This is an optimization exercise on Yosys and OpenROAD, whose aim is small area, a short achievable clock period and few clock cycles, not a production implementation.
At most, simulation tests tie the RTL to the original design; equivalence was not proved.
Not every run is shown, and edits may drop behaviour that the tests do not exercise.
Only the layout flow was run in runs 2 to 6; the RTL was not checked for function there.
Power and IR drop assume default switching activity.

### Nets reached from selected ports, run 1

Drawn at 1 px/um.
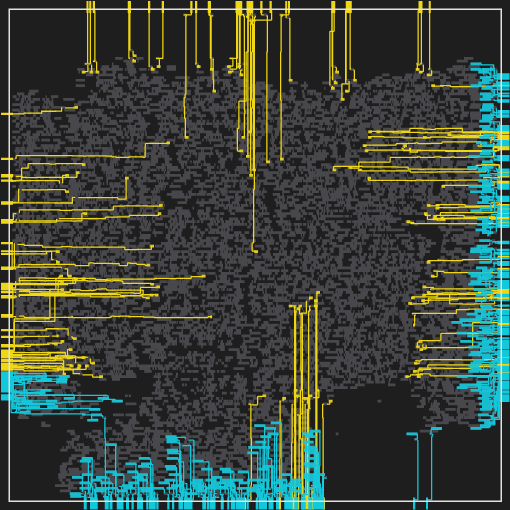
### PDN straps and rails, run 1

Drawn at 1 px/um. Pins as bars on the die edge. Tap cells in gray.
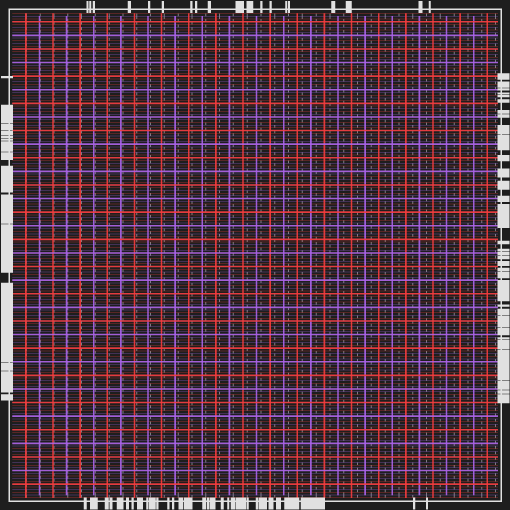
### Cell placement, run 1

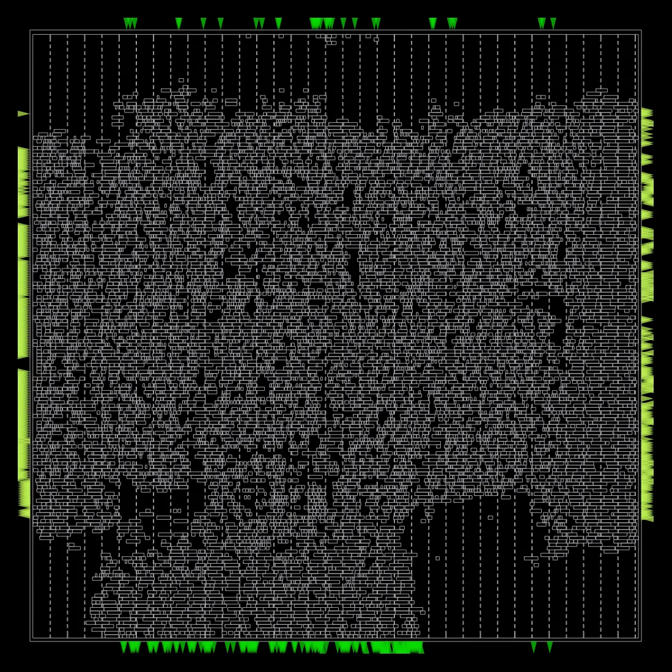
### Sequential cells colored by instance or generate block, run 1

Drawn at 1.5 px/um. Other sequential cells in the stronger gray, the rest of the logic in the fainter gray.
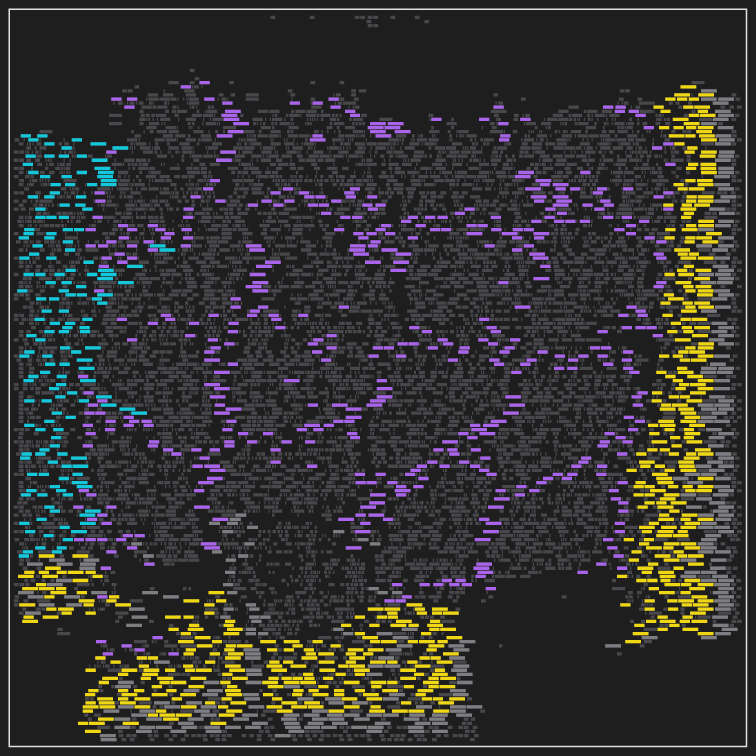
--- flow/run.sh ---
#!/bin/bash
# synth_recipe.tcl (not shown) runs the flow's synth.tcl, then flattens the netlist and writes it again
# the make line also repeats each setting of config.mk as NAME=value (left out here)
make -C /OpenROAD-flow-scripts/flow DESIGN_CONFIG=/design/flow/config.mk WORK_HOME=/design/flow/orfs CLKGATE_MAP_FILE= SYNTH_SCRIPT=/design/flow/synth_recipe.tcl finish
--- flow/config.mk ---
export PLATFORM = sky130hd
export DESIGN_NAME = sys_array_fetcher
export DESIGN_NICKNAME = sys_array_fetcher
export VERILOG_FILES = /design/flow/design.v
export SDC_FILE = /design/flow/constraint.sdc
export NUM_CORES = 4
export LEC_CHECK = 0
export CAP_MARGIN = 20
export CORE_MARGIN = 2
export CORE_UTILIZATION = 40
export SLEW_MARGIN = 20
--- flow/constraint.sdc ---
create_clock -name core_clock -period 6.5 [get_ports {clock}]
set_input_delay 1.3000 -clock core_clock [delete_from_list [all_inputs] [get_ports {clock}]]
set_output_delay 1.3000 -clock core_clock [all_outputs]
set_load 0.01 [all_outputs]
--- flow/design.v ---
module sys_array_cell
#(parameter DATA_WIDTH=8)
(
input  clock,
    input  reset_n,
    input  param_load,
    input  signed [DATA_WIDTH - 1:0] input_data,
    input  signed [2*DATA_WIDTH-1:0] prop_data,
    input  signed [DATA_WIDTH-1:0] param_data,
    output reg signed [2*DATA_WIDTH-1:0] out_data,
    output reg signed [DATA_WIDTH-1:0] prop_param
);
	reg signed [DATA_WIDTH-1:0] param;
	always @(posedge clock)
	begin
		if (~reset_n) begin
			out_data <= {2 * DATA_WIDTH{1'b0}};
			param <= {DATA_WIDTH{1'b0}};
		end
		else if (param_load) begin
			param <= param_data;
		end
		else begin
			out_data <= prop_data + input_data * param;
			prop_param <= input_data;
		end
	end
endmodule
module sys_array_basic
#(parameter DATA_WIDTH=8,
parameter ARRAY_W=4,  
parameter ARRAY_L=4)  
(
    input  clk,
    input  reset_n,
    input  param_load,
    input [DATA_WIDTH*ARRAY_L-1:0] input_module,
    input [DATA_WIDTH*ARRAY_W*ARRAY_L-1:0] parameter_data,
    output [2*DATA_WIDTH*ARRAY_W-1:0] out_module
);
wire [2*DATA_WIDTH*ARRAY_W*ARRAY_L-1:0] output_data;
wire [DATA_WIDTH*ARRAY_W*ARRAY_L-1:0] propagate_module;
genvar i;
genvar j;
genvar t;
generate
	for(i = 0; i < ARRAY_W; i = i + 1) begin : generate_array_proc
		 for (j = 0; j < ARRAY_L; j = j + 1) begin : generate_array_proc2
		 if ((i === 0) && (j === 0))
		 begin
			  sys_array_cell #(.DATA_WIDTH(DATA_WIDTH)) cell_inst ( 
			  .clock(clk),
			  .reset_n(reset_n),
			  .param_load(param_load),
			  .input_data(input_module[DATA_WIDTH-1:0]),
			  .prop_data({2*DATA_WIDTH{1'b0}}),
			  .param_data(parameter_data[DATA_WIDTH-1:0]),
			  .out_data(output_data[2*DATA_WIDTH-1:0]),
			  .prop_param(propagate_module[DATA_WIDTH-1:0])
			  );
		 end
		 else if (i === 0)
		 begin
			  sys_array_cell #(.DATA_WIDTH(DATA_WIDTH)) cell_inst (
			  .clock(clk),
			  .reset_n(reset_n),
			  .param_load(param_load),
			  .input_data(input_module[DATA_WIDTH*(j+1)-1:DATA_WIDTH*j]),
			  .prop_data(output_data[2*DATA_WIDTH*(ARRAY_L*i+j)-1:2*DATA_WIDTH*(ARRAY_L*i+j-1)]),
			  .param_data(parameter_data[DATA_WIDTH*(ARRAY_L*i+j+1)-1:DATA_WIDTH*(ARRAY_L*i+j)]),
			  .out_data(output_data[2*DATA_WIDTH*(ARRAY_L*i+j+1)-1:2*DATA_WIDTH*(ARRAY_L*i+j)]),
			  .prop_param(propagate_module[DATA_WIDTH*(ARRAY_L*i+j+1)-1:DATA_WIDTH*(ARRAY_L*i+j)])
			  );
		 end
		 else if (j === 0)
		 begin
			  sys_array_cell #(.DATA_WIDTH(DATA_WIDTH)) cell_inst (
			  .clock(clk),
			  .reset_n(reset_n),
			  .param_load(param_load),
			  .input_data(propagate_module[DATA_WIDTH*(ARRAY_L*(i-1)+j+1)-1:DATA_WIDTH*(ARRAY_L*(i-1)+j)]),
			  .prop_data({2*DATA_WIDTH{1'b0}}),
			  .param_data(parameter_data[DATA_WIDTH*(ARRAY_L*i+j+1)-1:DATA_WIDTH*(ARRAY_L*i+j)]),
			  .out_data(output_data[2*DATA_WIDTH*(ARRAY_L*i+j+1)-1:2*DATA_WIDTH*(ARRAY_L*i+j)]),
			  .prop_param(propagate_module[DATA_WIDTH*(ARRAY_L*i+j+1)-1:DATA_WIDTH*(ARRAY_L*i+j)])
			  );
		 end
		 else
		 begin
			  sys_array_cell #(.DATA_WIDTH(DATA_WIDTH)) cell_inst (
			  .clock(clk),
			  .reset_n(reset_n),
			  .param_load(param_load),
			  .input_data(propagate_module[DATA_WIDTH*(ARRAY_L*(i-1)+j+1)-1:DATA_WIDTH*(ARRAY_L*(i-1)+j)]),
			  .prop_data(output_data[2*DATA_WIDTH*(ARRAY_L*i+j)-1:2*DATA_WIDTH*(ARRAY_L*i+j-1)]),
			  .param_data(parameter_data[DATA_WIDTH*(ARRAY_L*i+j+1)-1:DATA_WIDTH*(ARRAY_L*i+j)]),
			  .out_data(output_data[2*DATA_WIDTH*(ARRAY_L*i+j+1)-1:2*DATA_WIDTH*(ARRAY_L*i+j)]),
			  .prop_param(propagate_module[DATA_WIDTH*(ARRAY_L*i+j+1)-1:DATA_WIDTH*(ARRAY_L*i+j)])
			  );
		 end
		 end
	end
endgenerate
generate
	for (t=0;t<ARRAY_W;t=t+1) begin: output_prop
		 assign out_module[2*DATA_WIDTH*(t+1)-1:2*DATA_WIDTH*t] = output_data[2*DATA_WIDTH*(ARRAY_L*(t+1))-1:2*DATA_WIDTH*(ARRAY_L*(t+1)-1)];
	end
endgenerate
endmodule
module shift_reg
#(parameter DATA_WIDTH=8,
parameter LENGTH=4)
(
	input clock,
	input reset_n,
	input [1:0] ctrl_code,
	input [DATA_WIDTH*LENGTH-1:0] data_in,
	input [DATA_WIDTH-1:0] data_write,
	output reg [DATA_WIDTH-1:0] data_read,
	output reg [DATA_WIDTH*LENGTH-1:0] data_out
);
localparam REG_UPLOAD = 0,
    REG_LOAD = 1,
    REG_WRITE = 2,
    REG_READ = 3;  
reg [DATA_WIDTH*LENGTH-1:0] contents;
always @(posedge clock)
begin
    if (~reset_n)
    begin
        contents <= {DATA_WIDTH*LENGTH{1'b0}};
    end
    else
    begin
    case (ctrl_code)
    REG_UPLOAD: data_out <= contents;
    REG_LOAD: contents <= data_in;
    REG_READ: begin contents <= {contents[DATA_WIDTH-1:0],contents[DATA_WIDTH*LENGTH-1:DATA_WIDTH]}; data_read <= contents[DATA_WIDTH-1:0]; end
    REG_WRITE: contents <= {data_write,contents[DATA_WIDTH*LENGTH-1:DATA_WIDTH]};
    endcase
    end
end
endmodule
module sys_array_fetcher
#(parameter DATA_WIDTH=8,
parameter ARRAY_W=4,  
parameter ARRAY_L=4)  
(input  clock,
    input  reset_n,
    input  load_params,
    input  start_comp,
    input  [DATA_WIDTH*ARRAY_W*ARRAY_L - 1:0] input_data_a,
    input  [DATA_WIDTH*ARRAY_W*ARRAY_L - 1:0] input_data_b,
    output reg ready,
    output reg [2*DATA_WIDTH*ARRAY_W*ARRAY_W-1:0] out_data);
localparam FETCH_LENGTH = ARRAY_L+ARRAY_W*2+1;  
reg [15:0] cnt;  
reg [ARRAY_L*2-1:0] control_sr_read;
reg [ARRAY_W*2-1:0] control_sr_write;
reg [ARRAY_L*2-1:0] next_sr_read;  
reg [ARRAY_W*2-1:0] next_sr_write;
wire [DATA_WIDTH*ARRAY_L - 1:0] input_sys_array;
wire [DATA_WIDTH*ARRAY_L - 1:0] empty_wire_reads = {DATA_WIDTH*ARRAY_L{1'b0}};  
wire [DATA_WIDTH*ARRAY_W*ARRAY_L-1:0] empty_wire2_reads;  
wire [2*DATA_WIDTH*ARRAY_W*ARRAY_W-1:0] empty_wire_writes = {2*DATA_WIDTH*ARRAY_W*ARRAY_W{1'b0}};  
wire [2*DATA_WIDTH*ARRAY_W - 1:0] empty_wire2_writes;  
wire [2*DATA_WIDTH*ARRAY_W - 1:0] output_sys_array;
wire [2*DATA_WIDTH*ARRAY_W*ARRAY_W-1:0] output_wire;  
genvar i,j;
wire [DATA_WIDTH*ARRAY_W*ARRAY_L-1:0] transposed_a;  
generate
    for (i=0;i<ARRAY_W;i=i+1) begin: transpose_i
        for (j=0;j<ARRAY_L;j=j+1) begin: transpose_j
            assign transposed_a [DATA_WIDTH*(ARRAY_W*j+i) +: DATA_WIDTH] = input_data_a [DATA_WIDTH*(ARRAY_L*i+j) +: DATA_WIDTH];
        end
    end
endgenerate
generate
    for (i=0;i<ARRAY_L;i=i+1) begin: reads
        shift_reg #(.DATA_WIDTH(DATA_WIDTH), .LENGTH(ARRAY_W)) sr (clock, reset_n, control_sr_read[2*i +: 2], transposed_a[DATA_WIDTH*ARRAY_W*i +: DATA_WIDTH*ARRAY_W], empty_wire_reads[DATA_WIDTH*i +: DATA_WIDTH], input_sys_array[DATA_WIDTH*i +: DATA_WIDTH], empty_wire2_reads[DATA_WIDTH*ARRAY_W*i +: DATA_WIDTH*ARRAY_W]);  
    end
    for (i=0;i<ARRAY_W;i=i+1) begin: writes
        shift_reg #(.DATA_WIDTH(2*DATA_WIDTH), .LENGTH(ARRAY_W)) sr (clock, reset_n, control_sr_write[2*i +: 2], empty_wire_writes[2*DATA_WIDTH*ARRAY_W*i +: 2*DATA_WIDTH*ARRAY_W], output_sys_array[2*DATA_WIDTH*i +: 2*DATA_WIDTH], empty_wire2_writes[2*DATA_WIDTH*i +: 2*DATA_WIDTH], output_wire[2*DATA_WIDTH*ARRAY_W*i +: 2*DATA_WIDTH*ARRAY_W]);  
    end
endgenerate
sys_array_basic #(.DATA_WIDTH(DATA_WIDTH), .ARRAY_W(ARRAY_W), .ARRAY_L(ARRAY_L)) systolic_array
(
    .clk(clock),
    .reset_n(reset_n),
    .param_load(load_params),
    .parameter_data(input_data_b),
    .input_module(input_sys_array),
    .out_module(output_sys_array)
);
always @(posedge clock)
begin
    if (~reset_n) begin 
        cnt <= 15'd0;
        control_sr_read <= {ARRAY_L*2{1'b0}};
        control_sr_write <= {ARRAY_W*2{1'b0}};
        ready <= 1'b0;
    end
    else if(start_comp) begin 
        cnt <= 15'd1;
        control_sr_read <= {ARRAY_L{2'b01}};  
        ready <= 1'b0;  
    end
    else if (cnt>0) begin  
        if (cnt == 1) begin  
            control_sr_read[2*ARRAY_L-1:2] <= {2*(ARRAY_L-1){1'b0}};  
            control_sr_read[1:0] <= 2'b11;  
            cnt <= cnt+1'b1; end
        else begin  
            next_sr_read = control_sr_read;
            next_sr_write = control_sr_write;
            if (cnt < ARRAY_L+1)  
                next_sr_read[2*(cnt-1) +: 2] = 2'b11; 
            if ((cnt > ARRAY_W) && (cnt < ARRAY_L+ARRAY_W+1))  
                next_sr_read[2*(cnt-ARRAY_W-1) +: 2] = 2'b00;
            if ((cnt > ARRAY_L+1) && (cnt < ARRAY_L+ARRAY_W+2))  
                next_sr_write[2*(cnt-ARRAY_L-2) +: 2] = 2'b10;
            if ((cnt>ARRAY_L+ARRAY_W+1) && (cnt<=FETCH_LENGTH))  
                next_sr_write[2*(cnt-(ARRAY_L+ARRAY_W)-2) +: 2] = 2'b00;
            control_sr_read <= next_sr_read;
            control_sr_write <= next_sr_write;
            if (cnt <= FETCH_LENGTH+1)
                cnt <= cnt+1'b1;
            else begin 
                cnt <= 15'd0;
                out_data <= output_wire;
                ready <= 1'b1;
            end
        end
    end
end
endmodule
==> flow_metrics.env, run 1 <==
export IMPL_timing_clock_skew_ns=0.0511
export IMPL_initialDrtViolationCount=3422
export IMPL_cts_root_buf="clkbuf_16"
export IMPL_fin_crit_sh_pct=82.5
export IMPL_synth_cells=8737
export IMPL_groute_usage_overall_pct=19.0
export IMPL_postRouteAntennaNets=0
export IMPL_cts_htree_levels=4
export IMPL_cts_max_path_buffers=3
export IMPL_slew_headroom_pct=27.0
export IMPL_synth_top_area_cell="fa_1"
export IMPL_report_final_hold_viol_count=0
export IMPL_worst_slew_pin_slew_ns=1.10
export IMPL_yosys_cell_count_top_type="inv_1"
export IMPL_synth_lib_cells_used_distinct=77
export IMPL_hp_start="writes[0].sr.data_out[15]"
export IMPL_critical_path_max_fanout=9
export IMPL_yosysSeqAreaShare_pct=37.2
export IMPL_drtPass1Iterations=5
export IMPL_worst_endpoint_arrival_ns=6.03
export IMPL_report_final_slew_viol_count=0
export IMPL_worstSetupPathType="reg2reg"
export IMPL_place_area_sq_um=103000
export IMPL_syn_area_sq_um=94700
export IMPL_grt_max_degree=156
export IMPL_run_status="timing/DRC/antenna clean"
Testbench counts for the RTL of run 1, summed over its fixed seeds: cycles 8,264.
## Picture notes: 'Nets reached from selected ports'
legend:
  input_data_b:
    color: yellow
    bits: 128
    direction: input
    end_cells: 128
    buffers: 128
    wire: 13,600 um
  out_data:
    color: cyan
    bits: 256
    direction: output
    end_cells: 256
    buffers: 256
    wire: 7,090 um

## Picture notes: 'PDN straps and rails'
legend:
  VDD:
    color: purple
  VSS:
    color: red
signal pins: 517
met5 straps: 35
rows: 178
met1 rails: 179

## Picture notes: 'Cell placement'
Finished Layout Cells: 12,500
core area: 235,000 sq um

## Picture notes: 'Sequential cells colored by instance or generate block'
legend:
  reads:
    color: cyan
    sequential_cells: 160
  systolic_array:
    color: purple
    sequential_cells: 480
  writes:
    color: yellow
    sequential_cells: 512
    where: spread over the die
not colored: 289

==> run 1: power by group <==
group | internal, W | total, W | switching, W
sequential | 0.0101 | 0.0108 | 0.000670
clock | 0.00563 | 0.00952 | 0.00389
combinational | 0.00426 | 0.00978 | 0.00552
==> run 1: worst max-delay path: stages (launching register included) <==
cell and delay [ns]:
edfxtp_1 0.54, nand2_1 0.43, inv_1 0.14, fa_1 0.48, fa_1 0.53, fa_1 0.44, fa_1 0.52, fa_1 0.49
ha_1 0.32, a21oi_1 0.24, o21bai_1 0.10, a21oi_1 0.23, o21bai_1 0.12, a41oi_1 0.26, nor4_1 0.07, a211o_1 0.30
==> run 1: cell type report <==
class                      instances  area, sq um
antenna                            8         20.0
clock buffer                     224         4660
clock inverter                    80          993
fill                           22000       126000
inverter                        1355         5100
multi-input combinational       5628        53200
sequential                      1441        35300
tap                             3150         3940
timing repair buffer             572         5640
==> run 1: stage by stage <==
stage	utilization [%]	setup WS (ns)	std cells	hold slack, ns	total power [W]
floorplan	-	0.0844	8746	0.400	0.0180
global placement	43.8	1.19	12100	0.402	0.0207
detailed placement	43.8	1.10	12100	0.405	0.0209
CTS	46.2	1.08	12500	0.411	0.0306
global route	46.2	0.769	12500	0.420	0.0323
finish	46.3	1.14	12500	0.415	0.0301
==> run 1: cells by family after synthesis <==
group	count (synthesis)	synth area share (%)
mux	428	4.59
flops	1441	37.2
other cells	1	0.00396
compound gates	954	6.74
xor+xnor	313	2.90
buf+inv	1677	6.68
fa+ha+maj	1651	30.3
simple gates	2272	11.5
==> run 1: worst paths after layout <==
path	end	slack (ns)	depth (start not counted)
min	out_data[15]	0.42	0
max reg2reg	flop	1.14	15
max	flop	1.14	15
min reg2reg	out_data[15]	0.42	0
==> run 1: placed cells by master, fill, tap and decap left out, drive strengths merged, types with 93 or more instances in the layout <==
cell           netlist  final
clkbuf             285    224
ha                 579    579
clkdlybuf4s50        0    514
a22o               192    192
and2               493    493
nand2              539    539
nor2               776    776
xnor2              270    270
mux2i              378    378
dfxtp              801    801
edfxtp             640    640
o21ai              102    102
a21oi              367    367
fa                1072   1072
nand3               93     93
nand2b             121    121
inv               1355   1366
==> run 1: routing by layer <==
layer / GRT usage (%) / up-vias / part of all wire, %
li1: - / 29200 / -
met5: 0 / - / 0.080
met1: 24.4 / 31000 / 43
met2: 32.6 / 1345 / 49
met3: 3.14 / 353 / 4.6
met4: 6.42 / 26 / 3.6
## Run 2: files that changed since run 1, shown whole
==> flow/design.v <==
module fa_cell (input a, input b, input c, output s, output co);
assign s = a ^ b ^ c;
assign co = (a & b) | (a & c) | (b & c);
endmodule
module ha_cell (input a, input b, output s, output co);
assign s = a ^ b;
assign co = a & b;
endmodule
module dot4_s1 (input [31:0] a, input [31:0] b, input [47:0] sel, output [34:0] cs);
wire s1_1 = ((sel[0] & a[0])) ^ sel[2];
wire s1_2 = ((sel[0] & a[1]) | (sel[1] & a[0])) ^ sel[2];
wire s1_3 = ((sel[0] & a[2]) | (sel[1] & a[1])) ^ sel[2];
wire s1_4 = ((sel[0] & a[3]) | (sel[1] & a[2])) ^ sel[2];
wire s1_5 = ((sel[0] & a[4]) | (sel[1] & a[3])) ^ sel[2];
wire s1_6 = ((sel[0] & a[5]) | (sel[1] & a[4])) ^ sel[2];
wire s1_7 = ((sel[0] & a[6]) | (sel[1] & a[5])) ^ sel[2];
wire s1_8 = ((sel[0] & a[7]) | (sel[1] & a[6])) ^ sel[2];
wire s1_9 = ~(((sel[0] & a[7]) | (sel[1] & a[7])) ^ sel[2]);
wire s1_10 = ((sel[3] & a[0])) ^ sel[5];
wire s1_11 = ((sel[3] & a[1]) | (sel[4] & a[0])) ^ sel[5];
wire s1_12 = ((sel[3] & a[2]) | (sel[4] & a[1])) ^ sel[5];
wire s1_13 = ((sel[3] & a[3]) | (sel[4] & a[2])) ^ sel[5];
wire s1_14 = ((sel[3] & a[4]) | (sel[4] & a[3])) ^ sel[5];
wire s1_15 = ((sel[3] & a[5]) | (sel[4] & a[4])) ^ sel[5];
wire s1_16 = ((sel[3] & a[6]) | (sel[4] & a[5])) ^ sel[5];
wire s1_17 = ((sel[3] & a[7]) | (sel[4] & a[6])) ^ sel[5];
wire s1_18 = ~(((sel[3] & a[7]) | (sel[4] & a[7])) ^ sel[5]);
wire s1_19 = ((sel[6] & a[0])) ^ sel[8];
wire s1_20 = ((sel[6] & a[1]) | (sel[7] & a[0])) ^ sel[8];
wire s1_21 = ((sel[6] & a[2]) | (sel[7] & a[1])) ^ sel[8];
wire s1_22 = ((sel[6] & a[3]) | (sel[7] & a[2])) ^ sel[8];
wire s1_23 = ((sel[6] & a[4]) | (sel[7] & a[3])) ^ sel[8];
wire s1_24 = ((sel[6] & a[5]) | (sel[7] & a[4])) ^ sel[8];
wire s1_25 = ((sel[6] & a[6]) | (sel[7] & a[5])) ^ sel[8];
wire s1_26 = ((sel[6] & a[7]) | (sel[7] & a[6])) ^ sel[8];
wire s1_27 = ~(((sel[6] & a[7]) | (sel[7] & a[7])) ^ sel[8]);
wire s1_28 = ((sel[9] & a[0])) ^ sel[11];
wire s1_29 = ((sel[9] & a[1]) | (sel[10] & a[0])) ^ sel[11];
wire s1_30 = ((sel[9] & a[2]) | (sel[10] & a[1])) ^ sel[11];
wire s1_31 = ((sel[9] & a[3]) | (sel[10] & a[2])) ^ sel[11];
wire s1_32 = ((sel[9] & a[4]) | (sel[10] & a[3])) ^ sel[11];
wire s1_33 = ((sel[9] & a[5]) | (sel[10] & a[4])) ^ sel[11];
wire s1_34 = ((sel[9] & a[6]) | (sel[10] & a[5])) ^ sel[11];
wire s1_35 = ((sel[9] & a[7]) | (sel[10] & a[6])) ^ sel[11];
wire s1_36 = ~(((sel[9] & a[7]) | (sel[10] & a[7])) ^ sel[11]);
wire s1_37 = ((sel[12] & a[8])) ^ sel[14];
wire s1_38 = ((sel[12] & a[9]) | (sel[13] & a[8])) ^ sel[14];
wire s1_39 = ((sel[12] & a[10]) | (sel[13] & a[9])) ^ sel[14];
wire s1_40 = ((sel[12] & a[11]) | (sel[13] & a[10])) ^ sel[14];
wire s1_41 = ((sel[12] & a[12]) | (sel[13] & a[11])) ^ sel[14];
wire s1_42 = ((sel[12] & a[13]) | (sel[13] & a[12])) ^ sel[14];
wire s1_43 = ((sel[12] & a[14]) | (sel[13] & a[13])) ^ sel[14];
wire s1_44 = ((sel[12] & a[15]) | (sel[13] & a[14])) ^ sel[14];
wire s1_45 = ~(((sel[12] & a[15]) | (sel[13] & a[15])) ^ sel[14]);
wire s1_46 = ((sel[15] & a[8])) ^ sel[17];
wire s1_47 = ((sel[15] & a[9]) | (sel[16] & a[8])) ^ sel[17];
wire s1_48 = ((sel[15] & a[10]) | (sel[16] & a[9])) ^ sel[17];
wire s1_49 = ((sel[15] & a[11]) | (sel[16] & a[10])) ^ sel[17];
wire s1_50 = ((sel[15] & a[12]) | (sel[16] & a[11])) ^ sel[17];
wire s1_51 = ((sel[15] & a[13]) | (sel[16] & a[12])) ^ sel[17];
wire s1_52 = ((sel[15] & a[14]) | (sel[16] & a[13])) ^ sel[17];
wire s1_53 = ((sel[15] & a[15]) | (sel[16] & a[14])) ^ sel[17];
wire s1_54 = ~(((sel[15] & a[15]) | (sel[16] & a[15])) ^ sel[17]);
wire s1_55 = ((sel[18] & a[8])) ^ sel[20];
wire s1_56 = ((sel[18] & a[9]) | (sel[19] & a[8])) ^ sel[20];
wire s1_57 = ((sel[18] & a[10]) | (sel[19] & a[9])) ^ sel[20];
wire s1_58 = ((sel[18] & a[11]) | (sel[19] & a[10])) ^ sel[20];
wire s1_59 = ((sel[18] & a[12]) | (sel[19] & a[11])) ^ sel[20];
wire s1_60 = ((sel[18] & a[13]) | (sel[19] & a[12])) ^ sel[20];
wire s1_61 = ((sel[18] & a[14]) | (sel[19] & a[13])) ^ sel[20];
wire s1_62 = ((sel[18] & a[15]) | (sel[19] & a[14])) ^ sel[20];
wire s1_63 = ~(((sel[18] & a[15]) | (sel[19] & a[15])) ^ sel[20]);
wire s1_64 = ((sel[21] & a[8])) ^ sel[23];
wire s1_65 = ((sel[21] & a[9]) | (sel[22] & a[8])) ^ sel[23];
wire s1_66 = ((sel[21] & a[10]) | (sel[22] & a[9])) ^ sel[23];
wire s1_67 = ((sel[21] & a[11]) | (sel[22] & a[10])) ^ sel[23];
wire s1_68 = ((sel[21] & a[12]) | (sel[22] & a[11])) ^ sel[23];
wire s1_69 = ((sel[21] & a[13]) | (sel[22] & a[12])) ^ sel[23];
wire s1_70 = ((sel[21] & a[14]) | (sel[22] & a[13])) ^ sel[23];
wire s1_71 = ((sel[21] & a[15]) | (sel[22] & a[14])) ^ sel[23];
wire s1_72 = ~(((sel[21] & a[15]) | (sel[22] & a[15])) ^ sel[23]);
wire s1_73 = ((sel[24] & a[16])) ^ sel[26];
wire s1_74 = ((sel[24] & a[17]) | (sel[25] & a[16])) ^ sel[26];
wire s1_75 = ((sel[24] & a[18]) | (sel[25] & a[17])) ^ sel[26];
wire s1_76 = ((sel[24] & a[19]) | (sel[25] & a[18])) ^ sel[26];
wire s1_77 = ((sel[24] & a[20]) | (sel[25] & a[19])) ^ sel[26];
wire s1_78 = ((sel[24] & a[21]) | (sel[25] & a[20])) ^ sel[26];
wire s1_79 = ((sel[24] & a[22]) | (sel[25] & a[21])) ^ sel[26];
wire s1_80 = ((sel[24] & a[23]) | (sel[25] & a[22])) ^ sel[26];
wire s1_81 = ~(((sel[24] & a[23]) | (sel[25] & a[23])) ^ sel[26]);
wire s1_82 = ((sel[27] & a[16])) ^ sel[29];
wire s1_83 = ((sel[27] & a[17]) | (sel[28] & a[16])) ^ sel[29];
wire s1_84 = ((sel[27] & a[18]) | (sel[28] & a[17])) ^ sel[29];
wire s1_85 = ((sel[27] & a[19]) | (sel[28] & a[18])) ^ sel[29];
wire s1_86 = ((sel[27] & a[20]) | (sel[28] & a[19])) ^ sel[29];
wire s1_87 = ((sel[27] & a[21]) | (sel[28] & a[20])) ^ sel[29];
wire s1_88 = ((sel[27] & a[22]) | (sel[28] & a[21])) ^ sel[29];
wire s1_89 = ((sel[27] & a[23]) | (sel[28] & a[22])) ^ sel[29];
wire s1_90 = ~(((sel[27] & a[23]) | (sel[28] & a[23])) ^ sel[29]);
wire s1_91 = ((sel[30] & a[16])) ^ sel[32];
wire s1_92 = ((sel[30] & a[17]) | (sel[31] & a[16])) ^ sel[32];
wire s1_93 = ((sel[30] & a[18]) | (sel[31] & a[17])) ^ sel[32];
wire s1_94 = ((sel[30] & a[19]) | (sel[31] & a[18])) ^ sel[32];
wire s1_95 = ((sel[30] & a[20]) | (sel[31] & a[19])) ^ sel[32];
wire s1_96 = ((sel[30] & a[21]) | (sel[31] & a[20])) ^ sel[32];
wire s1_97 = ((sel[30] & a[22]) | (sel[31] & a[21])) ^ sel[32];
wire s1_98 = ((sel[30] & a[23]) | (sel[31] & a[22])) ^ sel[32];
wire s1_99 = ~(((sel[30] & a[23]) | (sel[31] & a[23])) ^ sel[32]);
wire s1_100 = ((sel[33] & a[16])) ^ sel[35];
wire s1_101 = ((sel[33] & a[17]) | (sel[34] & a[16])) ^ sel[35];
wire s1_102 = ((sel[33] & a[18]) | (sel[34] & a[17])) ^ sel[35];
wire s1_103 = ((sel[33] & a[19]) | (sel[34] & a[18])) ^ sel[35];
wire s1_104 = ((sel[33] & a[20]) | (sel[34] & a[19])) ^ sel[35];
wire s1_105 = ((sel[33] & a[21]) | (sel[34] & a[20])) ^ sel[35];
wire s1_106 = ((sel[33] & a[22]) | (sel[34] & a[21])) ^ sel[35];
wire s1_107 = ((sel[33] & a[23]) | (sel[34] & a[22])) ^ sel[35];
wire s1_108 = ~(((sel[33] & a[23]) | (sel[34] & a[23])) ^ sel[35]);
wire s1_109 = ((sel[36] & a[24])) ^ sel[38];
wire s1_110 = ((sel[36] & a[25]) | (sel[37] & a[24])) ^ sel[38];
wire s1_111 = ((sel[36] & a[26]) | (sel[37] & a[25])) ^ sel[38];
wire s1_112 = ((sel[36] & a[27]) | (sel[37] & a[26])) ^ sel[38];
wire s1_113 = ((sel[36] & a[28]) | (sel[37] & a[27])) ^ sel[38];
wire s1_114 = ((sel[36] & a[29]) | (sel[37] & a[28])) ^ sel[38];
wire s1_115 = ((sel[36] & a[30]) | (sel[37] & a[29])) ^ sel[38];
wire s1_116 = ((sel[36] & a[31]) | (sel[37] & a[30])) ^ sel[38];
wire s1_117 = ~(((sel[36] & a[31]) | (sel[37] & a[31])) ^ sel[38]);
wire s1_118 = ((sel[39] & a[24])) ^ sel[41];
wire s1_119 = ((sel[39] & a[25]) | (sel[40] & a[24])) ^ sel[41];
wire s1_120 = ((sel[39] & a[26]) | (sel[40] & a[25])) ^ sel[41];
wire s1_121 = ((sel[39] & a[27]) | (sel[40] & a[26])) ^ sel[41];
wire s1_122 = ((sel[39] & a[28]) | (sel[40] & a[27])) ^ sel[41];
wire s1_123 = ((sel[39] & a[29]) | (sel[40] & a[28])) ^ sel[41];
wire s1_124 = ((sel[39] & a[30]) | (sel[40] & a[29])) ^ sel[41];
wire s1_125 = ((sel[39] & a[31]) | (sel[40] & a[30])) ^ sel[41];
wire s1_126 = ~(((sel[39] & a[31]) | (sel[40] & a[31])) ^ sel[41]);
wire s1_127 = ((sel[42] & a[24])) ^ sel[44];
wire s1_128 = ((sel[42] & a[25]) | (sel[43] & a[24])) ^ sel[44];
wire s1_129 = ((sel[42] & a[26]) | (sel[43] & a[25])) ^ sel[44];
wire s1_130 = ((sel[42] & a[27]) | (sel[43] & a[26])) ^ sel[44];
wire s1_131 = ((sel[42] & a[28]) | (sel[43] & a[27])) ^ sel[44];
wire s1_132 = ((sel[42] & a[29]) | (sel[43] & a[28])) ^ sel[44];
wire s1_133 = ((sel[42] & a[30]) | (sel[43] & a[29])) ^ sel[44];
wire s1_134 = ((sel[42] & a[31]) | (sel[43] & a[30])) ^ sel[44];
wire s1_135 = ~(((sel[42] & a[31]) | (sel[43] & a[31])) ^ sel[44]);
wire s1_136 = ((sel[45] & a[24])) ^ sel[47];
wire s1_137 = ((sel[45] & a[25]) | (sel[46] & a[24])) ^ sel[47];
wire s1_138 = ((sel[45] & a[26]) | (sel[46] & a[25])) ^ sel[47];
wire s1_139 = ((sel[45] & a[27]) | (sel[46] & a[26])) ^ sel[47];
wire s1_140 = ((sel[45] & a[28]) | (sel[46] & a[27])) ^ sel[47];
wire s1_141 = ((sel[45] & a[29]) | (sel[46] & a[28])) ^ sel[47];
wire s1_142 = ((sel[45] & a[30]) | (sel[46] & a[29])) ^ sel[47];
wire s1_143 = ((sel[45] & a[31]) | (sel[46] & a[30])) ^ sel[47];
wire s1_144 = ~(((sel[45] & a[31]) | (sel[46] & a[31])) ^ sel[47]);
wire s1_145, s1_146;
fa_cell s1_145_u (.a(sel[26]), .b(sel[14]), .c(sel[2]), .s(s1_145), .co(s1_146));
wire s1_147, s1_148;
fa_cell s1_147_u (.a(s1_37), .b(s1_1), .c(sel[38]), .s(s1_147), .co(s1_148));
wire s1_149, s1_150;
fa_cell s1_149_u (.a(s1_145), .b(s1_109), .c(s1_73), .s(s1_149), .co(s1_150));
wire s1_151, s1_152;
ha_cell s1_151_u (.a(s1_149), .b(s1_147), .s(s1_151), .co(s1_152));
wire s1_153, s1_154;
fa_cell s1_153_u (.a(s1_74), .b(s1_38), .c(s1_2), .s(s1_153), .co(s1_154));
wire s1_155, s1_156;
fa_cell s1_155_u (.a(s1_148), .b(s1_146), .c(s1_110), .s(s1_155), .co(s1_156));
wire s1_157, s1_158;
fa_cell s1_157_u (.a(s1_152), .b(s1_150), .c(s1_153), .s(s1_157), .co(s1_158));
wire s1_159, s1_160;
ha_cell s1_159_u (.a(s1_157), .b(s1_155), .s(s1_159), .co(s1_160));
wire s1_161, s1_162;
fa_cell s1_161_u (.a(sel[29]), .b(sel[17]), .c(sel[5]), .s(s1_161), .co(s1_162));
wire s1_163, s1_164;
fa_cell s1_163_u (.a(s1_10), .b(s1_3), .c(sel[41]), .s(s1_163), .co(s1_164));
wire s1_165, s1_166;
fa_cell s1_165_u (.a(s1_75), .b(s1_46), .c(s1_39), .s(s1_165), .co(s1_166));
wire s1_167, s1_168;
fa_cell s1_167_u (.a(s1_118), .b(s1_111), .c(s1_82), .s(s1_167), .co(s1_168));
wire s1_169, s1_170;
fa_cell s1_169_u (.a(s1_163), .b(s1_154), .c(s1_161), .s(s1_169), .co(s1_170));
wire s1_171, s1_172;
fa_cell s1_171_u (.a(s1_156), .b(s1_167), .c(s1_165), .s(s1_171), .co(s1_172));
wire s1_173, s1_174;
fa_cell s1_173_u (.a(s1_171), .b(s1_158), .c(s1_169), .s(s1_173), .co(s1_174));
wire s1_175, s1_176;
ha_cell s1_175_u (.a(s1_173), .b(s1_160), .s(s1_175), .co(s1_176));
wire s1_177, s1_178;
fa_cell s1_177_u (.a(s1_40), .b(s1_11), .c(s1_4), .s(s1_177), .co(s1_178));
wire s1_179, s1_180;
fa_cell s1_179_u (.a(s1_83), .b(s1_76), .c(s1_47), .s(s1_179), .co(s1_180));
wire s1_181, s1_182;
fa_cell s1_181_u (.a(s1_162), .b(s1_119), .c(s1_112), .s(s1_181), .co(s1_182));
wire s1_183, s1_184;
fa_cell s1_183_u (.a(s1_168), .b(s1_166), .c(s1_164), .s(s1_183), .co(s1_184));
wire s1_185, s1_186;
fa_cell s1_185_u (.a(s1_181), .b(s1_179), .c(s1_177), .s(s1_185), .co(s1_186));
wire s1_187, s1_188;
fa_cell s1_187_u (.a(s1_185), .b(s1_183), .c(s1_170), .s(s1_187), .co(s1_188));
wire s1_189, s1_190;
fa_cell s1_189_u (.a(s1_174), .b(s1_187), .c(s1_172), .s(s1_189), .co(s1_190));
wire s1_191, s1_192;
ha_cell s1_191_u (.a(s1_189), .b(s1_176), .s(s1_191), .co(s1_192));
wire s1_193, s1_194;
fa_cell s1_193_u (.a(sel[32]), .b(sel[20]), .c(sel[8]), .s(s1_193), .co(s1_194));
wire s1_195, s1_196;
fa_cell s1_195_u (.a(s1_12), .b(s1_5), .c(sel[44]), .s(s1_195), .co(s1_196));
wire s1_197, s1_198;
fa_cell s1_197_u (.a(s1_48), .b(s1_41), .c(s1_19), .s(s1_197), .co(s1_198));
wire s1_199, s1_200;
fa_cell s1_199_u (.a(s1_84), .b(s1_77), .c(s1_55), .s(s1_199), .co(s1_200));
wire s1_201, s1_202;
fa_cell s1_201_u (.a(s1_120), .b(s1_113), .c(s1_91), .s(s1_201), .co(s1_202));
wire s1_203, s1_204;
fa_cell s1_203_u (.a(s1_178), .b(s1_193), .c(s1_127), .s(s1_203), .co(s1_204));
wire s1_205, s1_206;
fa_cell s1_205_u (.a(s1_197), .b(s1_195), .c(s1_180), .s(s1_205), .co(s1_206));
wire s1_207, s1_208;
fa_cell s1_207_u (.a(s1_182), .b(s1_201), .c(s1_199), .s(s1_207), .co(s1_208));
wire s1_209, s1_210;
fa_cell s1_209_u (.a(s1_205), .b(s1_203), .c(s1_184), .s(s1_209), .co(s1_210));
wire s1_211, s1_212;
fa_cell s1_211_u (.a(s1_209), .b(s1_207), .c(s1_186), .s(s1_211), .co(s1_212));
wire s1_213, s1_214;
fa_cell s1_213_u (.a(s1_20), .b(s1_13), .c(s1_6), .s(s1_213), .co(s1_214));
wire s1_215, s1_216;
fa_cell s1_215_u (.a(s1_56), .b(s1_49), .c(s1_42), .s(s1_215), .co(s1_216));
wire s1_217, s1_218;
fa_cell s1_217_u (.a(s1_92), .b(s1_85), .c(s1_78), .s(s1_217), .co(s1_218));
wire s1_219, s1_220;
fa_cell s1_219_u (.a(s1_128), .b(s1_121), .c(s1_114), .s(s1_219), .co(s1_220));
wire s1_221, s1_222;
fa_cell s1_221_u (.a(s1_198), .b(s1_196), .c(s1_194), .s(s1_221), .co(s1_222));
wire s1_223, s1_224;
fa_cell s1_223_u (.a(s1_213), .b(s1_202), .c(s1_200), .s(s1_223), .co(s1_224));
wire s1_225, s1_226;
fa_cell s1_225_u (.a(s1_219), .b(s1_217), .c(s1_215), .s(s1_225), .co(s1_226));
wire s1_227, s1_228;
fa_cell s1_227_u (.a(s1_221), .b(s1_206), .c(s1_204), .s(s1_227), .co(s1_228));
wire s1_229, s1_230;
fa_cell s1_229_u (.a(s1_208), .b(s1_225), .c(s1_223), .s(s1_229), .co(s1_230));
wire s1_231, s1_232;
fa_cell s1_231_u (.a(s1_229), .b(s1_210), .c(s1_227), .s(s1_231), .co(s1_232));
wire s1_233, s1_234;
fa_cell s1_233_u (.a(sel[35]), .b(sel[23]), .c(sel[11]), .s(s1_233), .co(s1_234));
wire s1_235, s1_236;
fa_cell s1_235_u (.a(s1_14), .b(s1_7), .c(sel[47]), .s(s1_235), .co(s1_236));
wire s1_237, s1_238;
fa_cell s1_237_u (.a(s1_43), .b(s1_28), .c(s1_21), .s(s1_237), .co(s1_238));
wire s1_239, s1_240;
fa_cell s1_239_u (.a(s1_64), .b(s1_57), .c(s1_50), .s(s1_239), .co(s1_240));
wire s1_241, s1_242;
fa_cell s1_241_u (.a(s1_93), .b(s1_86), .c(s1_79), .s(s1_241), .co(s1_242));
wire s1_243, s1_244;
fa_cell s1_243_u (.a(s1_122), .b(s1_115), .c(s1_100), .s(s1_243), .co(s1_244));
wire s1_245, s1_246;
fa_cell s1_245_u (.a(s1_233), .b(s1_136), .c(s1_129), .s(s1_245), .co(s1_246));
wire s1_247, s1_248;
fa_cell s1_247_u (.a(s1_218), .b(s1_216), .c(s1_214), .s(s1_247), .co(s1_248));
wire s1_249, s1_250;
fa_cell s1_249_u (.a(s1_237), .b(s1_235), .c(s1_220), .s(s1_249), .co(s1_250));
wire s1_251, s1_252;
fa_cell s1_251_u (.a(s1_243), .b(s1_241), .c(s1_239), .s(s1_251), .co(s1_252));
wire s1_253, s1_254;
fa_cell s1_253_u (.a(s1_224), .b(s1_222), .c(s1_245), .s(s1_253), .co(s1_254));
wire s1_255, s1_256;
fa_cell s1_255_u (.a(s1_249), .b(s1_247), .c(s1_226), .s(s1_255), .co(s1_256));
wire s1_257, s1_258;
fa_cell s1_257_u (.a(s1_253), .b(s1_228), .c(s1_251), .s(s1_257), .co(s1_258));
wire s1_259, s1_260;
fa_cell s1_259_u (.a(s1_257), .b(s1_255), .c(s1_230), .s(s1_259), .co(s1_260));
wire s1_261, s1_262;
fa_cell s1_261_u (.a(s1_22), .b(s1_15), .c(s1_8), .s(s1_261), .co(s1_262));
wire s1_263, s1_264;
fa_cell s1_263_u (.a(s1_51), .b(s1_44), .c(s1_29), .s(s1_263), .co(s1_264));
wire s1_265, s1_266;
fa_cell s1_265_u (.a(s1_80), .b(s1_65), .c(s1_58), .s(s1_265), .co(s1_266));
wire s1_267, s1_268;
fa_cell s1_267_u (.a(s1_101), .b(s1_94), .c(s1_87), .s(s1_267), .co(s1_268));
wire s1_269, s1_270;
fa_cell s1_269_u (.a(s1_130), .b(s1_123), .c(s1_116), .s(s1_269), .co(s1_270));
wire s1_271, s1_272;
fa_cell s1_271_u (.a(s1_236), .b(s1_234), .c(s1_137), .s(s1_271), .co(s1_272));
wire s1_273, s1_274;
fa_cell s1_273_u (.a(s1_242), .b(s1_240), .c(s1_238), .s(s1_273), .co(s1_274));
wire s1_275, s1_276;
fa_cell s1_275_u (.a(s1_263), .b(s1_261), .c(s1_244), .s(s1_275), .co(s1_276));
wire s1_277, s1_278;
fa_cell s1_277_u (.a(s1_269), .b(s1_267), .c(s1_265), .s(s1_277), .co(s1_278));
wire s1_279, s1_280;
fa_cell s1_279_u (.a(s1_250), .b(s1_248), .c(s1_246), .s(s1_279), .co(s1_280));
wire s1_281, s1_282;
fa_cell s1_281_u (.a(s1_273), .b(s1_271), .c(s1_252), .s(s1_281), .co(s1_282));
wire s1_283, s1_284;
fa_cell s1_283_u (.a(s1_254), .b(s1_277), .c(s1_275), .s(s1_283), .co(s1_284));
wire s1_285, s1_286;
fa_cell s1_285_u (.a(s1_256), .b(s1_281), .c(s1_279), .s(s1_285), .co(s1_286));
wire s1_287, s1_288;
fa_cell s1_287_u (.a(s1_285), .b(s1_258), .c(s1_283), .s(s1_287), .co(s1_288));
wire s1_289, s1_290;
fa_cell s1_289_u (.a(s1_23), .b(s1_16), .c(s1_9), .s(s1_289), .co(s1_290));
wire s1_291, s1_292;
fa_cell s1_291_u (.a(s1_52), .b(s1_45), .c(s1_30), .s(s1_291), .co(s1_292));
wire s1_293, s1_294;
fa_cell s1_293_u (.a(s1_81), .b(s1_66), .c(s1_59), .s(s1_293), .co(s1_294));
wire s1_295, s1_296;
fa_cell s1_295_u (.a(s1_102), .b(s1_95), .c(s1_88), .s(s1_295), .co(s1_296));
wire s1_297, s1_298;
fa_cell s1_297_u (.a(s1_131), .b(s1_124), .c(s1_117), .s(s1_297), .co(s1_298));
wire s1_299, s1_300;
fa_cell s1_299_u (.a(s1_264), .b(s1_262), .c(s1_138), .s(s1_299), .co(s1_300));
wire s1_301, s1_302;
fa_cell s1_301_u (.a(s1_270), .b(s1_268), .c(s1_266), .s(s1_301), .co(s1_302));
wire s1_303, s1_304;
fa_cell s1_303_u (.a(s1_293), .b(s1_291), .c(s1_289), .s(s1_303), .co(s1_304));
wire s1_305, s1_306;
fa_cell s1_305_u (.a(s1_272), .b(s1_297), .c(s1_295), .s(s1_305), .co(s1_306));
wire s1_307, s1_308;
fa_cell s1_307_u (.a(s1_278), .b(s1_276), .c(s1_274), .s(s1_307), .co(s1_308));
wire s1_309, s1_310;
fa_cell s1_309_u (.a(s1_303), .b(s1_301), .c(s1_299), .s(s1_309), .co(s1_310));
wire s1_311, s1_312;
fa_cell s1_311_u (.a(s1_305), .b(s1_282), .c(s1_280), .s(s1_311), .co(s1_312));
wire s1_313, s1_314;
fa_cell s1_313_u (.a(s1_284), .b(s1_309), .c(s1_307), .s(s1_313), .co(s1_314));
wire s1_315, s1_316;
fa_cell s1_315_u (.a(s1_31), .b(s1_24), .c(s1_17), .s(s1_315), .co(s1_316));
wire s1_317, s1_318;
fa_cell s1_317_u (.a(s1_67), .b(s1_60), .c(s1_53), .s(s1_317), .co(s1_318));
wire s1_319, s1_320;
fa_cell s1_319_u (.a(s1_103), .b(s1_96), .c(s1_89), .s(s1_319), .co(s1_320));
wire s1_321, s1_322;
fa_cell s1_321_u (.a(s1_139), .b(s1_132), .c(s1_125), .s(s1_321), .co(s1_322));
wire s1_323, s1_324;
fa_cell s1_323_u (.a(s1_294), .b(s1_292), .c(s1_290), .s(s1_323), .co(s1_324));
wire s1_325, s1_326;
fa_cell s1_325_u (.a(s1_315), .b(s1_298), .c(s1_296), .s(s1_325), .co(s1_326));
wire s1_327, s1_328;
fa_cell s1_327_u (.a(s1_321), .b(s1_319), .c(s1_317), .s(s1_327), .co(s1_328));
wire s1_329, s1_330;
fa_cell s1_329_u (.a(s1_304), .b(s1_302), .c(s1_300), .s(s1_329), .co(s1_330));
wire s1_331, s1_332;
fa_cell s1_331_u (.a(s1_327), .b(s1_325), .c(s1_323), .s(s1_331), .co(s1_332));
wire s1_333, s1_334;
fa_cell s1_333_u (.a(s1_329), .b(s1_308), .c(s1_306), .s(s1_333), .co(s1_334));
wire s1_335, s1_336;
fa_cell s1_335_u (.a(s1_312), .b(s1_331), .c(s1_310), .s(s1_335), .co(s1_336));
wire s1_337, s1_338;
ha_cell s1_337_u (.a(s1_314), .b(s1_333), .s(s1_337), .co(s1_338));
wire s1_339, s1_340;
assign s1_339 = ~(s1_25 ^ s1_18);
assign s1_340 = s1_25 | s1_18;
wire s1_341, s1_342;
fa_cell s1_341_u (.a(s1_61), .b(s1_54), .c(s1_32), .s(s1_341), .co(s1_342));
wire s1_343, s1_344;
fa_cell s1_343_u (.a(s1_97), .b(s1_90), .c(s1_68), .s(s1_343), .co(s1_344));
wire s1_345, s1_346;
fa_cell s1_345_u (.a(s1_133), .b(s1_126), .c(s1_104), .s(s1_345), .co(s1_346));
wire s1_347, s1_348;
fa_cell s1_347_u (.a(s1_318), .b(s1_316), .c(s1_140), .s(s1_347), .co(s1_348));
wire s1_349, s1_350;
fa_cell s1_349_u (.a(s1_339), .b(s1_322), .c(s1_320), .s(s1_349), .co(s1_350));
wire s1_351, s1_352;
fa_cell s1_351_u (.a(s1_345), .b(s1_343), .c(s1_341), .s(s1_351), .co(s1_352));
wire s1_353, s1_354;
fa_cell s1_353_u (.a(s1_328), .b(s1_326), .c(s1_324), .s(s1_353), .co(s1_354));
wire s1_355, s1_356;
fa_cell s1_355_u (.a(s1_351), .b(s1_349), .c(s1_347), .s(s1_355), .co(s1_356));
wire s1_357, s1_358;
fa_cell s1_357_u (.a(s1_332), .b(s1_353), .c(s1_330), .s(s1_357), .co(s1_358));
wire s1_359, s1_360;
fa_cell s1_359_u (.a(s1_357), .b(s1_334), .c(s1_355), .s(s1_359), .co(s1_360));
wire s1_361, s1_362;
assign s1_361 = ~(s1_33 ^ s1_26);
assign s1_362 = s1_33 | s1_26;
wire s1_363, s1_364;
fa_cell s1_363_u (.a(s1_98), .b(s1_69), .c(s1_62), .s(s1_363), .co(s1_364));
wire s1_365, s1_366;
fa_cell s1_365_u (.a(s1_141), .b(s1_134), .c(s1_105), .s(s1_365), .co(s1_366));
wire s1_367, s1_368;
fa_cell s1_367_u (.a(s1_344), .b(s1_342), .c(s1_340), .s(s1_367), .co(s1_368));
wire s1_369, s1_370;
fa_cell s1_369_u (.a(s1_363), .b(s1_361), .c(s1_346), .s(s1_369), .co(s1_370));
wire s1_371, s1_372;
fa_cell s1_371_u (.a(s1_350), .b(s1_348), .c(s1_365), .s(s1_371), .co(s1_372));
wire s1_373, s1_374;
fa_cell s1_373_u (.a(s1_369), .b(s1_367), .c(s1_352), .s(s1_373), .co(s1_374));
wire s1_375, s1_376;
fa_cell s1_375_u (.a(s1_356), .b(s1_371), .c(s1_354), .s(s1_375), .co(s1_376));
wire s1_377, s1_378;
fa_cell s1_377_u (.a(s1_375), .b(s1_358), .c(s1_373), .s(s1_377), .co(s1_378));
wire s1_379, s1_380;
fa_cell s1_379_u (.a(s1_63), .b(s1_34), .c(s1_27), .s(s1_379), .co(s1_380));
wire s1_381, s1_382;
fa_cell s1_381_u (.a(s1_106), .b(s1_99), .c(s1_70), .s(s1_381), .co(s1_382));
wire s1_383, s1_384;
fa_cell s1_383_u (.a(s1_362), .b(s1_142), .c(s1_135), .s(s1_383), .co(s1_384));
wire s1_385, s1_386;
fa_cell s1_385_u (.a(s1_379), .b(s1_366), .c(s1_364), .s(s1_385), .co(s1_386));
wire s1_387, s1_388;
fa_cell s1_387_u (.a(s1_370), .b(s1_368), .c(s1_381), .s(s1_387), .co(s1_388));
wire s1_389, s1_390;
fa_cell s1_389_u (.a(s1_372), .b(s1_385), .c(s1_383), .s(s1_389), .co(s1_390));
wire s1_391, s1_392;
fa_cell s1_391_u (.a(s1_389), .b(s1_374), .c(s1_387), .s(s1_391), .co(s1_392));
wire s1_393, s1_394;
ha_cell s1_393_u (.a(s1_391), .b(s1_376), .s(s1_393), .co(s1_394));
wire s1_395, s1_396;
assign s1_395 = ~(s1_71 ^ s1_35);
assign s1_396 = s1_71 | s1_35;
wire s1_397, s1_398;
fa_cell s1_397_u (.a(s1_380), .b(s1_143), .c(s1_107), .s(s1_397), .co(s1_398));
wire s1_399, s1_400;
fa_cell s1_399_u (.a(s1_384), .b(s1_395), .c(s1_382), .s(s1_399), .co(s1_400));
wire s1_401, s1_402;
fa_cell s1_401_u (.a(s1_388), .b(s1_397), .c(s1_386), .s(s1_401), .co(s1_402));
wire s1_403, s1_404;
fa_cell s1_403_u (.a(s1_401), .b(s1_390), .c(s1_399), .s(s1_403), .co(s1_404));
wire s1_405, s1_406;
ha_cell s1_405_u (.a(s1_403), .b(s1_392), .s(s1_405), .co(s1_406));
wire s1_407, s1_408;
fa_cell s1_407_u (.a(s1_108), .b(s1_72), .c(s1_36), .s(s1_407), .co(s1_408));
wire s1_409, s1_410;
fa_cell s1_409_u (.a(s1_407), .b(s1_396), .c(s1_144), .s(s1_409), .co(s1_410));
wire s1_411, s1_412;
fa_cell s1_411_u (.a(s1_400), .b(s1_409), .c(s1_398), .s(s1_411), .co(s1_412));
wire s1_413 = s1_410 ^ s1_408 ^ 1'b1;
assign cs[0] = s1_151;
assign cs[1] = s1_159;
assign cs[2] = s1_175;
assign cs[3] = s1_191;
assign cs[4] = s1_188;
assign cs[5] = s1_211;
assign cs[6] = s1_190;
assign cs[7] = s1_192;
assign cs[8] = s1_212;
assign cs[9] = s1_231;
assign cs[10] = s1_232;
assign cs[11] = s1_259;
assign cs[12] = s1_260;
assign cs[13] = s1_287;
assign cs[14] = s1_286;
assign cs[15] = s1_311;
assign cs[16] = s1_313;
assign cs[17] = s1_288;
assign cs[18] = s1_335;
assign cs[19] = s1_337;
assign cs[20] = s1_336;
assign cs[21] = s1_359;
assign cs[22] = s1_338;
assign cs[23] = s1_360;
assign cs[24] = s1_377;
assign cs[25] = s1_378;
assign cs[26] = s1_393;
assign cs[27] = s1_394;
assign cs[28] = s1_405;
assign cs[29] = s1_402;
assign cs[30] = s1_411;
assign cs[31] = s1_404;
assign cs[32] = s1_406;
assign cs[33] = s1_413;
assign cs[34] = s1_412;
endmodule
module dot4_s2 (input [34:0] cs, output [15:0] y);
wire s2_1, s2_2;
fa_cell s2_1_u (.a(cs[6]), .b(cs[5]), .c(cs[4]), .s(s2_1), .co(s2_2));
wire s2_3, s2_4;
ha_cell s2_3_u (.a(cs[9]), .b(cs[8]), .s(s2_3), .co(s2_4));
wire s2_5, s2_6;
ha_cell s2_5_u (.a(cs[11]), .b(cs[10]), .s(s2_5), .co(s2_6));
wire s2_7, s2_8;
ha_cell s2_7_u (.a(cs[13]), .b(cs[12]), .s(s2_7), .co(s2_8));
wire s2_9, s2_10;
fa_cell s2_9_u (.a(cs[16]), .b(cs[15]), .c(cs[14]), .s(s2_9), .co(s2_10));
wire s2_11, s2_12;
ha_cell s2_11_u (.a(s2_8), .b(cs[17]), .s(s2_11), .co(s2_12));
wire s2_13, s2_14;
fa_cell s2_13_u (.a(s2_10), .b(cs[19]), .c(cs[18]), .s(s2_13), .co(s2_14));
wire s2_15, s2_16;
fa_cell s2_15_u (.a(cs[22]), .b(cs[21]), .c(cs[20]), .s(s2_15), .co(s2_16));
wire s2_17, s2_18;
ha_cell s2_17_u (.a(cs[24]), .b(cs[23]), .s(s2_17), .co(s2_18));
wire s2_19, s2_20;
ha_cell s2_19_u (.a(cs[26]), .b(cs[25]), .s(s2_19), .co(s2_20));
wire s2_21, s2_22;
ha_cell s2_21_u (.a(cs[28]), .b(cs[27]), .s(s2_21), .co(s2_22));
wire s2_23, s2_24;
fa_cell s2_23_u (.a(cs[31]), .b(cs[30]), .c(cs[29]), .s(s2_23), .co(s2_24));
wire s2_25, s2_26;
ha_cell s2_25_u (.a(s2_22), .b(cs[32]), .s(s2_25), .co(s2_26));
wire s2_27 = s2_24 ^ cs[34] ^ cs[33];
wire [11:0] r0 = {s2_26, s2_23, s2_20, s2_18, s2_17, s2_15, s2_12, s2_9, s2_6, s2_4, s2_3, cs[7]};
wire [11:0] r1 = {s2_27, s2_25, s2_21, s2_19, s2_16, s2_14, s2_13, s2_11, s2_7, s2_5, s2_2, s2_1};
assign y = {r0 + r1, cs[3], cs[2], cs[1], cs[0]};
endmodule
module sys_array_fetcher
#(parameter DATA_WIDTH=8,
parameter ARRAY_W=4,
parameter ARRAY_L=4)
(input  clock,
    input  reset_n,
    input  load_params,
    input  start_comp,
    input  [DATA_WIDTH*ARRAY_W*ARRAY_L - 1:0] input_data_a,
    input  [DATA_WIDTH*ARRAY_W*ARRAY_L - 1:0] input_data_b,
    output reg ready,
    output [2*DATA_WIDTH*ARRAY_W*ARRAY_W-1:0] out_data);
localparam CSW = 35;
reg [127:0] param;                
reg [16*CSW-1:0] cs;              
wire [16*CSW-1:0] cs_next;
wire [191:0] sel;                 
genvar i, j;
generate
    for (i = 0; i < 64; i = i + 1) begin : booth
        wire b1 = param[2*i+1];
        wire b0 = param[2*i];
        wire bm;
        if (i % 4 == 0) begin : lsb
            assign bm = 1'b0;
        end else begin : mid
            assign bm = param[2*i-1];
        end
        assign sel[3*i]   = b0 ^ bm;
        assign sel[3*i+1] = (b1 & ~b0 & ~bm) | (~b1 & b0 & bm);
        assign sel[3*i+2] = b1 & ~(b0 & bm);
    end
endgenerate
generate
    for (i = 0; i < 4; i = i + 1) begin : row
        for (j = 0; j < 4; j = j + 1) begin : col
            dot4_s1 s1 (.a(input_data_a[32*j +: 32]), .b(param[32*i +: 32]), .sel(sel[48*i +: 48]),
                        .cs(cs_next[CSW*(4*i+j) +: CSW]));
            dot4_s2 s2 (.cs(cs[CSW*(4*i+j) +: CSW]), .y(out_data[16*(4*i+j) +: 16]));
        end
    end
endgenerate
always @(posedge clock) begin
    if (~reset_n) begin
        param <= 128'd0;
        ready <= 1'b0;
    end else begin
        if (load_params) param <= input_data_b;
        if (start_comp) ready <= 1'b1;
    end
    if (start_comp) cs <= cs_next;
end
endmodule
==> flow/config.mk <==
export PLATFORM = sky130hd
export DESIGN_NAME = sys_array_fetcher
export DESIGN_NICKNAME = sys_array_fetcher
export VERILOG_FILES = /design/flow/design.v
export SDC_FILE = /design/flow/constraint.sdc
export NUM_CORES = 4
export LEC_CHECK = 0
export CAP_MARGIN = 20
export CORE_MARGIN = 2
export CORE_UTILIZATION = 40
export SLEW_MARGIN = 20
export SYNTH_HIERARCHICAL = 1
### Cell placement, run 2

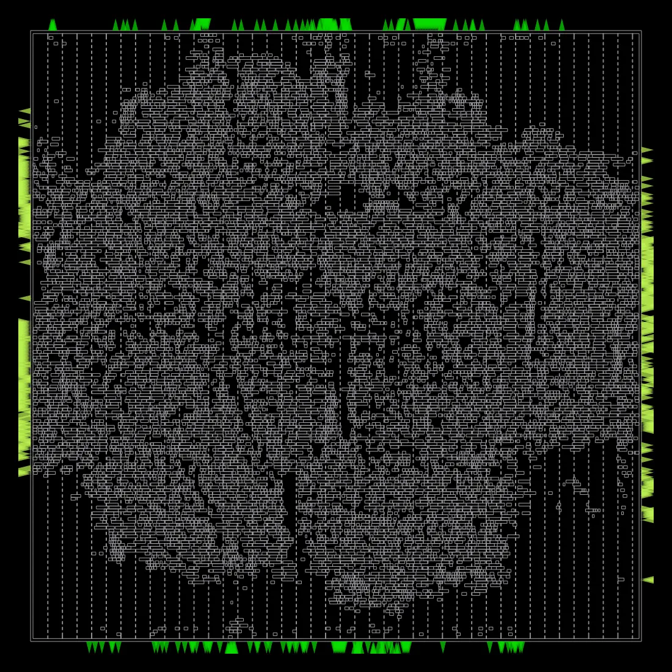
number of rows created at floorplan: 210
Finished Layout Cells: 15,000
FF+latch count: 689
fraction of area in registers: 14.3%

### PDN straps and rails, run 2

Pins as bars on the die edge. Tap cells in gray.
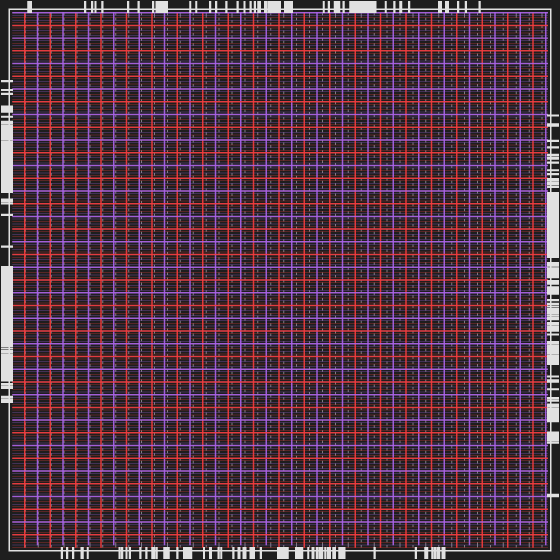
legend:
  VSS:
    color: red
  VDD:
    color: purple
met5 straps: 42
rows: 210

==> flow_metrics.env, run 2 <==
export IMPL_cts_root_buf="clkbuf_16"
export IMPL_yosys_cell_count_top_type="xnor2_1"
export IMPL_synth_lib_cells_used_distinct=42
export IMPL_crit_path_top_delay_cell="a311oi_1"
export IMPL_worstSetupPathType="reg2out"
export IMPL_critical_path_max_fanout=4
export IMPL_min_delay_worst_endpoint="ready"
export IMPL_cts_htree_levels=3
export IMPL_crit_path_cell_trace="fa_1 -> fa_1 -> ha_1 -> inv_2 -> a21o_1 -> a21boi_2 -> nor4_1 -> a311oi_1 -> clkdlybuf4s50_1"
export IMPL_setup_ws_ns=0.453
export IMPL_cts_max_path_buffers=4
export IMPL_worst_path_stages=9
export IMPL_yosysSeqAreaShare_pct=14.8
export IMPL_report_final_slew_viol_count=0
export IMPL_grt_max_degree=118
export IMPL_reg2reg_setup_slack_ns=1.14
export IMPL_worst_endpoint_arrival_ns=4.75
export IMPL_timing_clock_skew_ns=0.0597
export IMPL_synth_cells=11300
export IMPL_initialDrtViolationCount=13200
export IMPL_hp_start="ready"
export IMPL_totalPowerFinal_w=0.0846
export IMPL_synth_top_area_cell="fa_1"
export IMPL_run_status="timing/DRC/antenna clean"
export IMPL_final_fill_count=30700
## run 2: cell count changes in the layout (fill, tap and decap cells not counted), moves of 256 or more
| cell | change |
|---|---|
| a22oi_1 | +1480 |
| a22oi_2 | +272 |
| and2_1 | -475 |
| buf_4 | +286 |
| dfxtp_1 | -688 |
| fa_1 | +1008 |
| inv_1 | -1240 |
| nor2_1 | -759 |
| o21ai_1 | +256 |
| xnor2_1 | +1827 |
| xor2_1 | +341 |
## run 2: final cells by class
class                   count  area, sq um  share of cell area (%)
diodes                     14         35.0                  0.0258
repair buffers           1032        10900                    8.04
well taps                4346         5440                    4.01
multi-input cells        8625        96200                    70.9
inverters                 128          480                   0.354
clock buffers             123         2670                    1.97
flip-flops and latches    689        19400                    14.3
clock inverters            56          483                   0.356
## run 2: per-layer routing
metal	vias to the layer above	global-route usage [%]	routed length (um)
li1	36700	-	-
met1	49300	39.8	199000
met2	7946	47.1	230000
met3	1963	11.5	73600
met4	40	19.1	38300
met5	-	0	258
## run 2: kinds of logic after synthesis
family | count (synthesis) | share of synthesized area [%]
DFF | 689 | 14.8
AOI/OAI and AO/OA | 2465 | 14.7
buffers and inverters | 2028 | 12.6
adders and majority gates | 2592 | 36.6
and+or+nand+nor | 944 | 3.68
xor gates and xnor gates | 2480 | 16.6
muxes | 144 | 1.10
## run 2: per-module statistics from Yosys (local to each module, per instance)
module             flops+latches  cells inside
sys_array_fetcher            689          1230
fa_cell                        0             1
ha_cell                        0             1
dot4_s2                        0            79
dot4_s1                        0           409
## run 2: how the worst max path moves through the flow
| stage | slack, ns | end | start |
|---|---|---|---|
| finish | 0.45 | out_data[77] | cs[156] |
| global route | 0.34 | out_data[77] | cs[156] |
| CTS | 0.41 | out_data[77] | cs[156] |
| detailed placement | 0.84 | cs[98] | input_data_a[86] |
| global placement | 0.83 | cs[203] | input_data_a[44] |
| floorplan | 1.70 | cs[133] | input_data_a[109] |
## run 2: worst register-to-register path: stages (launching register included)
cell and delay (ns):
dfxtp_1 0.79, ha_2 1.03, buf_4 0.37, a22oi_1 0.11, xnor2_1 0.23, fa_1 0.47
fa_1 0.56, fa_1 0.48, fa_1 0.55, fa_1 0.51
## run 2: metrics by stage
step / area, sq um / utilization (%)
final: 136000 / 41.5
after global routing: 136000 / 41.5
after CTS: 136000 / 41.5
after global placement: 132000 / 40.5
after detailed placement: 132000 / 40.5
after floorplan: 131000 / -
## run 2: where the power goes
group	switching (W)	internal (W)
clock network	0.00236	0.00309
logic	0.0377	0.0304
registers	0.000992	0.0101
total	0.0411	0.0435
### Zoomed window, run 2

Region (278, 278) to (298, 298) um. Cells in gray, sequential cells in the stronger gray; small squares are vias.
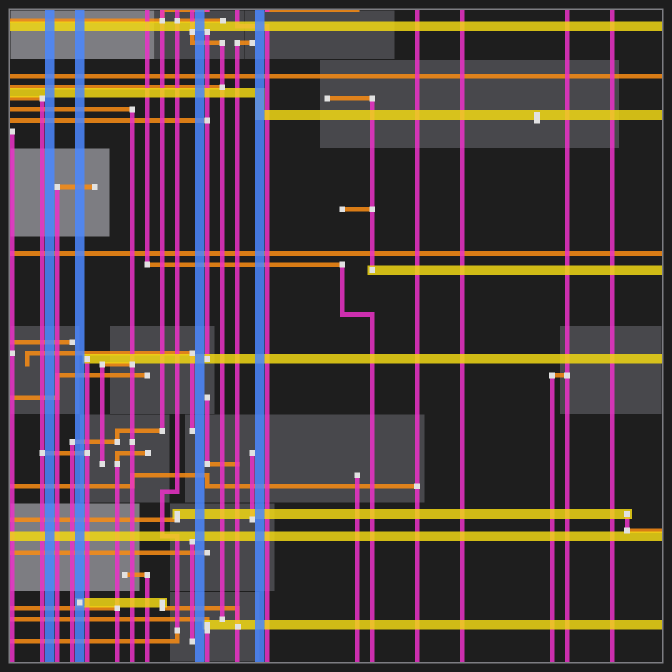

==> run 3: too many edits to list; what changed since run 2 <==
flow/design.v: 546 -> 533 lines; modules unchanged: 2
  dot4_s1: edited, 453 -> 467 lines
  dot4_s2: edited, 32 -> 5 lines
  sys_array_fetcher: edited, 53 -> 53 lines
==> module dot4_s2 as of run 3 <==
module dot4_s2 (input [25:0] cs, output [15:0] y);
wire [10:0] r0 = {cs[25], cs[23], cs[21], cs[19], cs[17], cs[15], cs[13], cs[11], cs[9], cs[7], cs[5]};
wire [10:0] r1 = {1'b0, cs[24], cs[22], cs[20], cs[18], cs[16], cs[14], cs[12], cs[10], cs[8], cs[6]};
assign y = {r0 + r1, cs[4], cs[3], cs[2], cs[1], cs[0]};
endmodule
==> module sys_array_fetcher as of run 3 <==
module sys_array_fetcher
#(parameter DATA_WIDTH=8,
parameter ARRAY_W=4,
parameter ARRAY_L=4)
(input  clock,
    input  reset_n,
    input  load_params,
    input  start_comp,
    input  [DATA_WIDTH*ARRAY_W*ARRAY_L - 1:0] input_data_a,
    input  [DATA_WIDTH*ARRAY_W*ARRAY_L - 1:0] input_data_b,
    output reg ready,
    output [2*DATA_WIDTH*ARRAY_W*ARRAY_W-1:0] out_data);
localparam CSW = 26;
reg [127:0] param;                
reg [16*CSW-1:0] cs;              
wire [16*CSW-1:0] cs_next;
wire [191:0] sel;                 
genvar i, j;
generate
    for (i = 0; i < 64; i = i + 1) begin : booth
        wire b1 = param[2*i+1];
        wire b0 = param[2*i];
        wire bm;
        if (i % 4 == 0) begin : lsb
            assign bm = 1'b0;
        end else begin : mid
            assign bm = param[2*i-1];
        end
        assign sel[3*i]   = b0 ^ bm;
        assign sel[3*i+1] = (b1 & ~b0 & ~bm) | (~b1 & b0 & bm);
        assign sel[3*i+2] = b1 & ~(b0 & bm);
    end
endgenerate
generate
    for (i = 0; i < 4; i = i + 1) begin : row
        for (j = 0; j < 4; j = j + 1) begin : col
            dot4_s1 s1 (.a(input_data_a[32*j +: 32]), .b(param[32*i +: 32]), .sel(sel[48*i +: 48]),
                        .cs(cs_next[CSW*(4*i+j) +: CSW]));
            dot4_s2 s2 (.cs(cs[CSW*(4*i+j) +: CSW]), .y(out_data[16*(4*i+j) +: 16]));
        end
    end
endgenerate
always @(posedge clock) begin
    if (~reset_n) begin
        param <= 128'd0;
        ready <= 1'b0;
    end else begin
        if (load_params) param <= input_data_b;
        if (start_comp) ready <= 1'b1;
    end
    if (start_comp) cs <= cs_next;
end
endmodule
### Zoomed window, run 3

Region (274, 274) to (294, 294) um. Cells in gray, sequential cells in the stronger gray; small squares are vias.
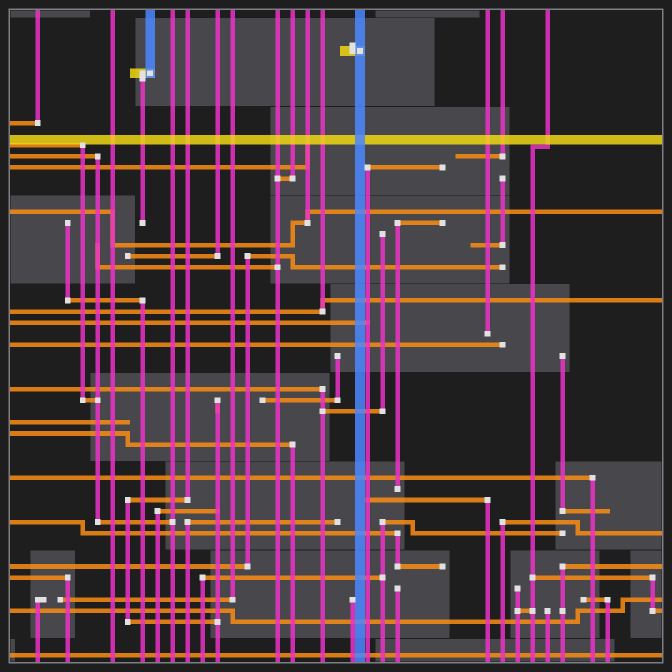
legend:
  metal 4:
    color: blue
  metal 2:
    color: magenta
  metal 3:
    color: yellow
  metal 1:
    color: orange
most frequent: fa_1 (7)
sequential cells in the window: 0
cells with their middle in the window: 10

==> flow_metrics.env, run 3 <==
export IMPL_synth_top_area_cell="fa_1"
export IMPL_kind_of_launch_point_of_the_worst_setup_path="flop"
export IMPL_worst_hold_slack_ns=0.476
export IMPL_max_cap_viol_count=0
export IMPL_asyncSetResetFlopFracSynth_pct=0
export IMPL_critical_path_max_fanout=16
export IMPL_final_fill_count=29500
export IMPL_floorplan_core_area_sq_um=317000
export IMPL_ys_dominant_reg_cell="edfxtp_1"
export IMPL_slew_headroom_pct=19.4
export IMPL_timing_clock_skew_ns=0.0679
export IMPL_worst_endpoint_arrival_ns=6.40
export IMPL_area_sequential_sq_um=15100
export IMPL_vias=90900
export IMPL_routedWlPerCell_um=36.0
export IMPL_die_h_um=568
export IMPL_max_fclk_mhz=172
export IMPL_layout_nets=13200
export IMPL_run_status="timing/DRC/antenna clean"
export IMPL_initialDrtViolationCount=11100
export IMPL_number_of_antenna_violations_at_the_first_check_in_global_routing=30
export IMPL_postRouteAntennaNets=0
export IMPL_totalPowerFinal_w=0.0829
export IMPL_groute_usage_overall_pct=32.1
export IMPL_timing_critical_path_required_ns=7.07
export IMPL_worstSetupPathType="reg2reg"
export IMPL_grt_max_degree=110
export IMPL_remaining_global_route_overflow=0
export IMPL_synth_seq_cells=545
export IMPL_die_x_um=568
export IMPL_globalplace_congestion=0.948
export IMPL_synth_cells=10800
export IMPL_multi_input_gate_area_in_the_final_layout_sq_um=97100
export IMPL_place_area_sq_um=130000
export IMPL_synth_lib_cells_used_distinct=34
export IMPL_cts_tree="done"
export IMPL_drtPass1Iterations=6
export IMPL_report_final_slew_viol_count=0
export IMPL_final_routed_wirelength_across_all_metal_layers_um=526000
export IMPL_first_global_vias=97700
export IMPL_cts_root_buf="clkbuf_16"
export IMPL_grt_pass1_wl_um=740000
export IMPL_finalWorstPathRequiredPeriod_ns=5.82
export IMPL_fin_crit_sh_pct=89.6
export IMPL_registers_with_the_highest_flip_flop_counts="cs (416), param (128), ready (1)"
export IMPL_synthesis_yosys_warnings=7
export IMPL_clkTransAtPathRegs_ns=0.07
export IMPL_cts_htree_levels=3
export IMPL_yosysSeqAreaShare_pct=11.8
export IMPL_stdcell_area_sq_um=133000
export IMPL_setup_viol=0
export IMPL_cts_max_path_buffers=4
export IMPL_rows=207
### Cell placement, run 3

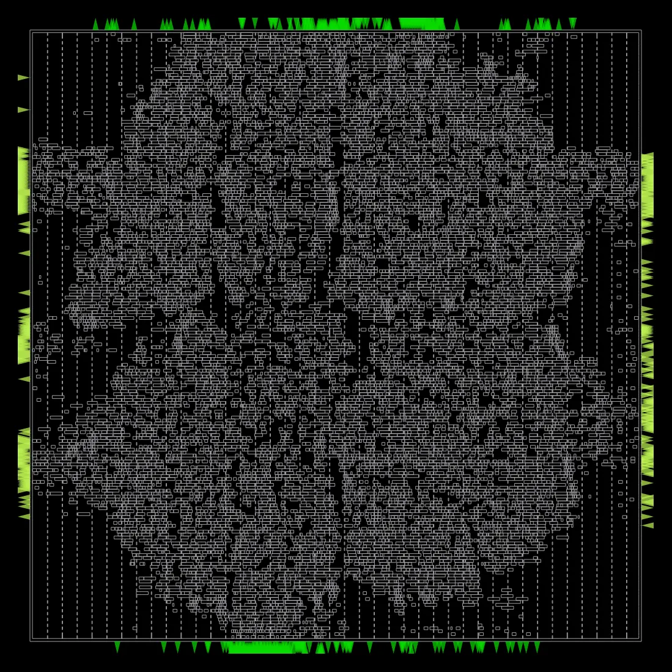
utilization after layout: 42.0%
Finished Layout Cells: 14,600

[run 3: cell types whose count changed after synthesis, sizes merged, moves of 48 or more]
cell / change
a21o: -80
buf: -160
edfxtp: -144
ha: -80
inv: +80
nand2: +49
nand3: -48
[run 3: cell type report]
type                       count  share of cell area (%)
tap                         4180                    3.93
timing repair buffer        1155                    9.08
multi-input combinational   8353                    72.9
antenna                       21                  0.0395
sequential                   545                    11.3
inverter                     208                   0.586
clock inverter                34                   0.294
clock buffer                 115                    1.80
[run 3: Yosys stat by module (local to each module, per instance)]
module	copies in the design	area (sq um)	flip-flops and latches	cells
sys_array_fetcher	1	19300	545	1086
dot4_s1	16	3510	0	402
dot4_s2	16	482	0	66
fa_cell	2096	20.0	0	1
ha_cell	176	12.5	0	1
[run 3: metal layers]
layer  vias to the layer above  GRT usage (%)  wire (um)
met5                         -              0        195
met4                        32           19.4      37100
met3                      1542           10.7      63900
met2                      6627           46.7     222000
met1                     47500           41.2     203000
li1                      35200              -          -
[run 3: cells by family after synthesis]
kind of cell | count (synthesis) | share of synthesized area (%)
XOR/XNOR | 2496 | 17.2
flip-flops | 545 | 11.8
buffers and inverters | 1948 | 12.7
AND/OR/NAND/NOR | 848 | 3.24
AO/OA/AOI/OAI | 2337 | 16.6
multiplexers | 128 | 1.01
adder cells (fa/ha/maj) | 2544 | 37.4
[run 3: worst paths after layout]
kind | from | to | slack [ns] | cells after the start
max | param[67] | cs[224] | 0.68 | 10
max reg2reg | param[67] | cs[224] | 0.68 | 10
min | ready | ready | 0.48 | 1
min reg2reg | ready | ready | 0.48 | 1
[run 3: metrics by stage]
step / setup slack (ns) / std cells
final: 0.677 / 14600
after global routing: 0.600 / 14600
after CTS: 0.770 / 14600
after detailed placement: 0.308 / 14400
after global placement: 0.339 / 14400
after floorplan: 1.11 / 10800
[run 3: critical path, cell delays in order, from the launching register on]
cell	delay, ns
dfxtp_1	0.67
ha_1	1.01
buf_4	0.39
a22oi_2	0.11
xnor2_1	0.34
fa_1	0.50
fa_1	0.54
fa_1	0.45
fa_1	0.52
fa_1	0.59
fa_1	0.42
[run 3: where the power goes]
| part | leakage, nW | switching, W | internal (W) | total [W] |
|---|---|---|---|---|
| combinational | 41.2 | 0.0370 | 0.0302 | 0.0671 |
| clock | 1.36 | 0.00206 | 0.00283 | 0.00489 |
| sequential | 5.20 | 0.000747 | 0.0102 | 0.0109 |
| total | 47.7 | 0.0398 | 0.0432 | 0.0829 |
### Register map, names as in the netlist, run 3

Drawn at 1 px/um. Other sequential cells in the stronger gray, the rest of the logic in the fainter gray.
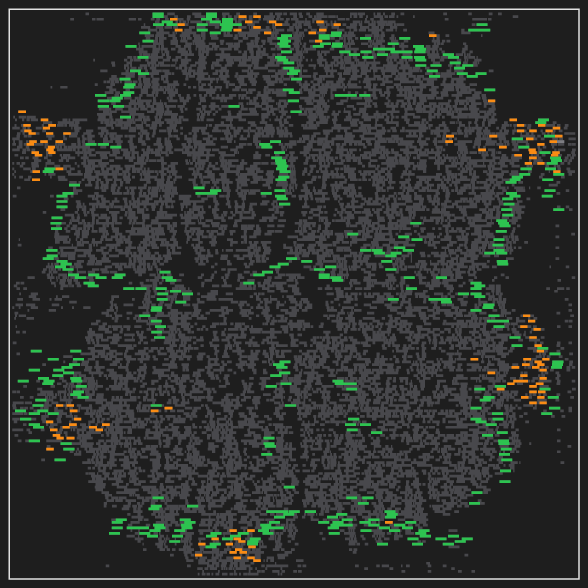

--- run 4 (diff from run 3) ---
--- a/flow/design.v
+++ b/flow/design.v
@@ -6,7 +6,7 @@
 assign s = a ^ b;
 assign co = a & b;
 endmodule
-module dot4_s1 (input [31:0] a, input [31:0] b, input [47:0] sel, output [25:0] cs);
+module dot4_s1 (input [31:0] a, input [47:0] sel, output [25:0] cs);
 wire s1_1 = ((sel[0] & a[0])) ^ sel[2];
 wire s1_2 = ((sel[0] & a[1]) | (sel[1] & a[0])) ^ sel[2];
 wire s1_3 = ((sel[0] & a[2]) | (sel[1] & a[1])) ^ sel[2];
@@ -491,30 +491,30 @@
     output reg ready,
     output [2*DATA_WIDTH*ARRAY_W*ARRAY_W-1:0] out_data);
 localparam CSW = 26;
-reg [127:0] param;                
+reg [191:0] sel;                  
+wire [191:0] sel_next;
 reg [16*CSW-1:0] cs;              
 wire [16*CSW-1:0] cs_next;
-wire [191:0] sel;                 
 genvar i, j;
 generate
     for (i = 0; i < 64; i = i + 1) begin : booth
-        wire b1 = param[2*i+1];
-        wire b0 = param[2*i];
+        wire b1 = input_data_b[2*i+1];
+        wire b0 = input_data_b[2*i];
         wire bm;
         if (i % 4 == 0) begin : lsb
             assign bm = 1'b0;
         end else begin : mid
-            assign bm = param[2*i-1];
+            assign bm = input_data_b[2*i-1];
         end
-        assign sel[3*i]   = b0 ^ bm;
-        assign sel[3*i+1] = (b1 & ~b0 & ~bm) | (~b1 & b0 & bm);
-        assign sel[3*i+2] = b1 & ~(b0 & bm);
+        assign sel_next[3*i]   = b0 ^ bm;
+        assign sel_next[3*i+1] = (b1 & ~b0 & ~bm) | (~b1 & b0 & bm);
+        assign sel_next[3*i+2] = b1 & ~(b0 & bm);
     end
 endgenerate
 generate
     for (i = 0; i < 4; i = i + 1) begin : row
         for (j = 0; j < 4; j = j + 1) begin : col
-            dot4_s1 s1 (.a(input_data_a[32*j +: 32]), .b(param[32*i +: 32]), .sel(sel[48*i +: 48]),
+            dot4_s1 s1 (.a(input_data_a[32*j +: 32]), .sel(sel[48*i +: 48]),
                         .cs(cs_next[CSW*(4*i+j) +: CSW]));
             dot4_s2 s2 (.cs(cs[CSW*(4*i+j) +: CSW]), .y(out_data[16*(4*i+j) +: 16]));
         end
@@ -522,10 +522,10 @@
 endgenerate
 always @(posedge clock) begin
     if (~reset_n) begin
-        param <= 128'd0;
+        sel <= 192'd0;
         ready <= 1'b0;
     end else begin
-        if (load_params) param <= input_data_b;
+        if (load_params) sel <= sel_next;
         if (start_comp) ready <= 1'b1;
     end
     if (start_comp) cs <= cs_next;
### Register map, names as in the netlist, run 4

Drawn at 1 px/um. Other sequential cells in the stronger gray, the rest of the logic in the fainter gray.
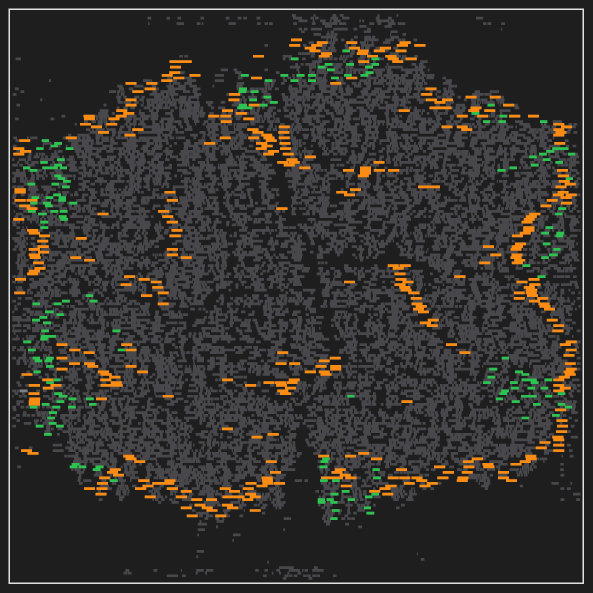
legend:
  cs:
    color: orange
    sequential_cells: 416
    where: spread over the die
  sel:
    color: green
    sequential_cells: 192
    where: spread over the die
not colored: 1

### Nets reached from selected ports, run 4

Drawn at 1 px/um.
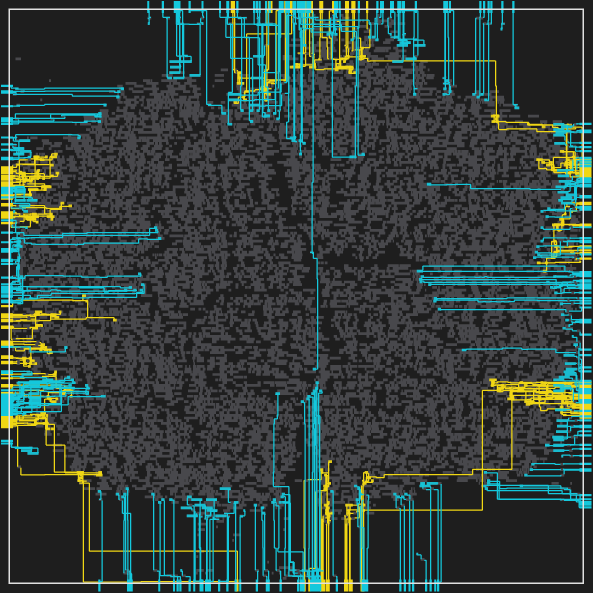
IO Pins: 517
number of port buffers: 516

==> flow_metrics.env, run 4 <==
export IMPL_run_status="timing/DRC/antenna clean"
export IMPL_dpl_cell_count=14800
export IMPL_cts_max_path_buffers=3
export IMPL_ys_dominant_reg_cell="edfxtp_1"
export IMPL_asyncSetResetFlopFracSynth_pct=0
export IMPL_vias=93300
export IMPL_max_fclk_mhz=181
export IMPL_hp_start="ready"
export IMPL_clkTransAtPathRegs_ns=0.06
export IMPL_final_routed_wirelength_across_all_metal_layers_um=527000
export IMPL_final_fill_count=30200
export IMPL_yosysSeqAreaShare_pct=12.6
export IMPL_slew_headroom_pct=11.1
export IMPL_worstHoldPathCells=1
export IMPL_synth_top_area_cell="fa_1"
export IMPL_synth_seq_cells=609
export IMPL_net_sw_power_w=0.0328
export IMPL_worst_path_stages=12
export IMPL_multi_input_gate_area_in_the_final_layout_sq_um=96800
export IMPL_crit_path_cell_trace="clkdlybuf4s50_1 -> buf_12 -> buf_4 -> a22oi_1 -> xnor2_1 -> fa_1 -> fa_1 -> fa_1 -> fa_1 -> fa_1 -> fa_1 -> fa_1"
export IMPL_area_sequential_sq_um=16500
export IMPL_path_common_cell="fa_1"
export IMPL_worstSetupPathType="in2reg"
export IMPL_die_x_um=573
export IMPL_pre_cts_slack_ns=0.278
export IMPL_critPathBufInv=3
export IMPL_setup_ws_ns=0.974
export IMPL_critical_path_max_fanout=25
export IMPL_synth_cells=11000
-- run 4: cell count changes after synthesis, sizes merged --
cell	previous run	this run
nor2b	192	80
mux2i	128	80
nand3b	0	112
o21ai	288	336
a21boi	0	64
nand2	400	352
nand2b	64	80
clkbuf	13	27
or3b	0	48
buf	1727	1740
o22ai	48	0
dfxtp	129	193
a31oi	16	64
-- run 4: stage by stage --
step,power (W),cell area (sq um),hold slack (ns)
2_1_floorplan,0.0583,129000,0.470
3_3_place_gp,0.0629,132000,0.457
3_5_place_dp,0.0639,132000,0.461
4_1_cts,0.0695,134000,0.479
5_1_grt,0.0751,134000,0.501
6_report,0.0695,135000,0.479
-- run 4: cell families (layout without fill, tap and decap cells) --
group | count (synthesis) | in the layout | share of synthesized area, %
adder cells (fa/ha/maj) | 2544 | 2544 | 36.9
AND/OR/NAND/NOR | 864 | 864 | 3.56
other | 0 | 28 | 0
flip-flops | 609 | 609 | 12.6
multiplexers | 80 | 80 | 0.619
buffers and inverters | 1975 | 1572 | 12.5
XOR/XNOR | 2496 | 2496 | 16.9
AO/OA/AOI/OAI | 2449 | 2449 | 16.9
-- run 4: path summary, 6_finish.rpt --
kind	to	slack, ns
max	cs[94]	0.97
min	ready	0.48
max reg2reg	cs[94]	1.04
min reg2reg	ready	0.48
-- run 4: modules after synthesis, one instance, submodules excluded --
module,cell area [sq um],flip-flops and latches,cells inside
dot4_s1,3510,0,402
dot4_s2,482,0,66
fa_cell,20.0,0,1
ha_cell,12.5,0,1
sys_array_fetcher,21200,609,1257
-- run 4: final cells by class --
cell class	count	share of cell area (%)
well taps	4305	4.00
diodes	28	0.0521
inverters	208	0.580
flip-flops and latches	609	12.3
repair buffers	1213	9.02
multi-input cells	8433	72.0
clock buffers	119	1.81
clock inverters	32	0.273
-- run 4: per-layer routing --
| layer | global-route usage [%] | up-vias | wire length, um |
|---|---|---|---|
| li1 | - | 35900 | - |
| met1 | 39.4 | 48300 | 194000 |
| met2 | 45.9 | 7274 | 221000 |
| met3 | 12.4 | 1748 | 72000 |
| met4 | 20.5 | 22 | 40200 |
| met5 | 0 | - | 189 |
-- run 4: worst reg2reg max path, delay by kind of cell, from the launching register on --
family / cells / cell delay (ns)
flip-flops: 1 / 1.13
buffers and inverters: 1 / 0.37
AO/OA/AOI/OAI: 1 / 0.11
XOR/XNOR: 1 / 0.23
adder cells (fa/ha/maj): 7 / 3.37
-- run 4: power by group through the flow --
| stage | logic (W) | registers (W) | clock network (W) |
|---|---|---|---|
| global route | 0.0594 | 0.0106 | 0.00514 |
| floorplan | 0.0484 | 0.00987 | 0 |
| finish | 0.0540 | 0.0105 | 0.00492 |
| CTS | 0.0540 | 0.0105 | 0.00503 |
| detailed placement | 0.0534 | 0.0105 | 0 |
| global placement | 0.0524 | 0.0105 | 0 |
### Zoomed window, run 4

Region (276, 276) to (296, 296) um. Cells in gray, sequential cells in the stronger gray; small squares are vias.
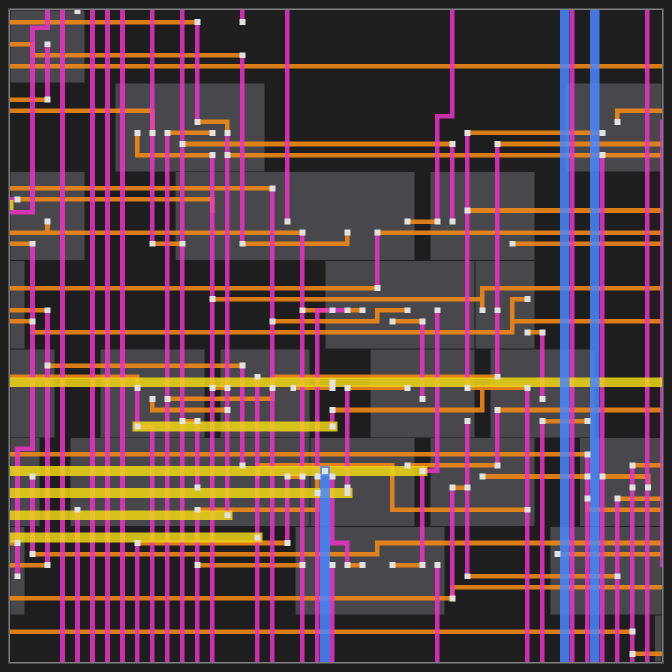

--- run 5 (diff from run 4) ---
==> flow/flow/run.sh (new file) <==
#!/bin/bash
# The standard ORFS layout (standard.sh, standard synthesis included),
# except that the input and output ports are buffered with buf_4 cells
# instead of buffer_ports' default choice.
set -euo pipefail
export BUFFER_PORTS_ARGS="-buffer_cell sky130_fd_sc_hd__buf_4"
bash standard.sh finish > standard.log 2>&1
==> flow/standard.sh (new file) <==
#!/bin/bash
# synth_recipe.tcl (not shown) runs the flow's synth.tcl, then flattens the netlist and writes it again
# the make line also repeats each setting of config.mk as NAME=value (left out here)
make -C /OpenROAD-flow-scripts/flow DESIGN_CONFIG=/design/flow/config.mk WORK_HOME=/design/flow/orfs CLKGATE_MAP_FILE= SYNTH_SCRIPT=/design/flow/synth_recipe.tcl "${@:-finish}"
removed: flow/run.sh
### Zoomed window, run 5

Region (276, 276) to (296, 296) um. Cells in gray, sequential cells in the stronger gray; small squares are vias.
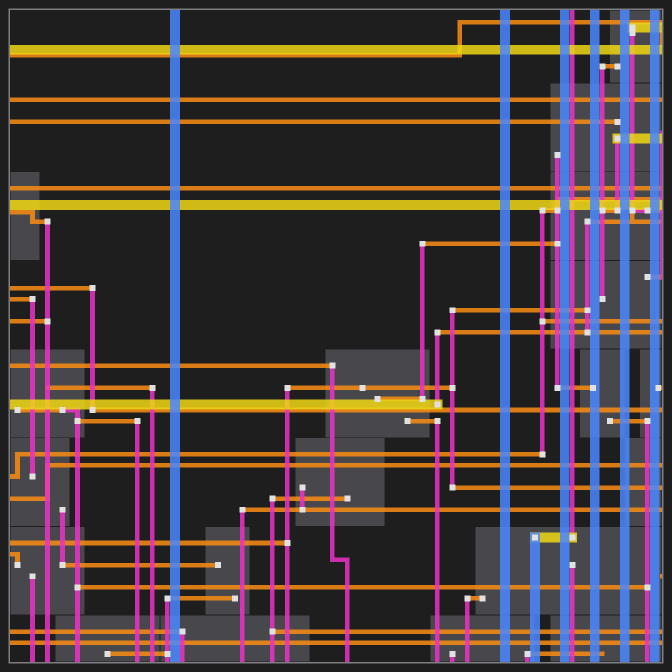

### Cell placement, run 5

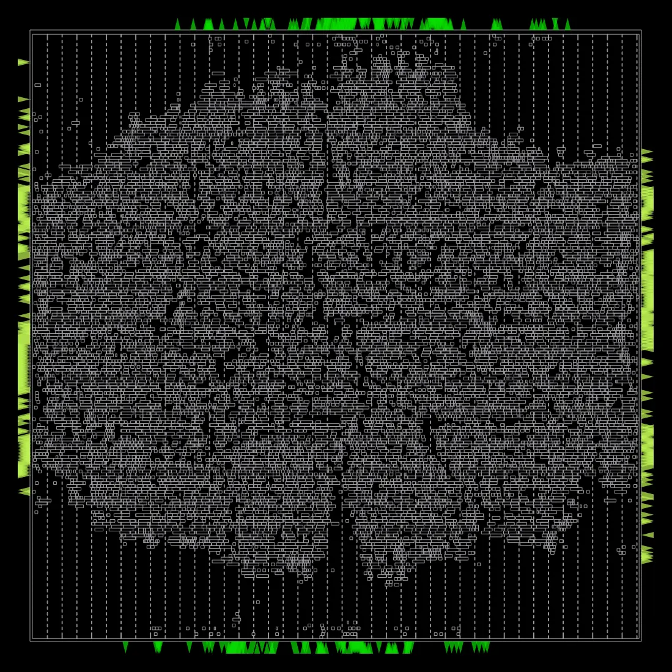
Finished Layout Cells: 15,000
number of rows created at floorplan: 208

==> flow_metrics.env, run 5 <==
export IMPL_synth_cells=11000
export IMPL_post_synth_top_area_fraction_pct=32.7
export IMPL_worstSetupPathType="in2reg"
export IMPL_min_delay_worst_endpoint="sel[25]"
export IMPL_critical_path_max_fanout=24
export IMPL_synth_seq_cells=609
export IMPL_worstHoldPathCells=2
export IMPL_asyncSetResetFlopFracSynth_pct=0
export IMPL_cts_setup_buffers=0
export IMPL_top_level_ports=517
export IMPL_synth_top_area_cell="fa_1"
export IMPL_run_status="timing/DRC/antenna clean"
export IMPL_ys_dominant_reg_cell="edfxtp_1"
export IMPL_clkTransAtPathRegs_ns=0.06
export IMPL_timing_rr_end="cs[259]"
export IMPL_irDropWorstVdd_uv=554
export IMPL_yosysSeqAreaShare_pct=12.6
export IMPL_totalPowerFinal_w=0.0686
export IMPL_final_routed_wirelength_across_all_metal_layers_um=528000
export IMPL_cts_max_path_buffers=3
export IMPL_vias=92900
export IMPL_slew_headroom_pct=17.5
export IMPL_final_fill_count=30400
export IMPL_net_sw_power_w=0.0330
export IMPL_worst_hold_slack_ns=0.478
export IMPL_die_x_um=573
export IMPL_hp_start="sel[25]"
export IMPL_port_buffer_count=516
export IMPL_reg2reg_setup_slack_ns=1.19
## run 5: worst max-delay path, stage by stage
cell	delay, ns
buf_4	0.52
buf_4	0.26
a22oi_2	0.09
xnor2_1	0.24
fa_1	0.48
fa_1	0.46
fa_1	0.47
fa_1	0.53
fa_1	0.48
fa_1	0.45
xnor2_1	0.15
xnor2_1	0.35
## run 5: power groups by stage
stage	clock, W	combinational, W	sequential, W
finish	0.00487	0.0533	0.0105
global placement	0	0.0517	0.0105
detailed placement	0	0.0524	0.0105
CTS	0.00495	0.0531	0.0104
global route	0.00507	0.0586	0.0106
floorplan	0	0.0484	0.00987
## run 5: cell families after synthesis
group / after synthesis / synth area share [%]
simple gates: 864 / 3.56
flops: 609 / 12.6
fa+ha+maj: 2544 / 36.9
buf+inv: 1975 / 12.5
mux: 80 / 0.619
xor+xnor: 2496 / 16.9
compound gates: 2449 / 16.9
## run 5: how the worst max path moves through the flow
| stage | start | endpoint | slack [ns] | depth (start not counted) |
|---|---|---|---|---|
| CTS | input_data_a[4] | cs[16] | 1.30 | 11 |
| finish | input_data_a[108] | cs[207] | 1.19 | 12 |
| global placement | input_data_a[4] | cs[16] | 0.53 | 11 |
| floorplan | input_data_a[4] | cs[120] | 1.11 | 11 |
| global route | input_data_a[4] | cs[16] | 1.05 | 11 |
| detailed placement | input_data_a[4] | cs[16] | 0.53 | 11 |
## run 5: per-layer routing
metal | GRT usage (%) | routed length, um | share of wire [%]
met3 | 12.0 | 71000 | 13
met2 | 46.3 | 222000 | 42
met1 | 39.3 | 194000 | 37
met5 | 0.0735 | 205 | 0.039
met4 | 20.4 | 40300 | 7.6
## run 5: through the flow
stage | cells | setup slack [ns] | instance area (sq um) | util [%]
after floorplan | 11000 | 1.11 | 129000 | -
after global placement | 14800 | 0.533 | 131000 | 40.7
after detailed placement | 14800 | 0.531 | 131000 | 40.7
after CTS | 15000 | 1.30 | 134000 | 41.5
after global routing | 15000 | 1.05 | 134000 | 41.5
final | 15000 | 1.19 | 134000 | 41.6
## run 5: area by class of cell
type,instances,area (sq um),share of cell area [%]
Inverter,208,781,0.585
Tap cell,4305,5390,4.03
Clock inverter,39,397,0.297
Clock buffer,111,2340,1.75
Sequential cell,609,16600,12.4
Timing Repair Buffer,1280,11200,8.41
Multi-Input combinational cell,8433,96800,72.5
Antenna cell,21,52.6,0.0393
## run 5: modules after synthesis (local to each module, per instance)
module | flip-flops and latches | cells inside | copies in the design
sys_array_fetcher | 609 | 1257 | 1
ha_cell | 0 | 1 | 176
dot4_s2 | 0 | 66 | 16
fa_cell | 0 | 1 | 2096
dot4_s1 | 0 | 402 | 16
### Register map, names as in the netlist, run 5

Drawn at 1 px/um. Other sequential cells in the stronger gray, the rest of the logic in the fainter gray.
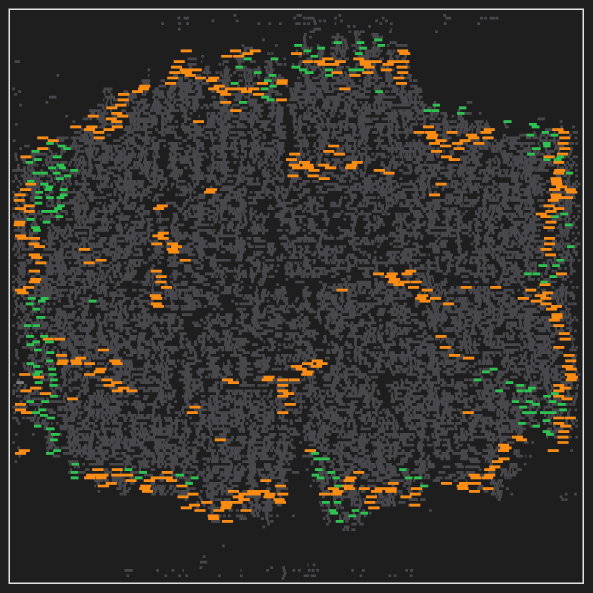

==> run 6: too many edits to list; what changed since run 5 <==
flow/design.v: 533 -> 797 lines; modules unchanged: 1
  dot4_s1: edited, 467 -> 733 lines
  dot4_s2: edited, 5 -> 23 lines
  sys_array_fetcher: edited, 53 -> 37 lines
  removed: ha_cell
==> module sys_array_fetcher as of run 6 <==
module sys_array_fetcher
#(parameter DATA_WIDTH=8,
parameter ARRAY_W=4,
parameter ARRAY_L=4)
(input  clock,
    input  reset_n,
    input  load_params,
    input  start_comp,
    input  [DATA_WIDTH*ARRAY_W*ARRAY_L - 1:0] input_data_a,
    input  [DATA_WIDTH*ARRAY_W*ARRAY_L - 1:0] input_data_b,
    output reg ready,
    output [2*DATA_WIDTH*ARRAY_W*ARRAY_W-1:0] out_data);
localparam CSW = 33;
reg [127:0] param;                
reg [16*CSW-1:0] cs;              
wire [16*CSW-1:0] cs_next;
genvar i, j;
generate
    for (i = 0; i < 4; i = i + 1) begin : row
        for (j = 0; j < 4; j = j + 1) begin : col
            dot4_s1 s1 (.a(input_data_a[32*j +: 32]), .b(param[32*i +: 32]),
                        .cs(cs_next[CSW*(4*i+j) +: CSW]));
            dot4_s2 s2 (.cs(cs[CSW*(4*i+j) +: CSW]), .y(out_data[16*(4*i+j) +: 16]));
        end
    end
endgenerate
always @(posedge clock) begin
    if (~reset_n) begin
        param <= 128'd0;
        ready <= 1'b0;
    end else begin
        if (load_params) param <= input_data_b;
        if (start_comp) ready <= 1'b1;
    end
    if (start_comp) cs <= cs_next;
end
endmodule
==> module dot4_s2 as of run 6 <==
module dot4_s2 (input [32:0] cs, output [15:0] y);
wire s2_1, s2_2;
fa_cell s2_1_u (.a(cs[10]), .b(cs[9]), .c(cs[8]), .s(s2_1), .co(s2_2));
wire s2_3, s2_4;
fa_cell s2_3_u (.a(s2_2), .b(cs[12]), .c(cs[11]), .s(s2_3), .co(s2_4));
wire s2_5, s2_6;
fa_cell s2_5_u (.a(s2_4), .b(cs[14]), .c(cs[13]), .s(s2_5), .co(s2_6));
wire s2_7, s2_8;
fa_cell s2_7_u (.a(cs[17]), .b(cs[16]), .c(cs[15]), .s(s2_7), .co(s2_8));
wire s2_9, s2_10;
fa_cell s2_9_u (.a(s2_6), .b(s2_7), .c(cs[18]), .s(s2_9), .co(s2_10));
wire s2_11, s2_12;
fa_cell s2_11_u (.a(s2_8), .b(cs[20]), .c(cs[19]), .s(s2_11), .co(s2_12));
wire s2_13, s2_14;
fa_cell s2_13_u (.a(cs[23]), .b(cs[22]), .c(cs[21]), .s(s2_13), .co(s2_14));
wire s2_15, s2_16;
fa_cell s2_15_u (.a(cs[26]), .b(cs[25]), .c(cs[24]), .s(s2_15), .co(s2_16));
wire s2_17, s2_18;
fa_cell s2_17_u (.a(cs[29]), .b(cs[28]), .c(cs[27]), .s(s2_17), .co(s2_18));
wire [15:0] r0 = {cs[31], cs[30], s2_16, s2_14, s2_13, s2_11, s2_9, s2_5, s2_3, s2_1, cs[7], cs[6], cs[5], cs[3], cs[2], cs[0]};
wire [15:0] r1 = {cs[32], s2_18, s2_17, s2_15, s2_12, s2_10, 1'b0, 1'b0, 1'b0, 1'b0, 1'b0, 1'b0, 1'b0, cs[4], 1'b0, cs[1]};
assign y = r0 + r1;
endmodule
==> flow/run.sh (new file) <==
#!/bin/bash
# synth_recipe.tcl (not shown) runs the flow's synth.tcl, then flattens the netlist and writes it again
# the make line also repeats each setting of config.mk as NAME=value (left out here)
make -C /OpenROAD-flow-scripts/flow DESIGN_CONFIG=/design/flow/config.mk WORK_HOME=/design/flow/orfs CLKGATE_MAP_FILE= SYNTH_SCRIPT=/design/flow/synth_recipe.tcl finish
removed: flow/flow/run.sh
removed: flow/standard.sh
### Register map, names as in the netlist, run 6

Drawn at 1 px/um. Other sequential cells in the stronger gray, the rest of the logic in the fainter gray.
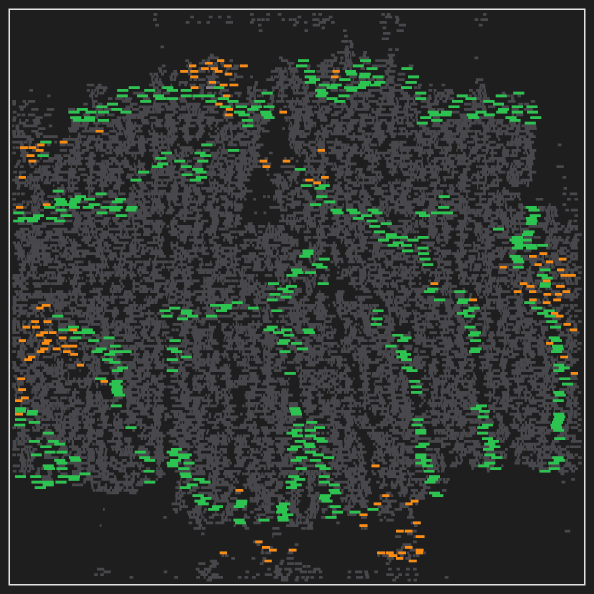
fraction of area in registers: 12.9%
utilization after layout: 44.5%

==> flow_metrics.env, run 6 <==
export IMPL_critical_path_max_fanout=3
export IMPL_area_sequential_sq_um=18600
export IMPL_run_status="timing/DRC/antenna clean"
export IMPL_yosysSeqAreaShare_pct=14.2
export IMPL_asyncSetResetFlopFracSynth_pct=0
export IMPL_synth_cells=10300
export IMPL_totalPowerFinal_w=0.0589
export IMPL_synth_seq_cells=657
export IMPL_hp_start="ready"
export IMPL_irDropWorstVdd_uv=990
export IMPL_synth_top_area_cell="fa_1"
export IMPL_final_fill_count=29400
export IMPL_clkTransAtPathRegs_ns=0.06
export IMPL_multi_input_gate_area_in_the_final_layout_sq_um=107000
export IMPL_setup_ws_ns=0.137
export IMPL_top_level_ports=517
export IMPL_post_synth_top_area_fraction_pct=56.4
export IMPL_port_buffer_count=516
export IMPL_ys_dominant_reg_cell="edfxtp_1"
export IMPL_cts_max_path_buffers=3
export IMPL_place_area_sq_um=141000
export IMPL_die_x_um=574
export IMPL_worst_hold_slack_ns=0.477
export IMPL_critPathLaunch="cs[109]"
export IMPL_final_routed_wirelength_across_all_metal_layers_um=502000
### Cell placement, run 6

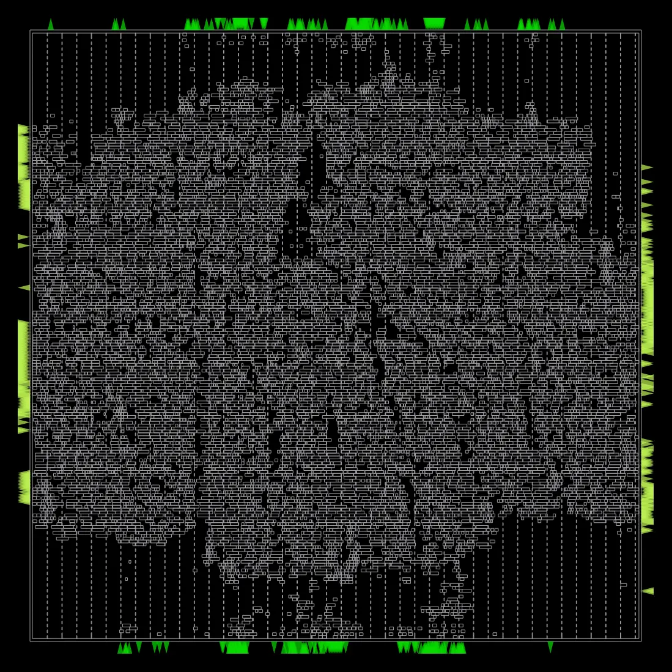
number of rows created at floorplan: 209
Finished Layout Cells: 15,100
core area: 324,000 sq um
FF+latch count: 657

[run 6: path summary, 6_finish.rpt]
kind	endpoint	slack [ns]	depth (start not counted)
hold reg to reg	ready	0.48	1
setup reg to reg	cs[315]	1.26	9
hold / removal	ready	0.48	1
setup / recovery	out_data[62]	0.14	10
[run 6: per-layer routing]
metal	up-vias	global-route usage, %	wire (um)	part of all wire [%]
met3	1936	8.80	57700	12
met5	-	0	93	0.019
li1	32800	-	-	-
met2	7218	48.4	232000	46
met4	14	17.8	33600	6.7
met1	48100	37.8	179000	36
[run 6: worst max-delay path, stage by stage (launching register included)]
cell             delay, ns
edfxtp_1              0.40
fa_1                  0.46
fa_1                  0.47
fa_1                  0.46
fa_1                  0.43
ha_1                  0.35
and4_1                0.23
nand4_1               0.34
a21oi_1               0.35
xor2_2                0.24
clkdlybuf4s50_1       0.59
[run 6: what timing repair did]
item	4_1_cts	5_1_grt
resized for setup	9	11
gates cloned	0	0
buffers inserted	1	1
pin swaps	2	8
endpoints found under the setup margin	7	13
[run 6: per-module statistics from Yosys, one instance, submodules excluded]
| module | area (sq um) | flops+latches | cells |
|---|---|---|---|
| sys_array_fetcher | 20900 | 657 | 942 |
| dot4_s1 | 1760 | 0 | 296 |
| dot4_s2 | 474 | 0 | 60 |
| fa_cell | 20.0 | 0 | 1 |
[run 6: final cells by class]
| cell class | instances | share of cell area, % |
|---|---|---|
| Clock inverter | 51 | 0.444 |
| Inverter | 32 | 0.0833 |
| Tap cell | 4325 | 3.75 |
| Antenna cell | 60 | 0.104 |
| Sequential cell | 657 | 12.9 |
| Clock buffer | 118 | 1.76 |
| Timing Repair Buffer | 881 | 6.69 |
| Multi-Input combinational cell | 9009 | 74.3 |
[run 6: kinds of logic after synthesis]
group / synth area share (%)
multiplexers: 0.985
adder cells (fa/ha/maj): 57.6
AO/OA/AOI/OAI: 1.16
buffers and inverters: 3.53
AND/OR/NAND/NOR: 20.6
XOR/XNOR: 1.89
other: 0.0462
flip-flops: 14.2
[run 6: per-stage QoR]
stage | std cells | TNS [ns]
after floorplan | 10300 | 0
after global placement | 14900 | 0
after detailed placement | 14900 | 0
after CTS | 15100 | -0.0384
after global routing | 15100 | -0.0122
final | 15100 | 0
[run 6: report_power, final]
group          internal, W  switching, W  leakage, nW  total (W)
Clock              0.00324       0.00222         1.55    0.00545
Sequential         0.00789       0.00146         6.33    0.00935
Combinational       0.0202        0.0239         52.5     0.0441
### Nets reached from selected ports, run 6

Drawn at 1 px/um.
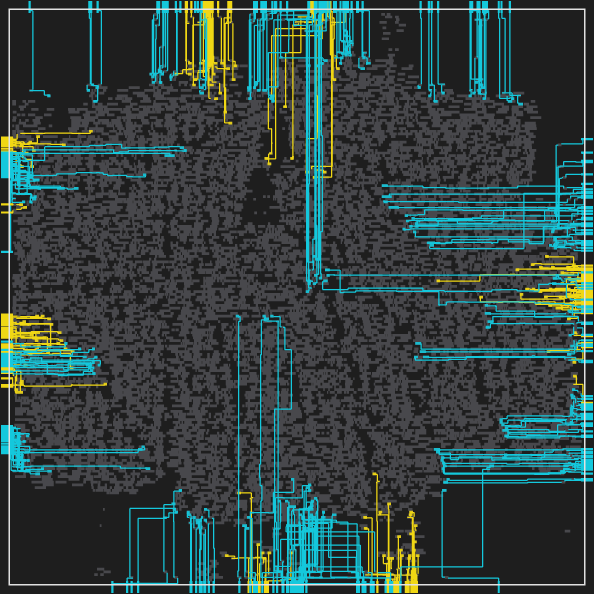

## Run 7: large edit since run 6, in outline
flow/design.v: 797 -> 677 lines; modules unchanged: 1
  ha_cell: new, 4 lines
  hainv_cell: new, 4 lines
  dot4_s1: edited, 733 -> 592 lines
  dot4_s2: edited, 23 -> 20 lines
  sys_array_fetcher: edited, 37 -> 53 lines
==> module dot4_s2 as of run 7 <==
module dot4_s2 (input [29:0] cs, output [15:0] y);
wire s2_1, s2_2;
fa_cell s2_1_u (.a(cs[14]), .b(cs[13]), .c(cs[12]), .s(s2_1), .co(s2_2));
wire s2_3, s2_4;
hainv_cell s2_3_u (.a(cs[16]), .b(cs[15]), .s(s2_3), .co(s2_4));
wire s2_5, s2_6;
hainv_cell s2_5_u (.a(cs[18]), .b(cs[17]), .s(s2_5), .co(s2_6));
wire s2_7, s2_8;
hainv_cell s2_7_u (.a(cs[20]), .b(cs[19]), .s(s2_7), .co(s2_8));
wire s2_9, s2_10;
hainv_cell s2_9_u (.a(cs[22]), .b(cs[21]), .s(s2_9), .co(s2_10));
wire s2_11, s2_12;
hainv_cell s2_11_u (.a(cs[24]), .b(cs[23]), .s(s2_11), .co(s2_12));
wire s2_13, s2_14;
hainv_cell s2_13_u (.a(cs[26]), .b(cs[25]), .s(s2_13), .co(s2_14));
wire s2_15 = cs[29] ^ cs[28] ^ cs[27];
wire [11:0] r0 = {~s2_14, ~s2_12, ~s2_10, ~s2_8, ~s2_6, ~s2_4, ~s2_3, ~s2_1, ~cs[10], ~cs[8], ~cs[6], ~cs[4]};
wire [11:0] r1 = {~s2_15, ~s2_13, ~s2_11, ~s2_9, ~s2_7, ~s2_5, ~s2_2, 1'b0, ~cs[11], ~cs[9], ~cs[7], ~cs[5]};
assign y = {r0 + r1, ~cs[3], ~cs[2], ~cs[1], ~cs[0]};
endmodule
==> module ha_cell as of run 7 <==
module ha_cell (input a, input b, output s, output co);
assign s = a ^ b;
assign co = a & b;
endmodule
==> module sys_array_fetcher as of run 7 <==
module sys_array_fetcher
#(parameter DATA_WIDTH=8,
parameter ARRAY_W=4,
parameter ARRAY_L=4)
(input  clock,
    input  reset_n,
    input  load_params,
    input  start_comp,
    input  [DATA_WIDTH*ARRAY_W*ARRAY_L - 1:0] input_data_a,
    input  [DATA_WIDTH*ARRAY_W*ARRAY_L - 1:0] input_data_b,
    output reg ready,
    output [2*DATA_WIDTH*ARRAY_W*ARRAY_W-1:0] out_data);
localparam CSW = 30;
reg [191:0] sel;                  
wire [191:0] sel_next;
reg [16*CSW-1:0] cs;              
wire [16*CSW-1:0] cs_next;
genvar i, j;
generate
    for (i = 0; i < 64; i = i + 1) begin : booth
        wire b1 = input_data_b[2*i+1];
        wire b0 = input_data_b[2*i];
        wire bm;
        if (i % 4 == 0) begin : lsb
            assign bm = 1'b0;
        end else begin : mid
            assign bm = input_data_b[2*i-1];
        end
        assign sel_next[3*i]   = b0 ^ bm;
        assign sel_next[3*i+1] = (b1 & ~b0 & ~bm) | (~b1 & b0 & bm);
        assign sel_next[3*i+2] = b1 & ~(b0 & bm);
    end
endgenerate
generate
    for (i = 0; i < 4; i = i + 1) begin : row
        for (j = 0; j < 4; j = j + 1) begin : col
            dot4_s1 s1 (.a(input_data_a[32*j +: 32]), .sel(sel[48*i +: 48]),
                        .cs(cs_next[CSW*(4*i+j) +: CSW]));
            dot4_s2 s2 (.cs(cs[CSW*(4*i+j) +: CSW]), .y(out_data[16*(4*i+j) +: 16]));
        end
    end
endgenerate
always @(posedge clock) begin
    if (~reset_n) begin
        sel <= 192'd0;
        ready <= 1'b0;
    end else begin
        if (load_params) sel <= sel_next;
        if (start_comp) ready <= 1'b1;
    end
    if (start_comp) cs <= cs_next;
end
endmodule
==> module hainv_cell as of run 7 <==
module hainv_cell (input a, input b, output s, output co);
assign s = ~(a ^ b);
assign co = a | b;
endmodule
==> flow/flow/run.sh (new file) <==
#!/bin/bash
# The standard ORFS layout (standard.sh, standard synthesis included),
# except that the input and output ports are buffered with buf_4 cells
# instead of buffer_ports' default choice.
set -euo pipefail
export BUFFER_PORTS_ARGS="-buffer_cell sky130_fd_sc_hd__buf_4"
bash standard.sh finish > standard.log 2>&1
==> flow/standard.sh (new file) <==
#!/bin/bash
# synth_recipe.tcl (not shown) runs the flow's synth.tcl, then flattens the netlist and writes it again
# the make line also repeats each setting of config.mk as NAME=value (left out here)
make -C /OpenROAD-flow-scripts/flow DESIGN_CONFIG=/design/flow/config.mk WORK_HOME=/design/flow/orfs CLKGATE_MAP_FILE= SYNTH_SCRIPT=/design/flow/synth_recipe.tcl "${@:-finish}"
removed: flow/run.sh
### Nets reached from selected ports, run 7

Drawn at 1 px/um.
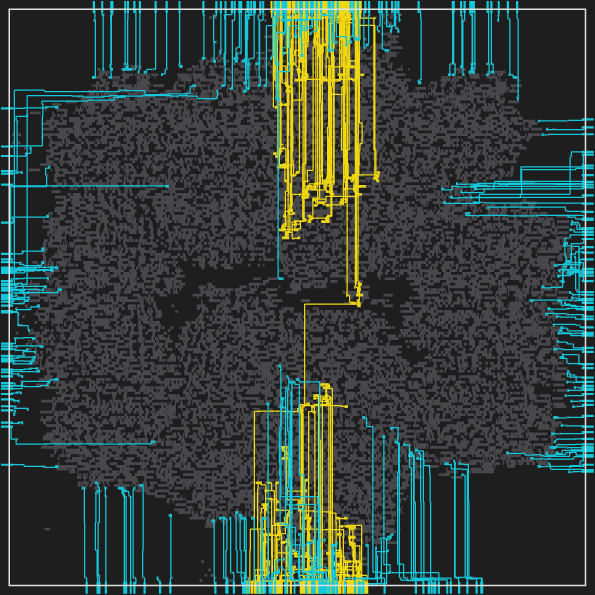
legend:
  input_data_b:
    color: yellow
    bits: 128
    direction: input
    end_cells: 240
    buffers: 128
    wire: 18,100 um
  out_data:
    color: cyan
    bits: 256
    direction: output
    end_cells: 256
    buffers: 257
    wire: 17,500 um

### Cell placement, run 7

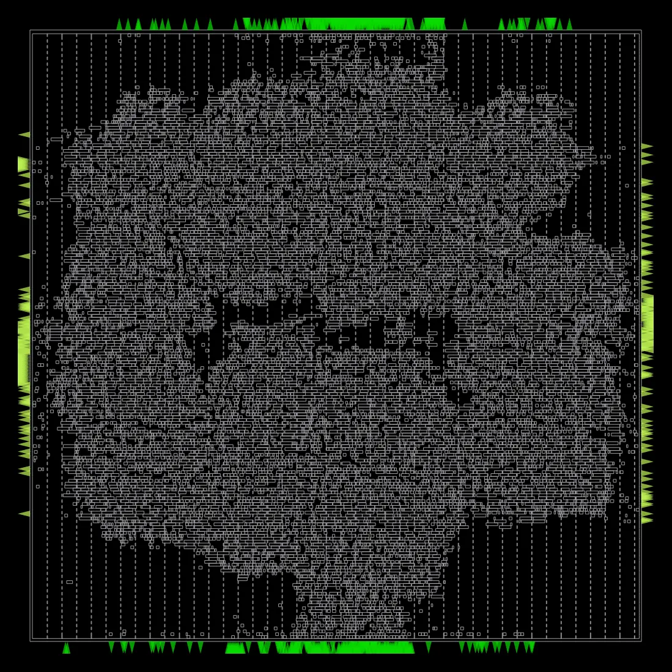
utilization after layout: 41.7%
# fillers: 31,900
num tapcells: 4,325
fraction of area in registers: 13.6%

==> flow_metrics.env, run 7 <==
export IMPL_power_density_nw_per_um2=411
export IMPL_critical_path_max_fanout=4
export IMPL_fin_crit_sh_pct=79.0
export IMPL_cts_setup_buffers=0
export IMPL_port_buffer_count=516
export IMPL_rows=209
export IMPL_largest_register_ff_count=480
export IMPL_final_cells=16700
export IMPL_post_synth_top_area_fraction_pct=32.2
export IMPL_groute_usage_overall_pct=27.4
export IMPL_start_util_pct=40.2
export IMPL_synth_seq_cells=673
export IMPL_run_status="timing/DRC/antenna clean"
export IMPL_drive_above_1_share_pct=9.42
export IMPL_post_cts_resize_count=0
export IMPL_setup_viol=0
export IMPL_yosysSeqAreaShare_pct=14.0
export IMPL_synth_edf_count=480
export IMPL_die_x_um=575
export IMPL_remaining_drc_errors=0
export IMPL_capturing_element_type_of_the_critical_path="output pin"
export IMPL_routedWlPerCell_um=27.5
export IMPL_clkTransAtPathRegs_ns=0.06
export IMPL_dp_final_hpwl_um=363000
export IMPL_stdcell_area_sq_um=135000
export IMPL_yosys_cell_count_top_type="fa_1"
export IMPL_registers_with_the_highest_flip_flop_counts="cs (480), sel (192), ready (1)"
export IMPL_setup_tns_after_final_layout_ns=0
export IMPL_synth_area_top_cells="fa_1 (32%), xor2_1 (12%), edfxtp_1 (11%), a22oi_1 (9.9%), inv_1 (5.0%)"
export IMPL_worst_endpoint_arrival_ns=3.83
export IMPL_top_level_ports=517
export IMPL_worst_slew_pin_slew_ns=1.28
export IMPL_kind_of_launch_point_of_the_worst_setup_path="flop"
export IMPL_vias=96700
export IMPL_setup_ws_ns=1.37
export IMPL_cts_tree="done"
export IMPL_final_routed_wirelength_across_all_metal_layers_um=460000
export IMPL_synth_top_area_cell="fa_1"
export IMPL_layout_commonest_cell="fa_1"
export IMPL_place_area_sq_um=132000
export IMPL_tritoncts_buffer_count=98
export IMPL_cts_max_path_buffers=4
export IMPL_hp_class="reg2reg"
export IMPL_max_fclk_mhz=195
export IMPL_totalPowerFinal_w=0.0556
export IMPL_reg2reg_setup_slack_ns=1.44
export IMPL_syn_to_final_growth_pct=3.83
export IMPL_yosys_top_cells_count="fa_1 (2,096), xor2_1 (1,744), inv_1 (1,728), a22oi_1 (1,712), ha_1 (512)"
export IMPL_floorplan_core_area_sq_um=324000
export IMPL_synth_cells=12900
export IMPL_irDropWorstVdd_uv=556
export IMPL_asyncSetResetFlopFracSynth_pct=0
export IMPL_die_area_sq_um=330000
export IMPL_number_of_antenna_violations_at_the_first_check_in_global_routing=36
export IMPL_dpl_cell_count=16500
export IMPL_synth_area_per_cell_sq_um=10.1
export IMPL_ys_dominant_reg_cell="edfxtp_1"
Testbench counts for the RTL of run 7, summed over its fixed seeds: cycles 584.
[run 7: cell count changes in the layout (fill, tap and decap cells not counted), sizes merged, moves of 384 or more]
cell / previous run / this run
nand2: 960 / 64
clkdlybuf4s50: 497 / 0
nor2: 64 / 496
a22oi: 16 / 1712
xor2: 64 / 1744
fa: 3664 / 2096
ha: 128 / 512
inv: 41 / 1788
buf: 380 / 779
and2: 3248 / 0
[run 7: metrics by stage]
step	hold WS (ns)	util [%]
floorplan	0.478	-
CTS	0.480	41.7
detailed placement	0.472	40.7
finish	0.478	41.7
global route	0.505	41.7
global placement	0.466	40.7
[run 7: final cells by class]
class / instances / area [sq um]
fillers: 31900 / 189000
multi-input cells: 8977 / 95200
flip-flops and latches: 673 / 18400
inverters: 1776 / 6670
repair buffers: 779 / 6330
well taps: 4325 / 5410
clock buffers: 133 / 2790
clock inverters: 46 / 450
diodes: 26 / 65.1
[run 7: power by group]
group	leakage, nW	switching (W)	internal (W)
Clock	1.60	0.00227	0.00329
Combinational	45.3	0.0232	0.0176
Sequential	6.07	0.00110	0.00810
Total	53.0	0.0266	0.0290
[run 7: critical path: stages, from the launching register on]
cell and delay, ns:
edfxtp_1 0.43, fa_1 0.53, inv_1 0.09, ha_1 0.27
and3b_1 0.25, o2111ai_1 0.19, o21ai_0 0.13, a21oi_1 0.44
xnor2_1 0.40, buf_4 0.26
[run 7: per-module statistics from Yosys, one instance, submodules excluded]
module / flip-flops and latches / cells / cell area (sq um)
hainv_cell: 0 / 5 / 27.5
fa_cell: 0 / 1 / 20.0
dot4_s1: 0 / 417 / 3020
dot4_s2: 0 / 96 / 629
sys_array_fetcher: 673 / 1321 / 23200
[run 7: path summary, 6_finish.rpt]
| path | start | end | cells after the start |
|---|---|---|---|
| setup reg to reg | sel[56] | cs[164] | 9 |
| setup / recovery | cs[14] | out_data[15] | 9 |
| hold reg to reg | sel[152] | sel[152] | 2 |
| hold / removal | sel[152] | sel[152] | 2 |
[run 7: layer usage]
metal  GRT usage [%]  wire [um]  vias to the layer above
li1                -          -                    41300
met1            35.6     179000                    48500
met2            41.9     203000                     5743
met3            6.05      46900                     1108
met4            16.1      30800                       18
met5               0        129                        -
[run 7: kinds of logic after synthesis]
group | share of synthesized area (%)
buf+inv | 12.9
mux | 0.860
xor+xnor | 14.0
simple gates | 5.25
flops | 14.0
compound gates | 15.8
fa+ha+maj | 37.1

## Gallery

Nets reached from selected ports.
Drawn at 1 px/um.
(a)
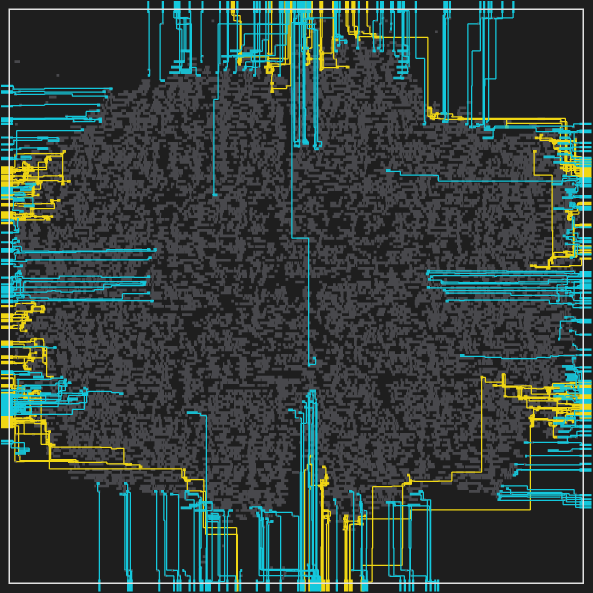
(b)
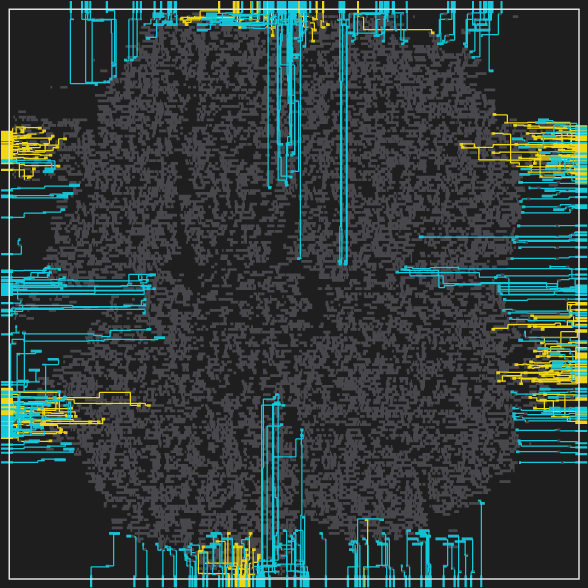
(c)
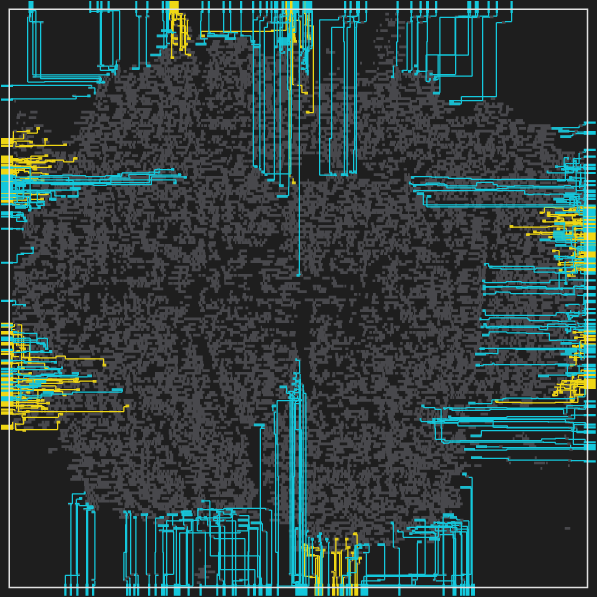
- (b) = run 3
- (c) = run 2
- (a) = run 5

Key to (b):
legend:
  input_data_b:
    color: yellow
    bits: 128
    direction: input
    end_cells: 128
    buffers: 128
    wire: 6,680 um
  out_data:
    color: cyan
    bits: 256
    direction: output
    end_cells: 256
    buffers: 256
    wire: 17,700 um

[what the ideal ports hide]
How much do the figures lean on ideal ports? The routed layouts below were timed once more, with nothing changed but the port constraints.
Step 1, drivers: a clkbuf_16 drives clock and a buf_2 each remaining input, both assumed.
Step 2 moves the port delays by t, midway between the first and last clock arrival at a register: inputs arrive t later, outputs are due t later. That takes back most of the time a late clock gives input paths.
Three values: ideal, step 1, step 2; two values: the first two.
run	t, ns	setup slack, ns	worst setup path after step 2
run 1	0.885	1.138 / 1.138 / 1.138	register to register
run 2	0.963	0.453 / 0.363 / 0.728	input to register
run 3	0.946	0.677 / 0.677 / 0.124	input to register
run 4	0.837	0.974 / 1.039 / 0.212	input to register
run 5	0.841	1.189 / 1.144 / 0.303	input to register
run 6	0.857	0.137 / 0.027 / 0.387	input to register
run 7	0.937	1.366 / 1.258 / 0.864	input to register
After both steps setup and hold are still met in every run listed. The setup slack of run 5, which loses most, moves by -0.045 ns with the drivers and by -0.886 ns with both steps.
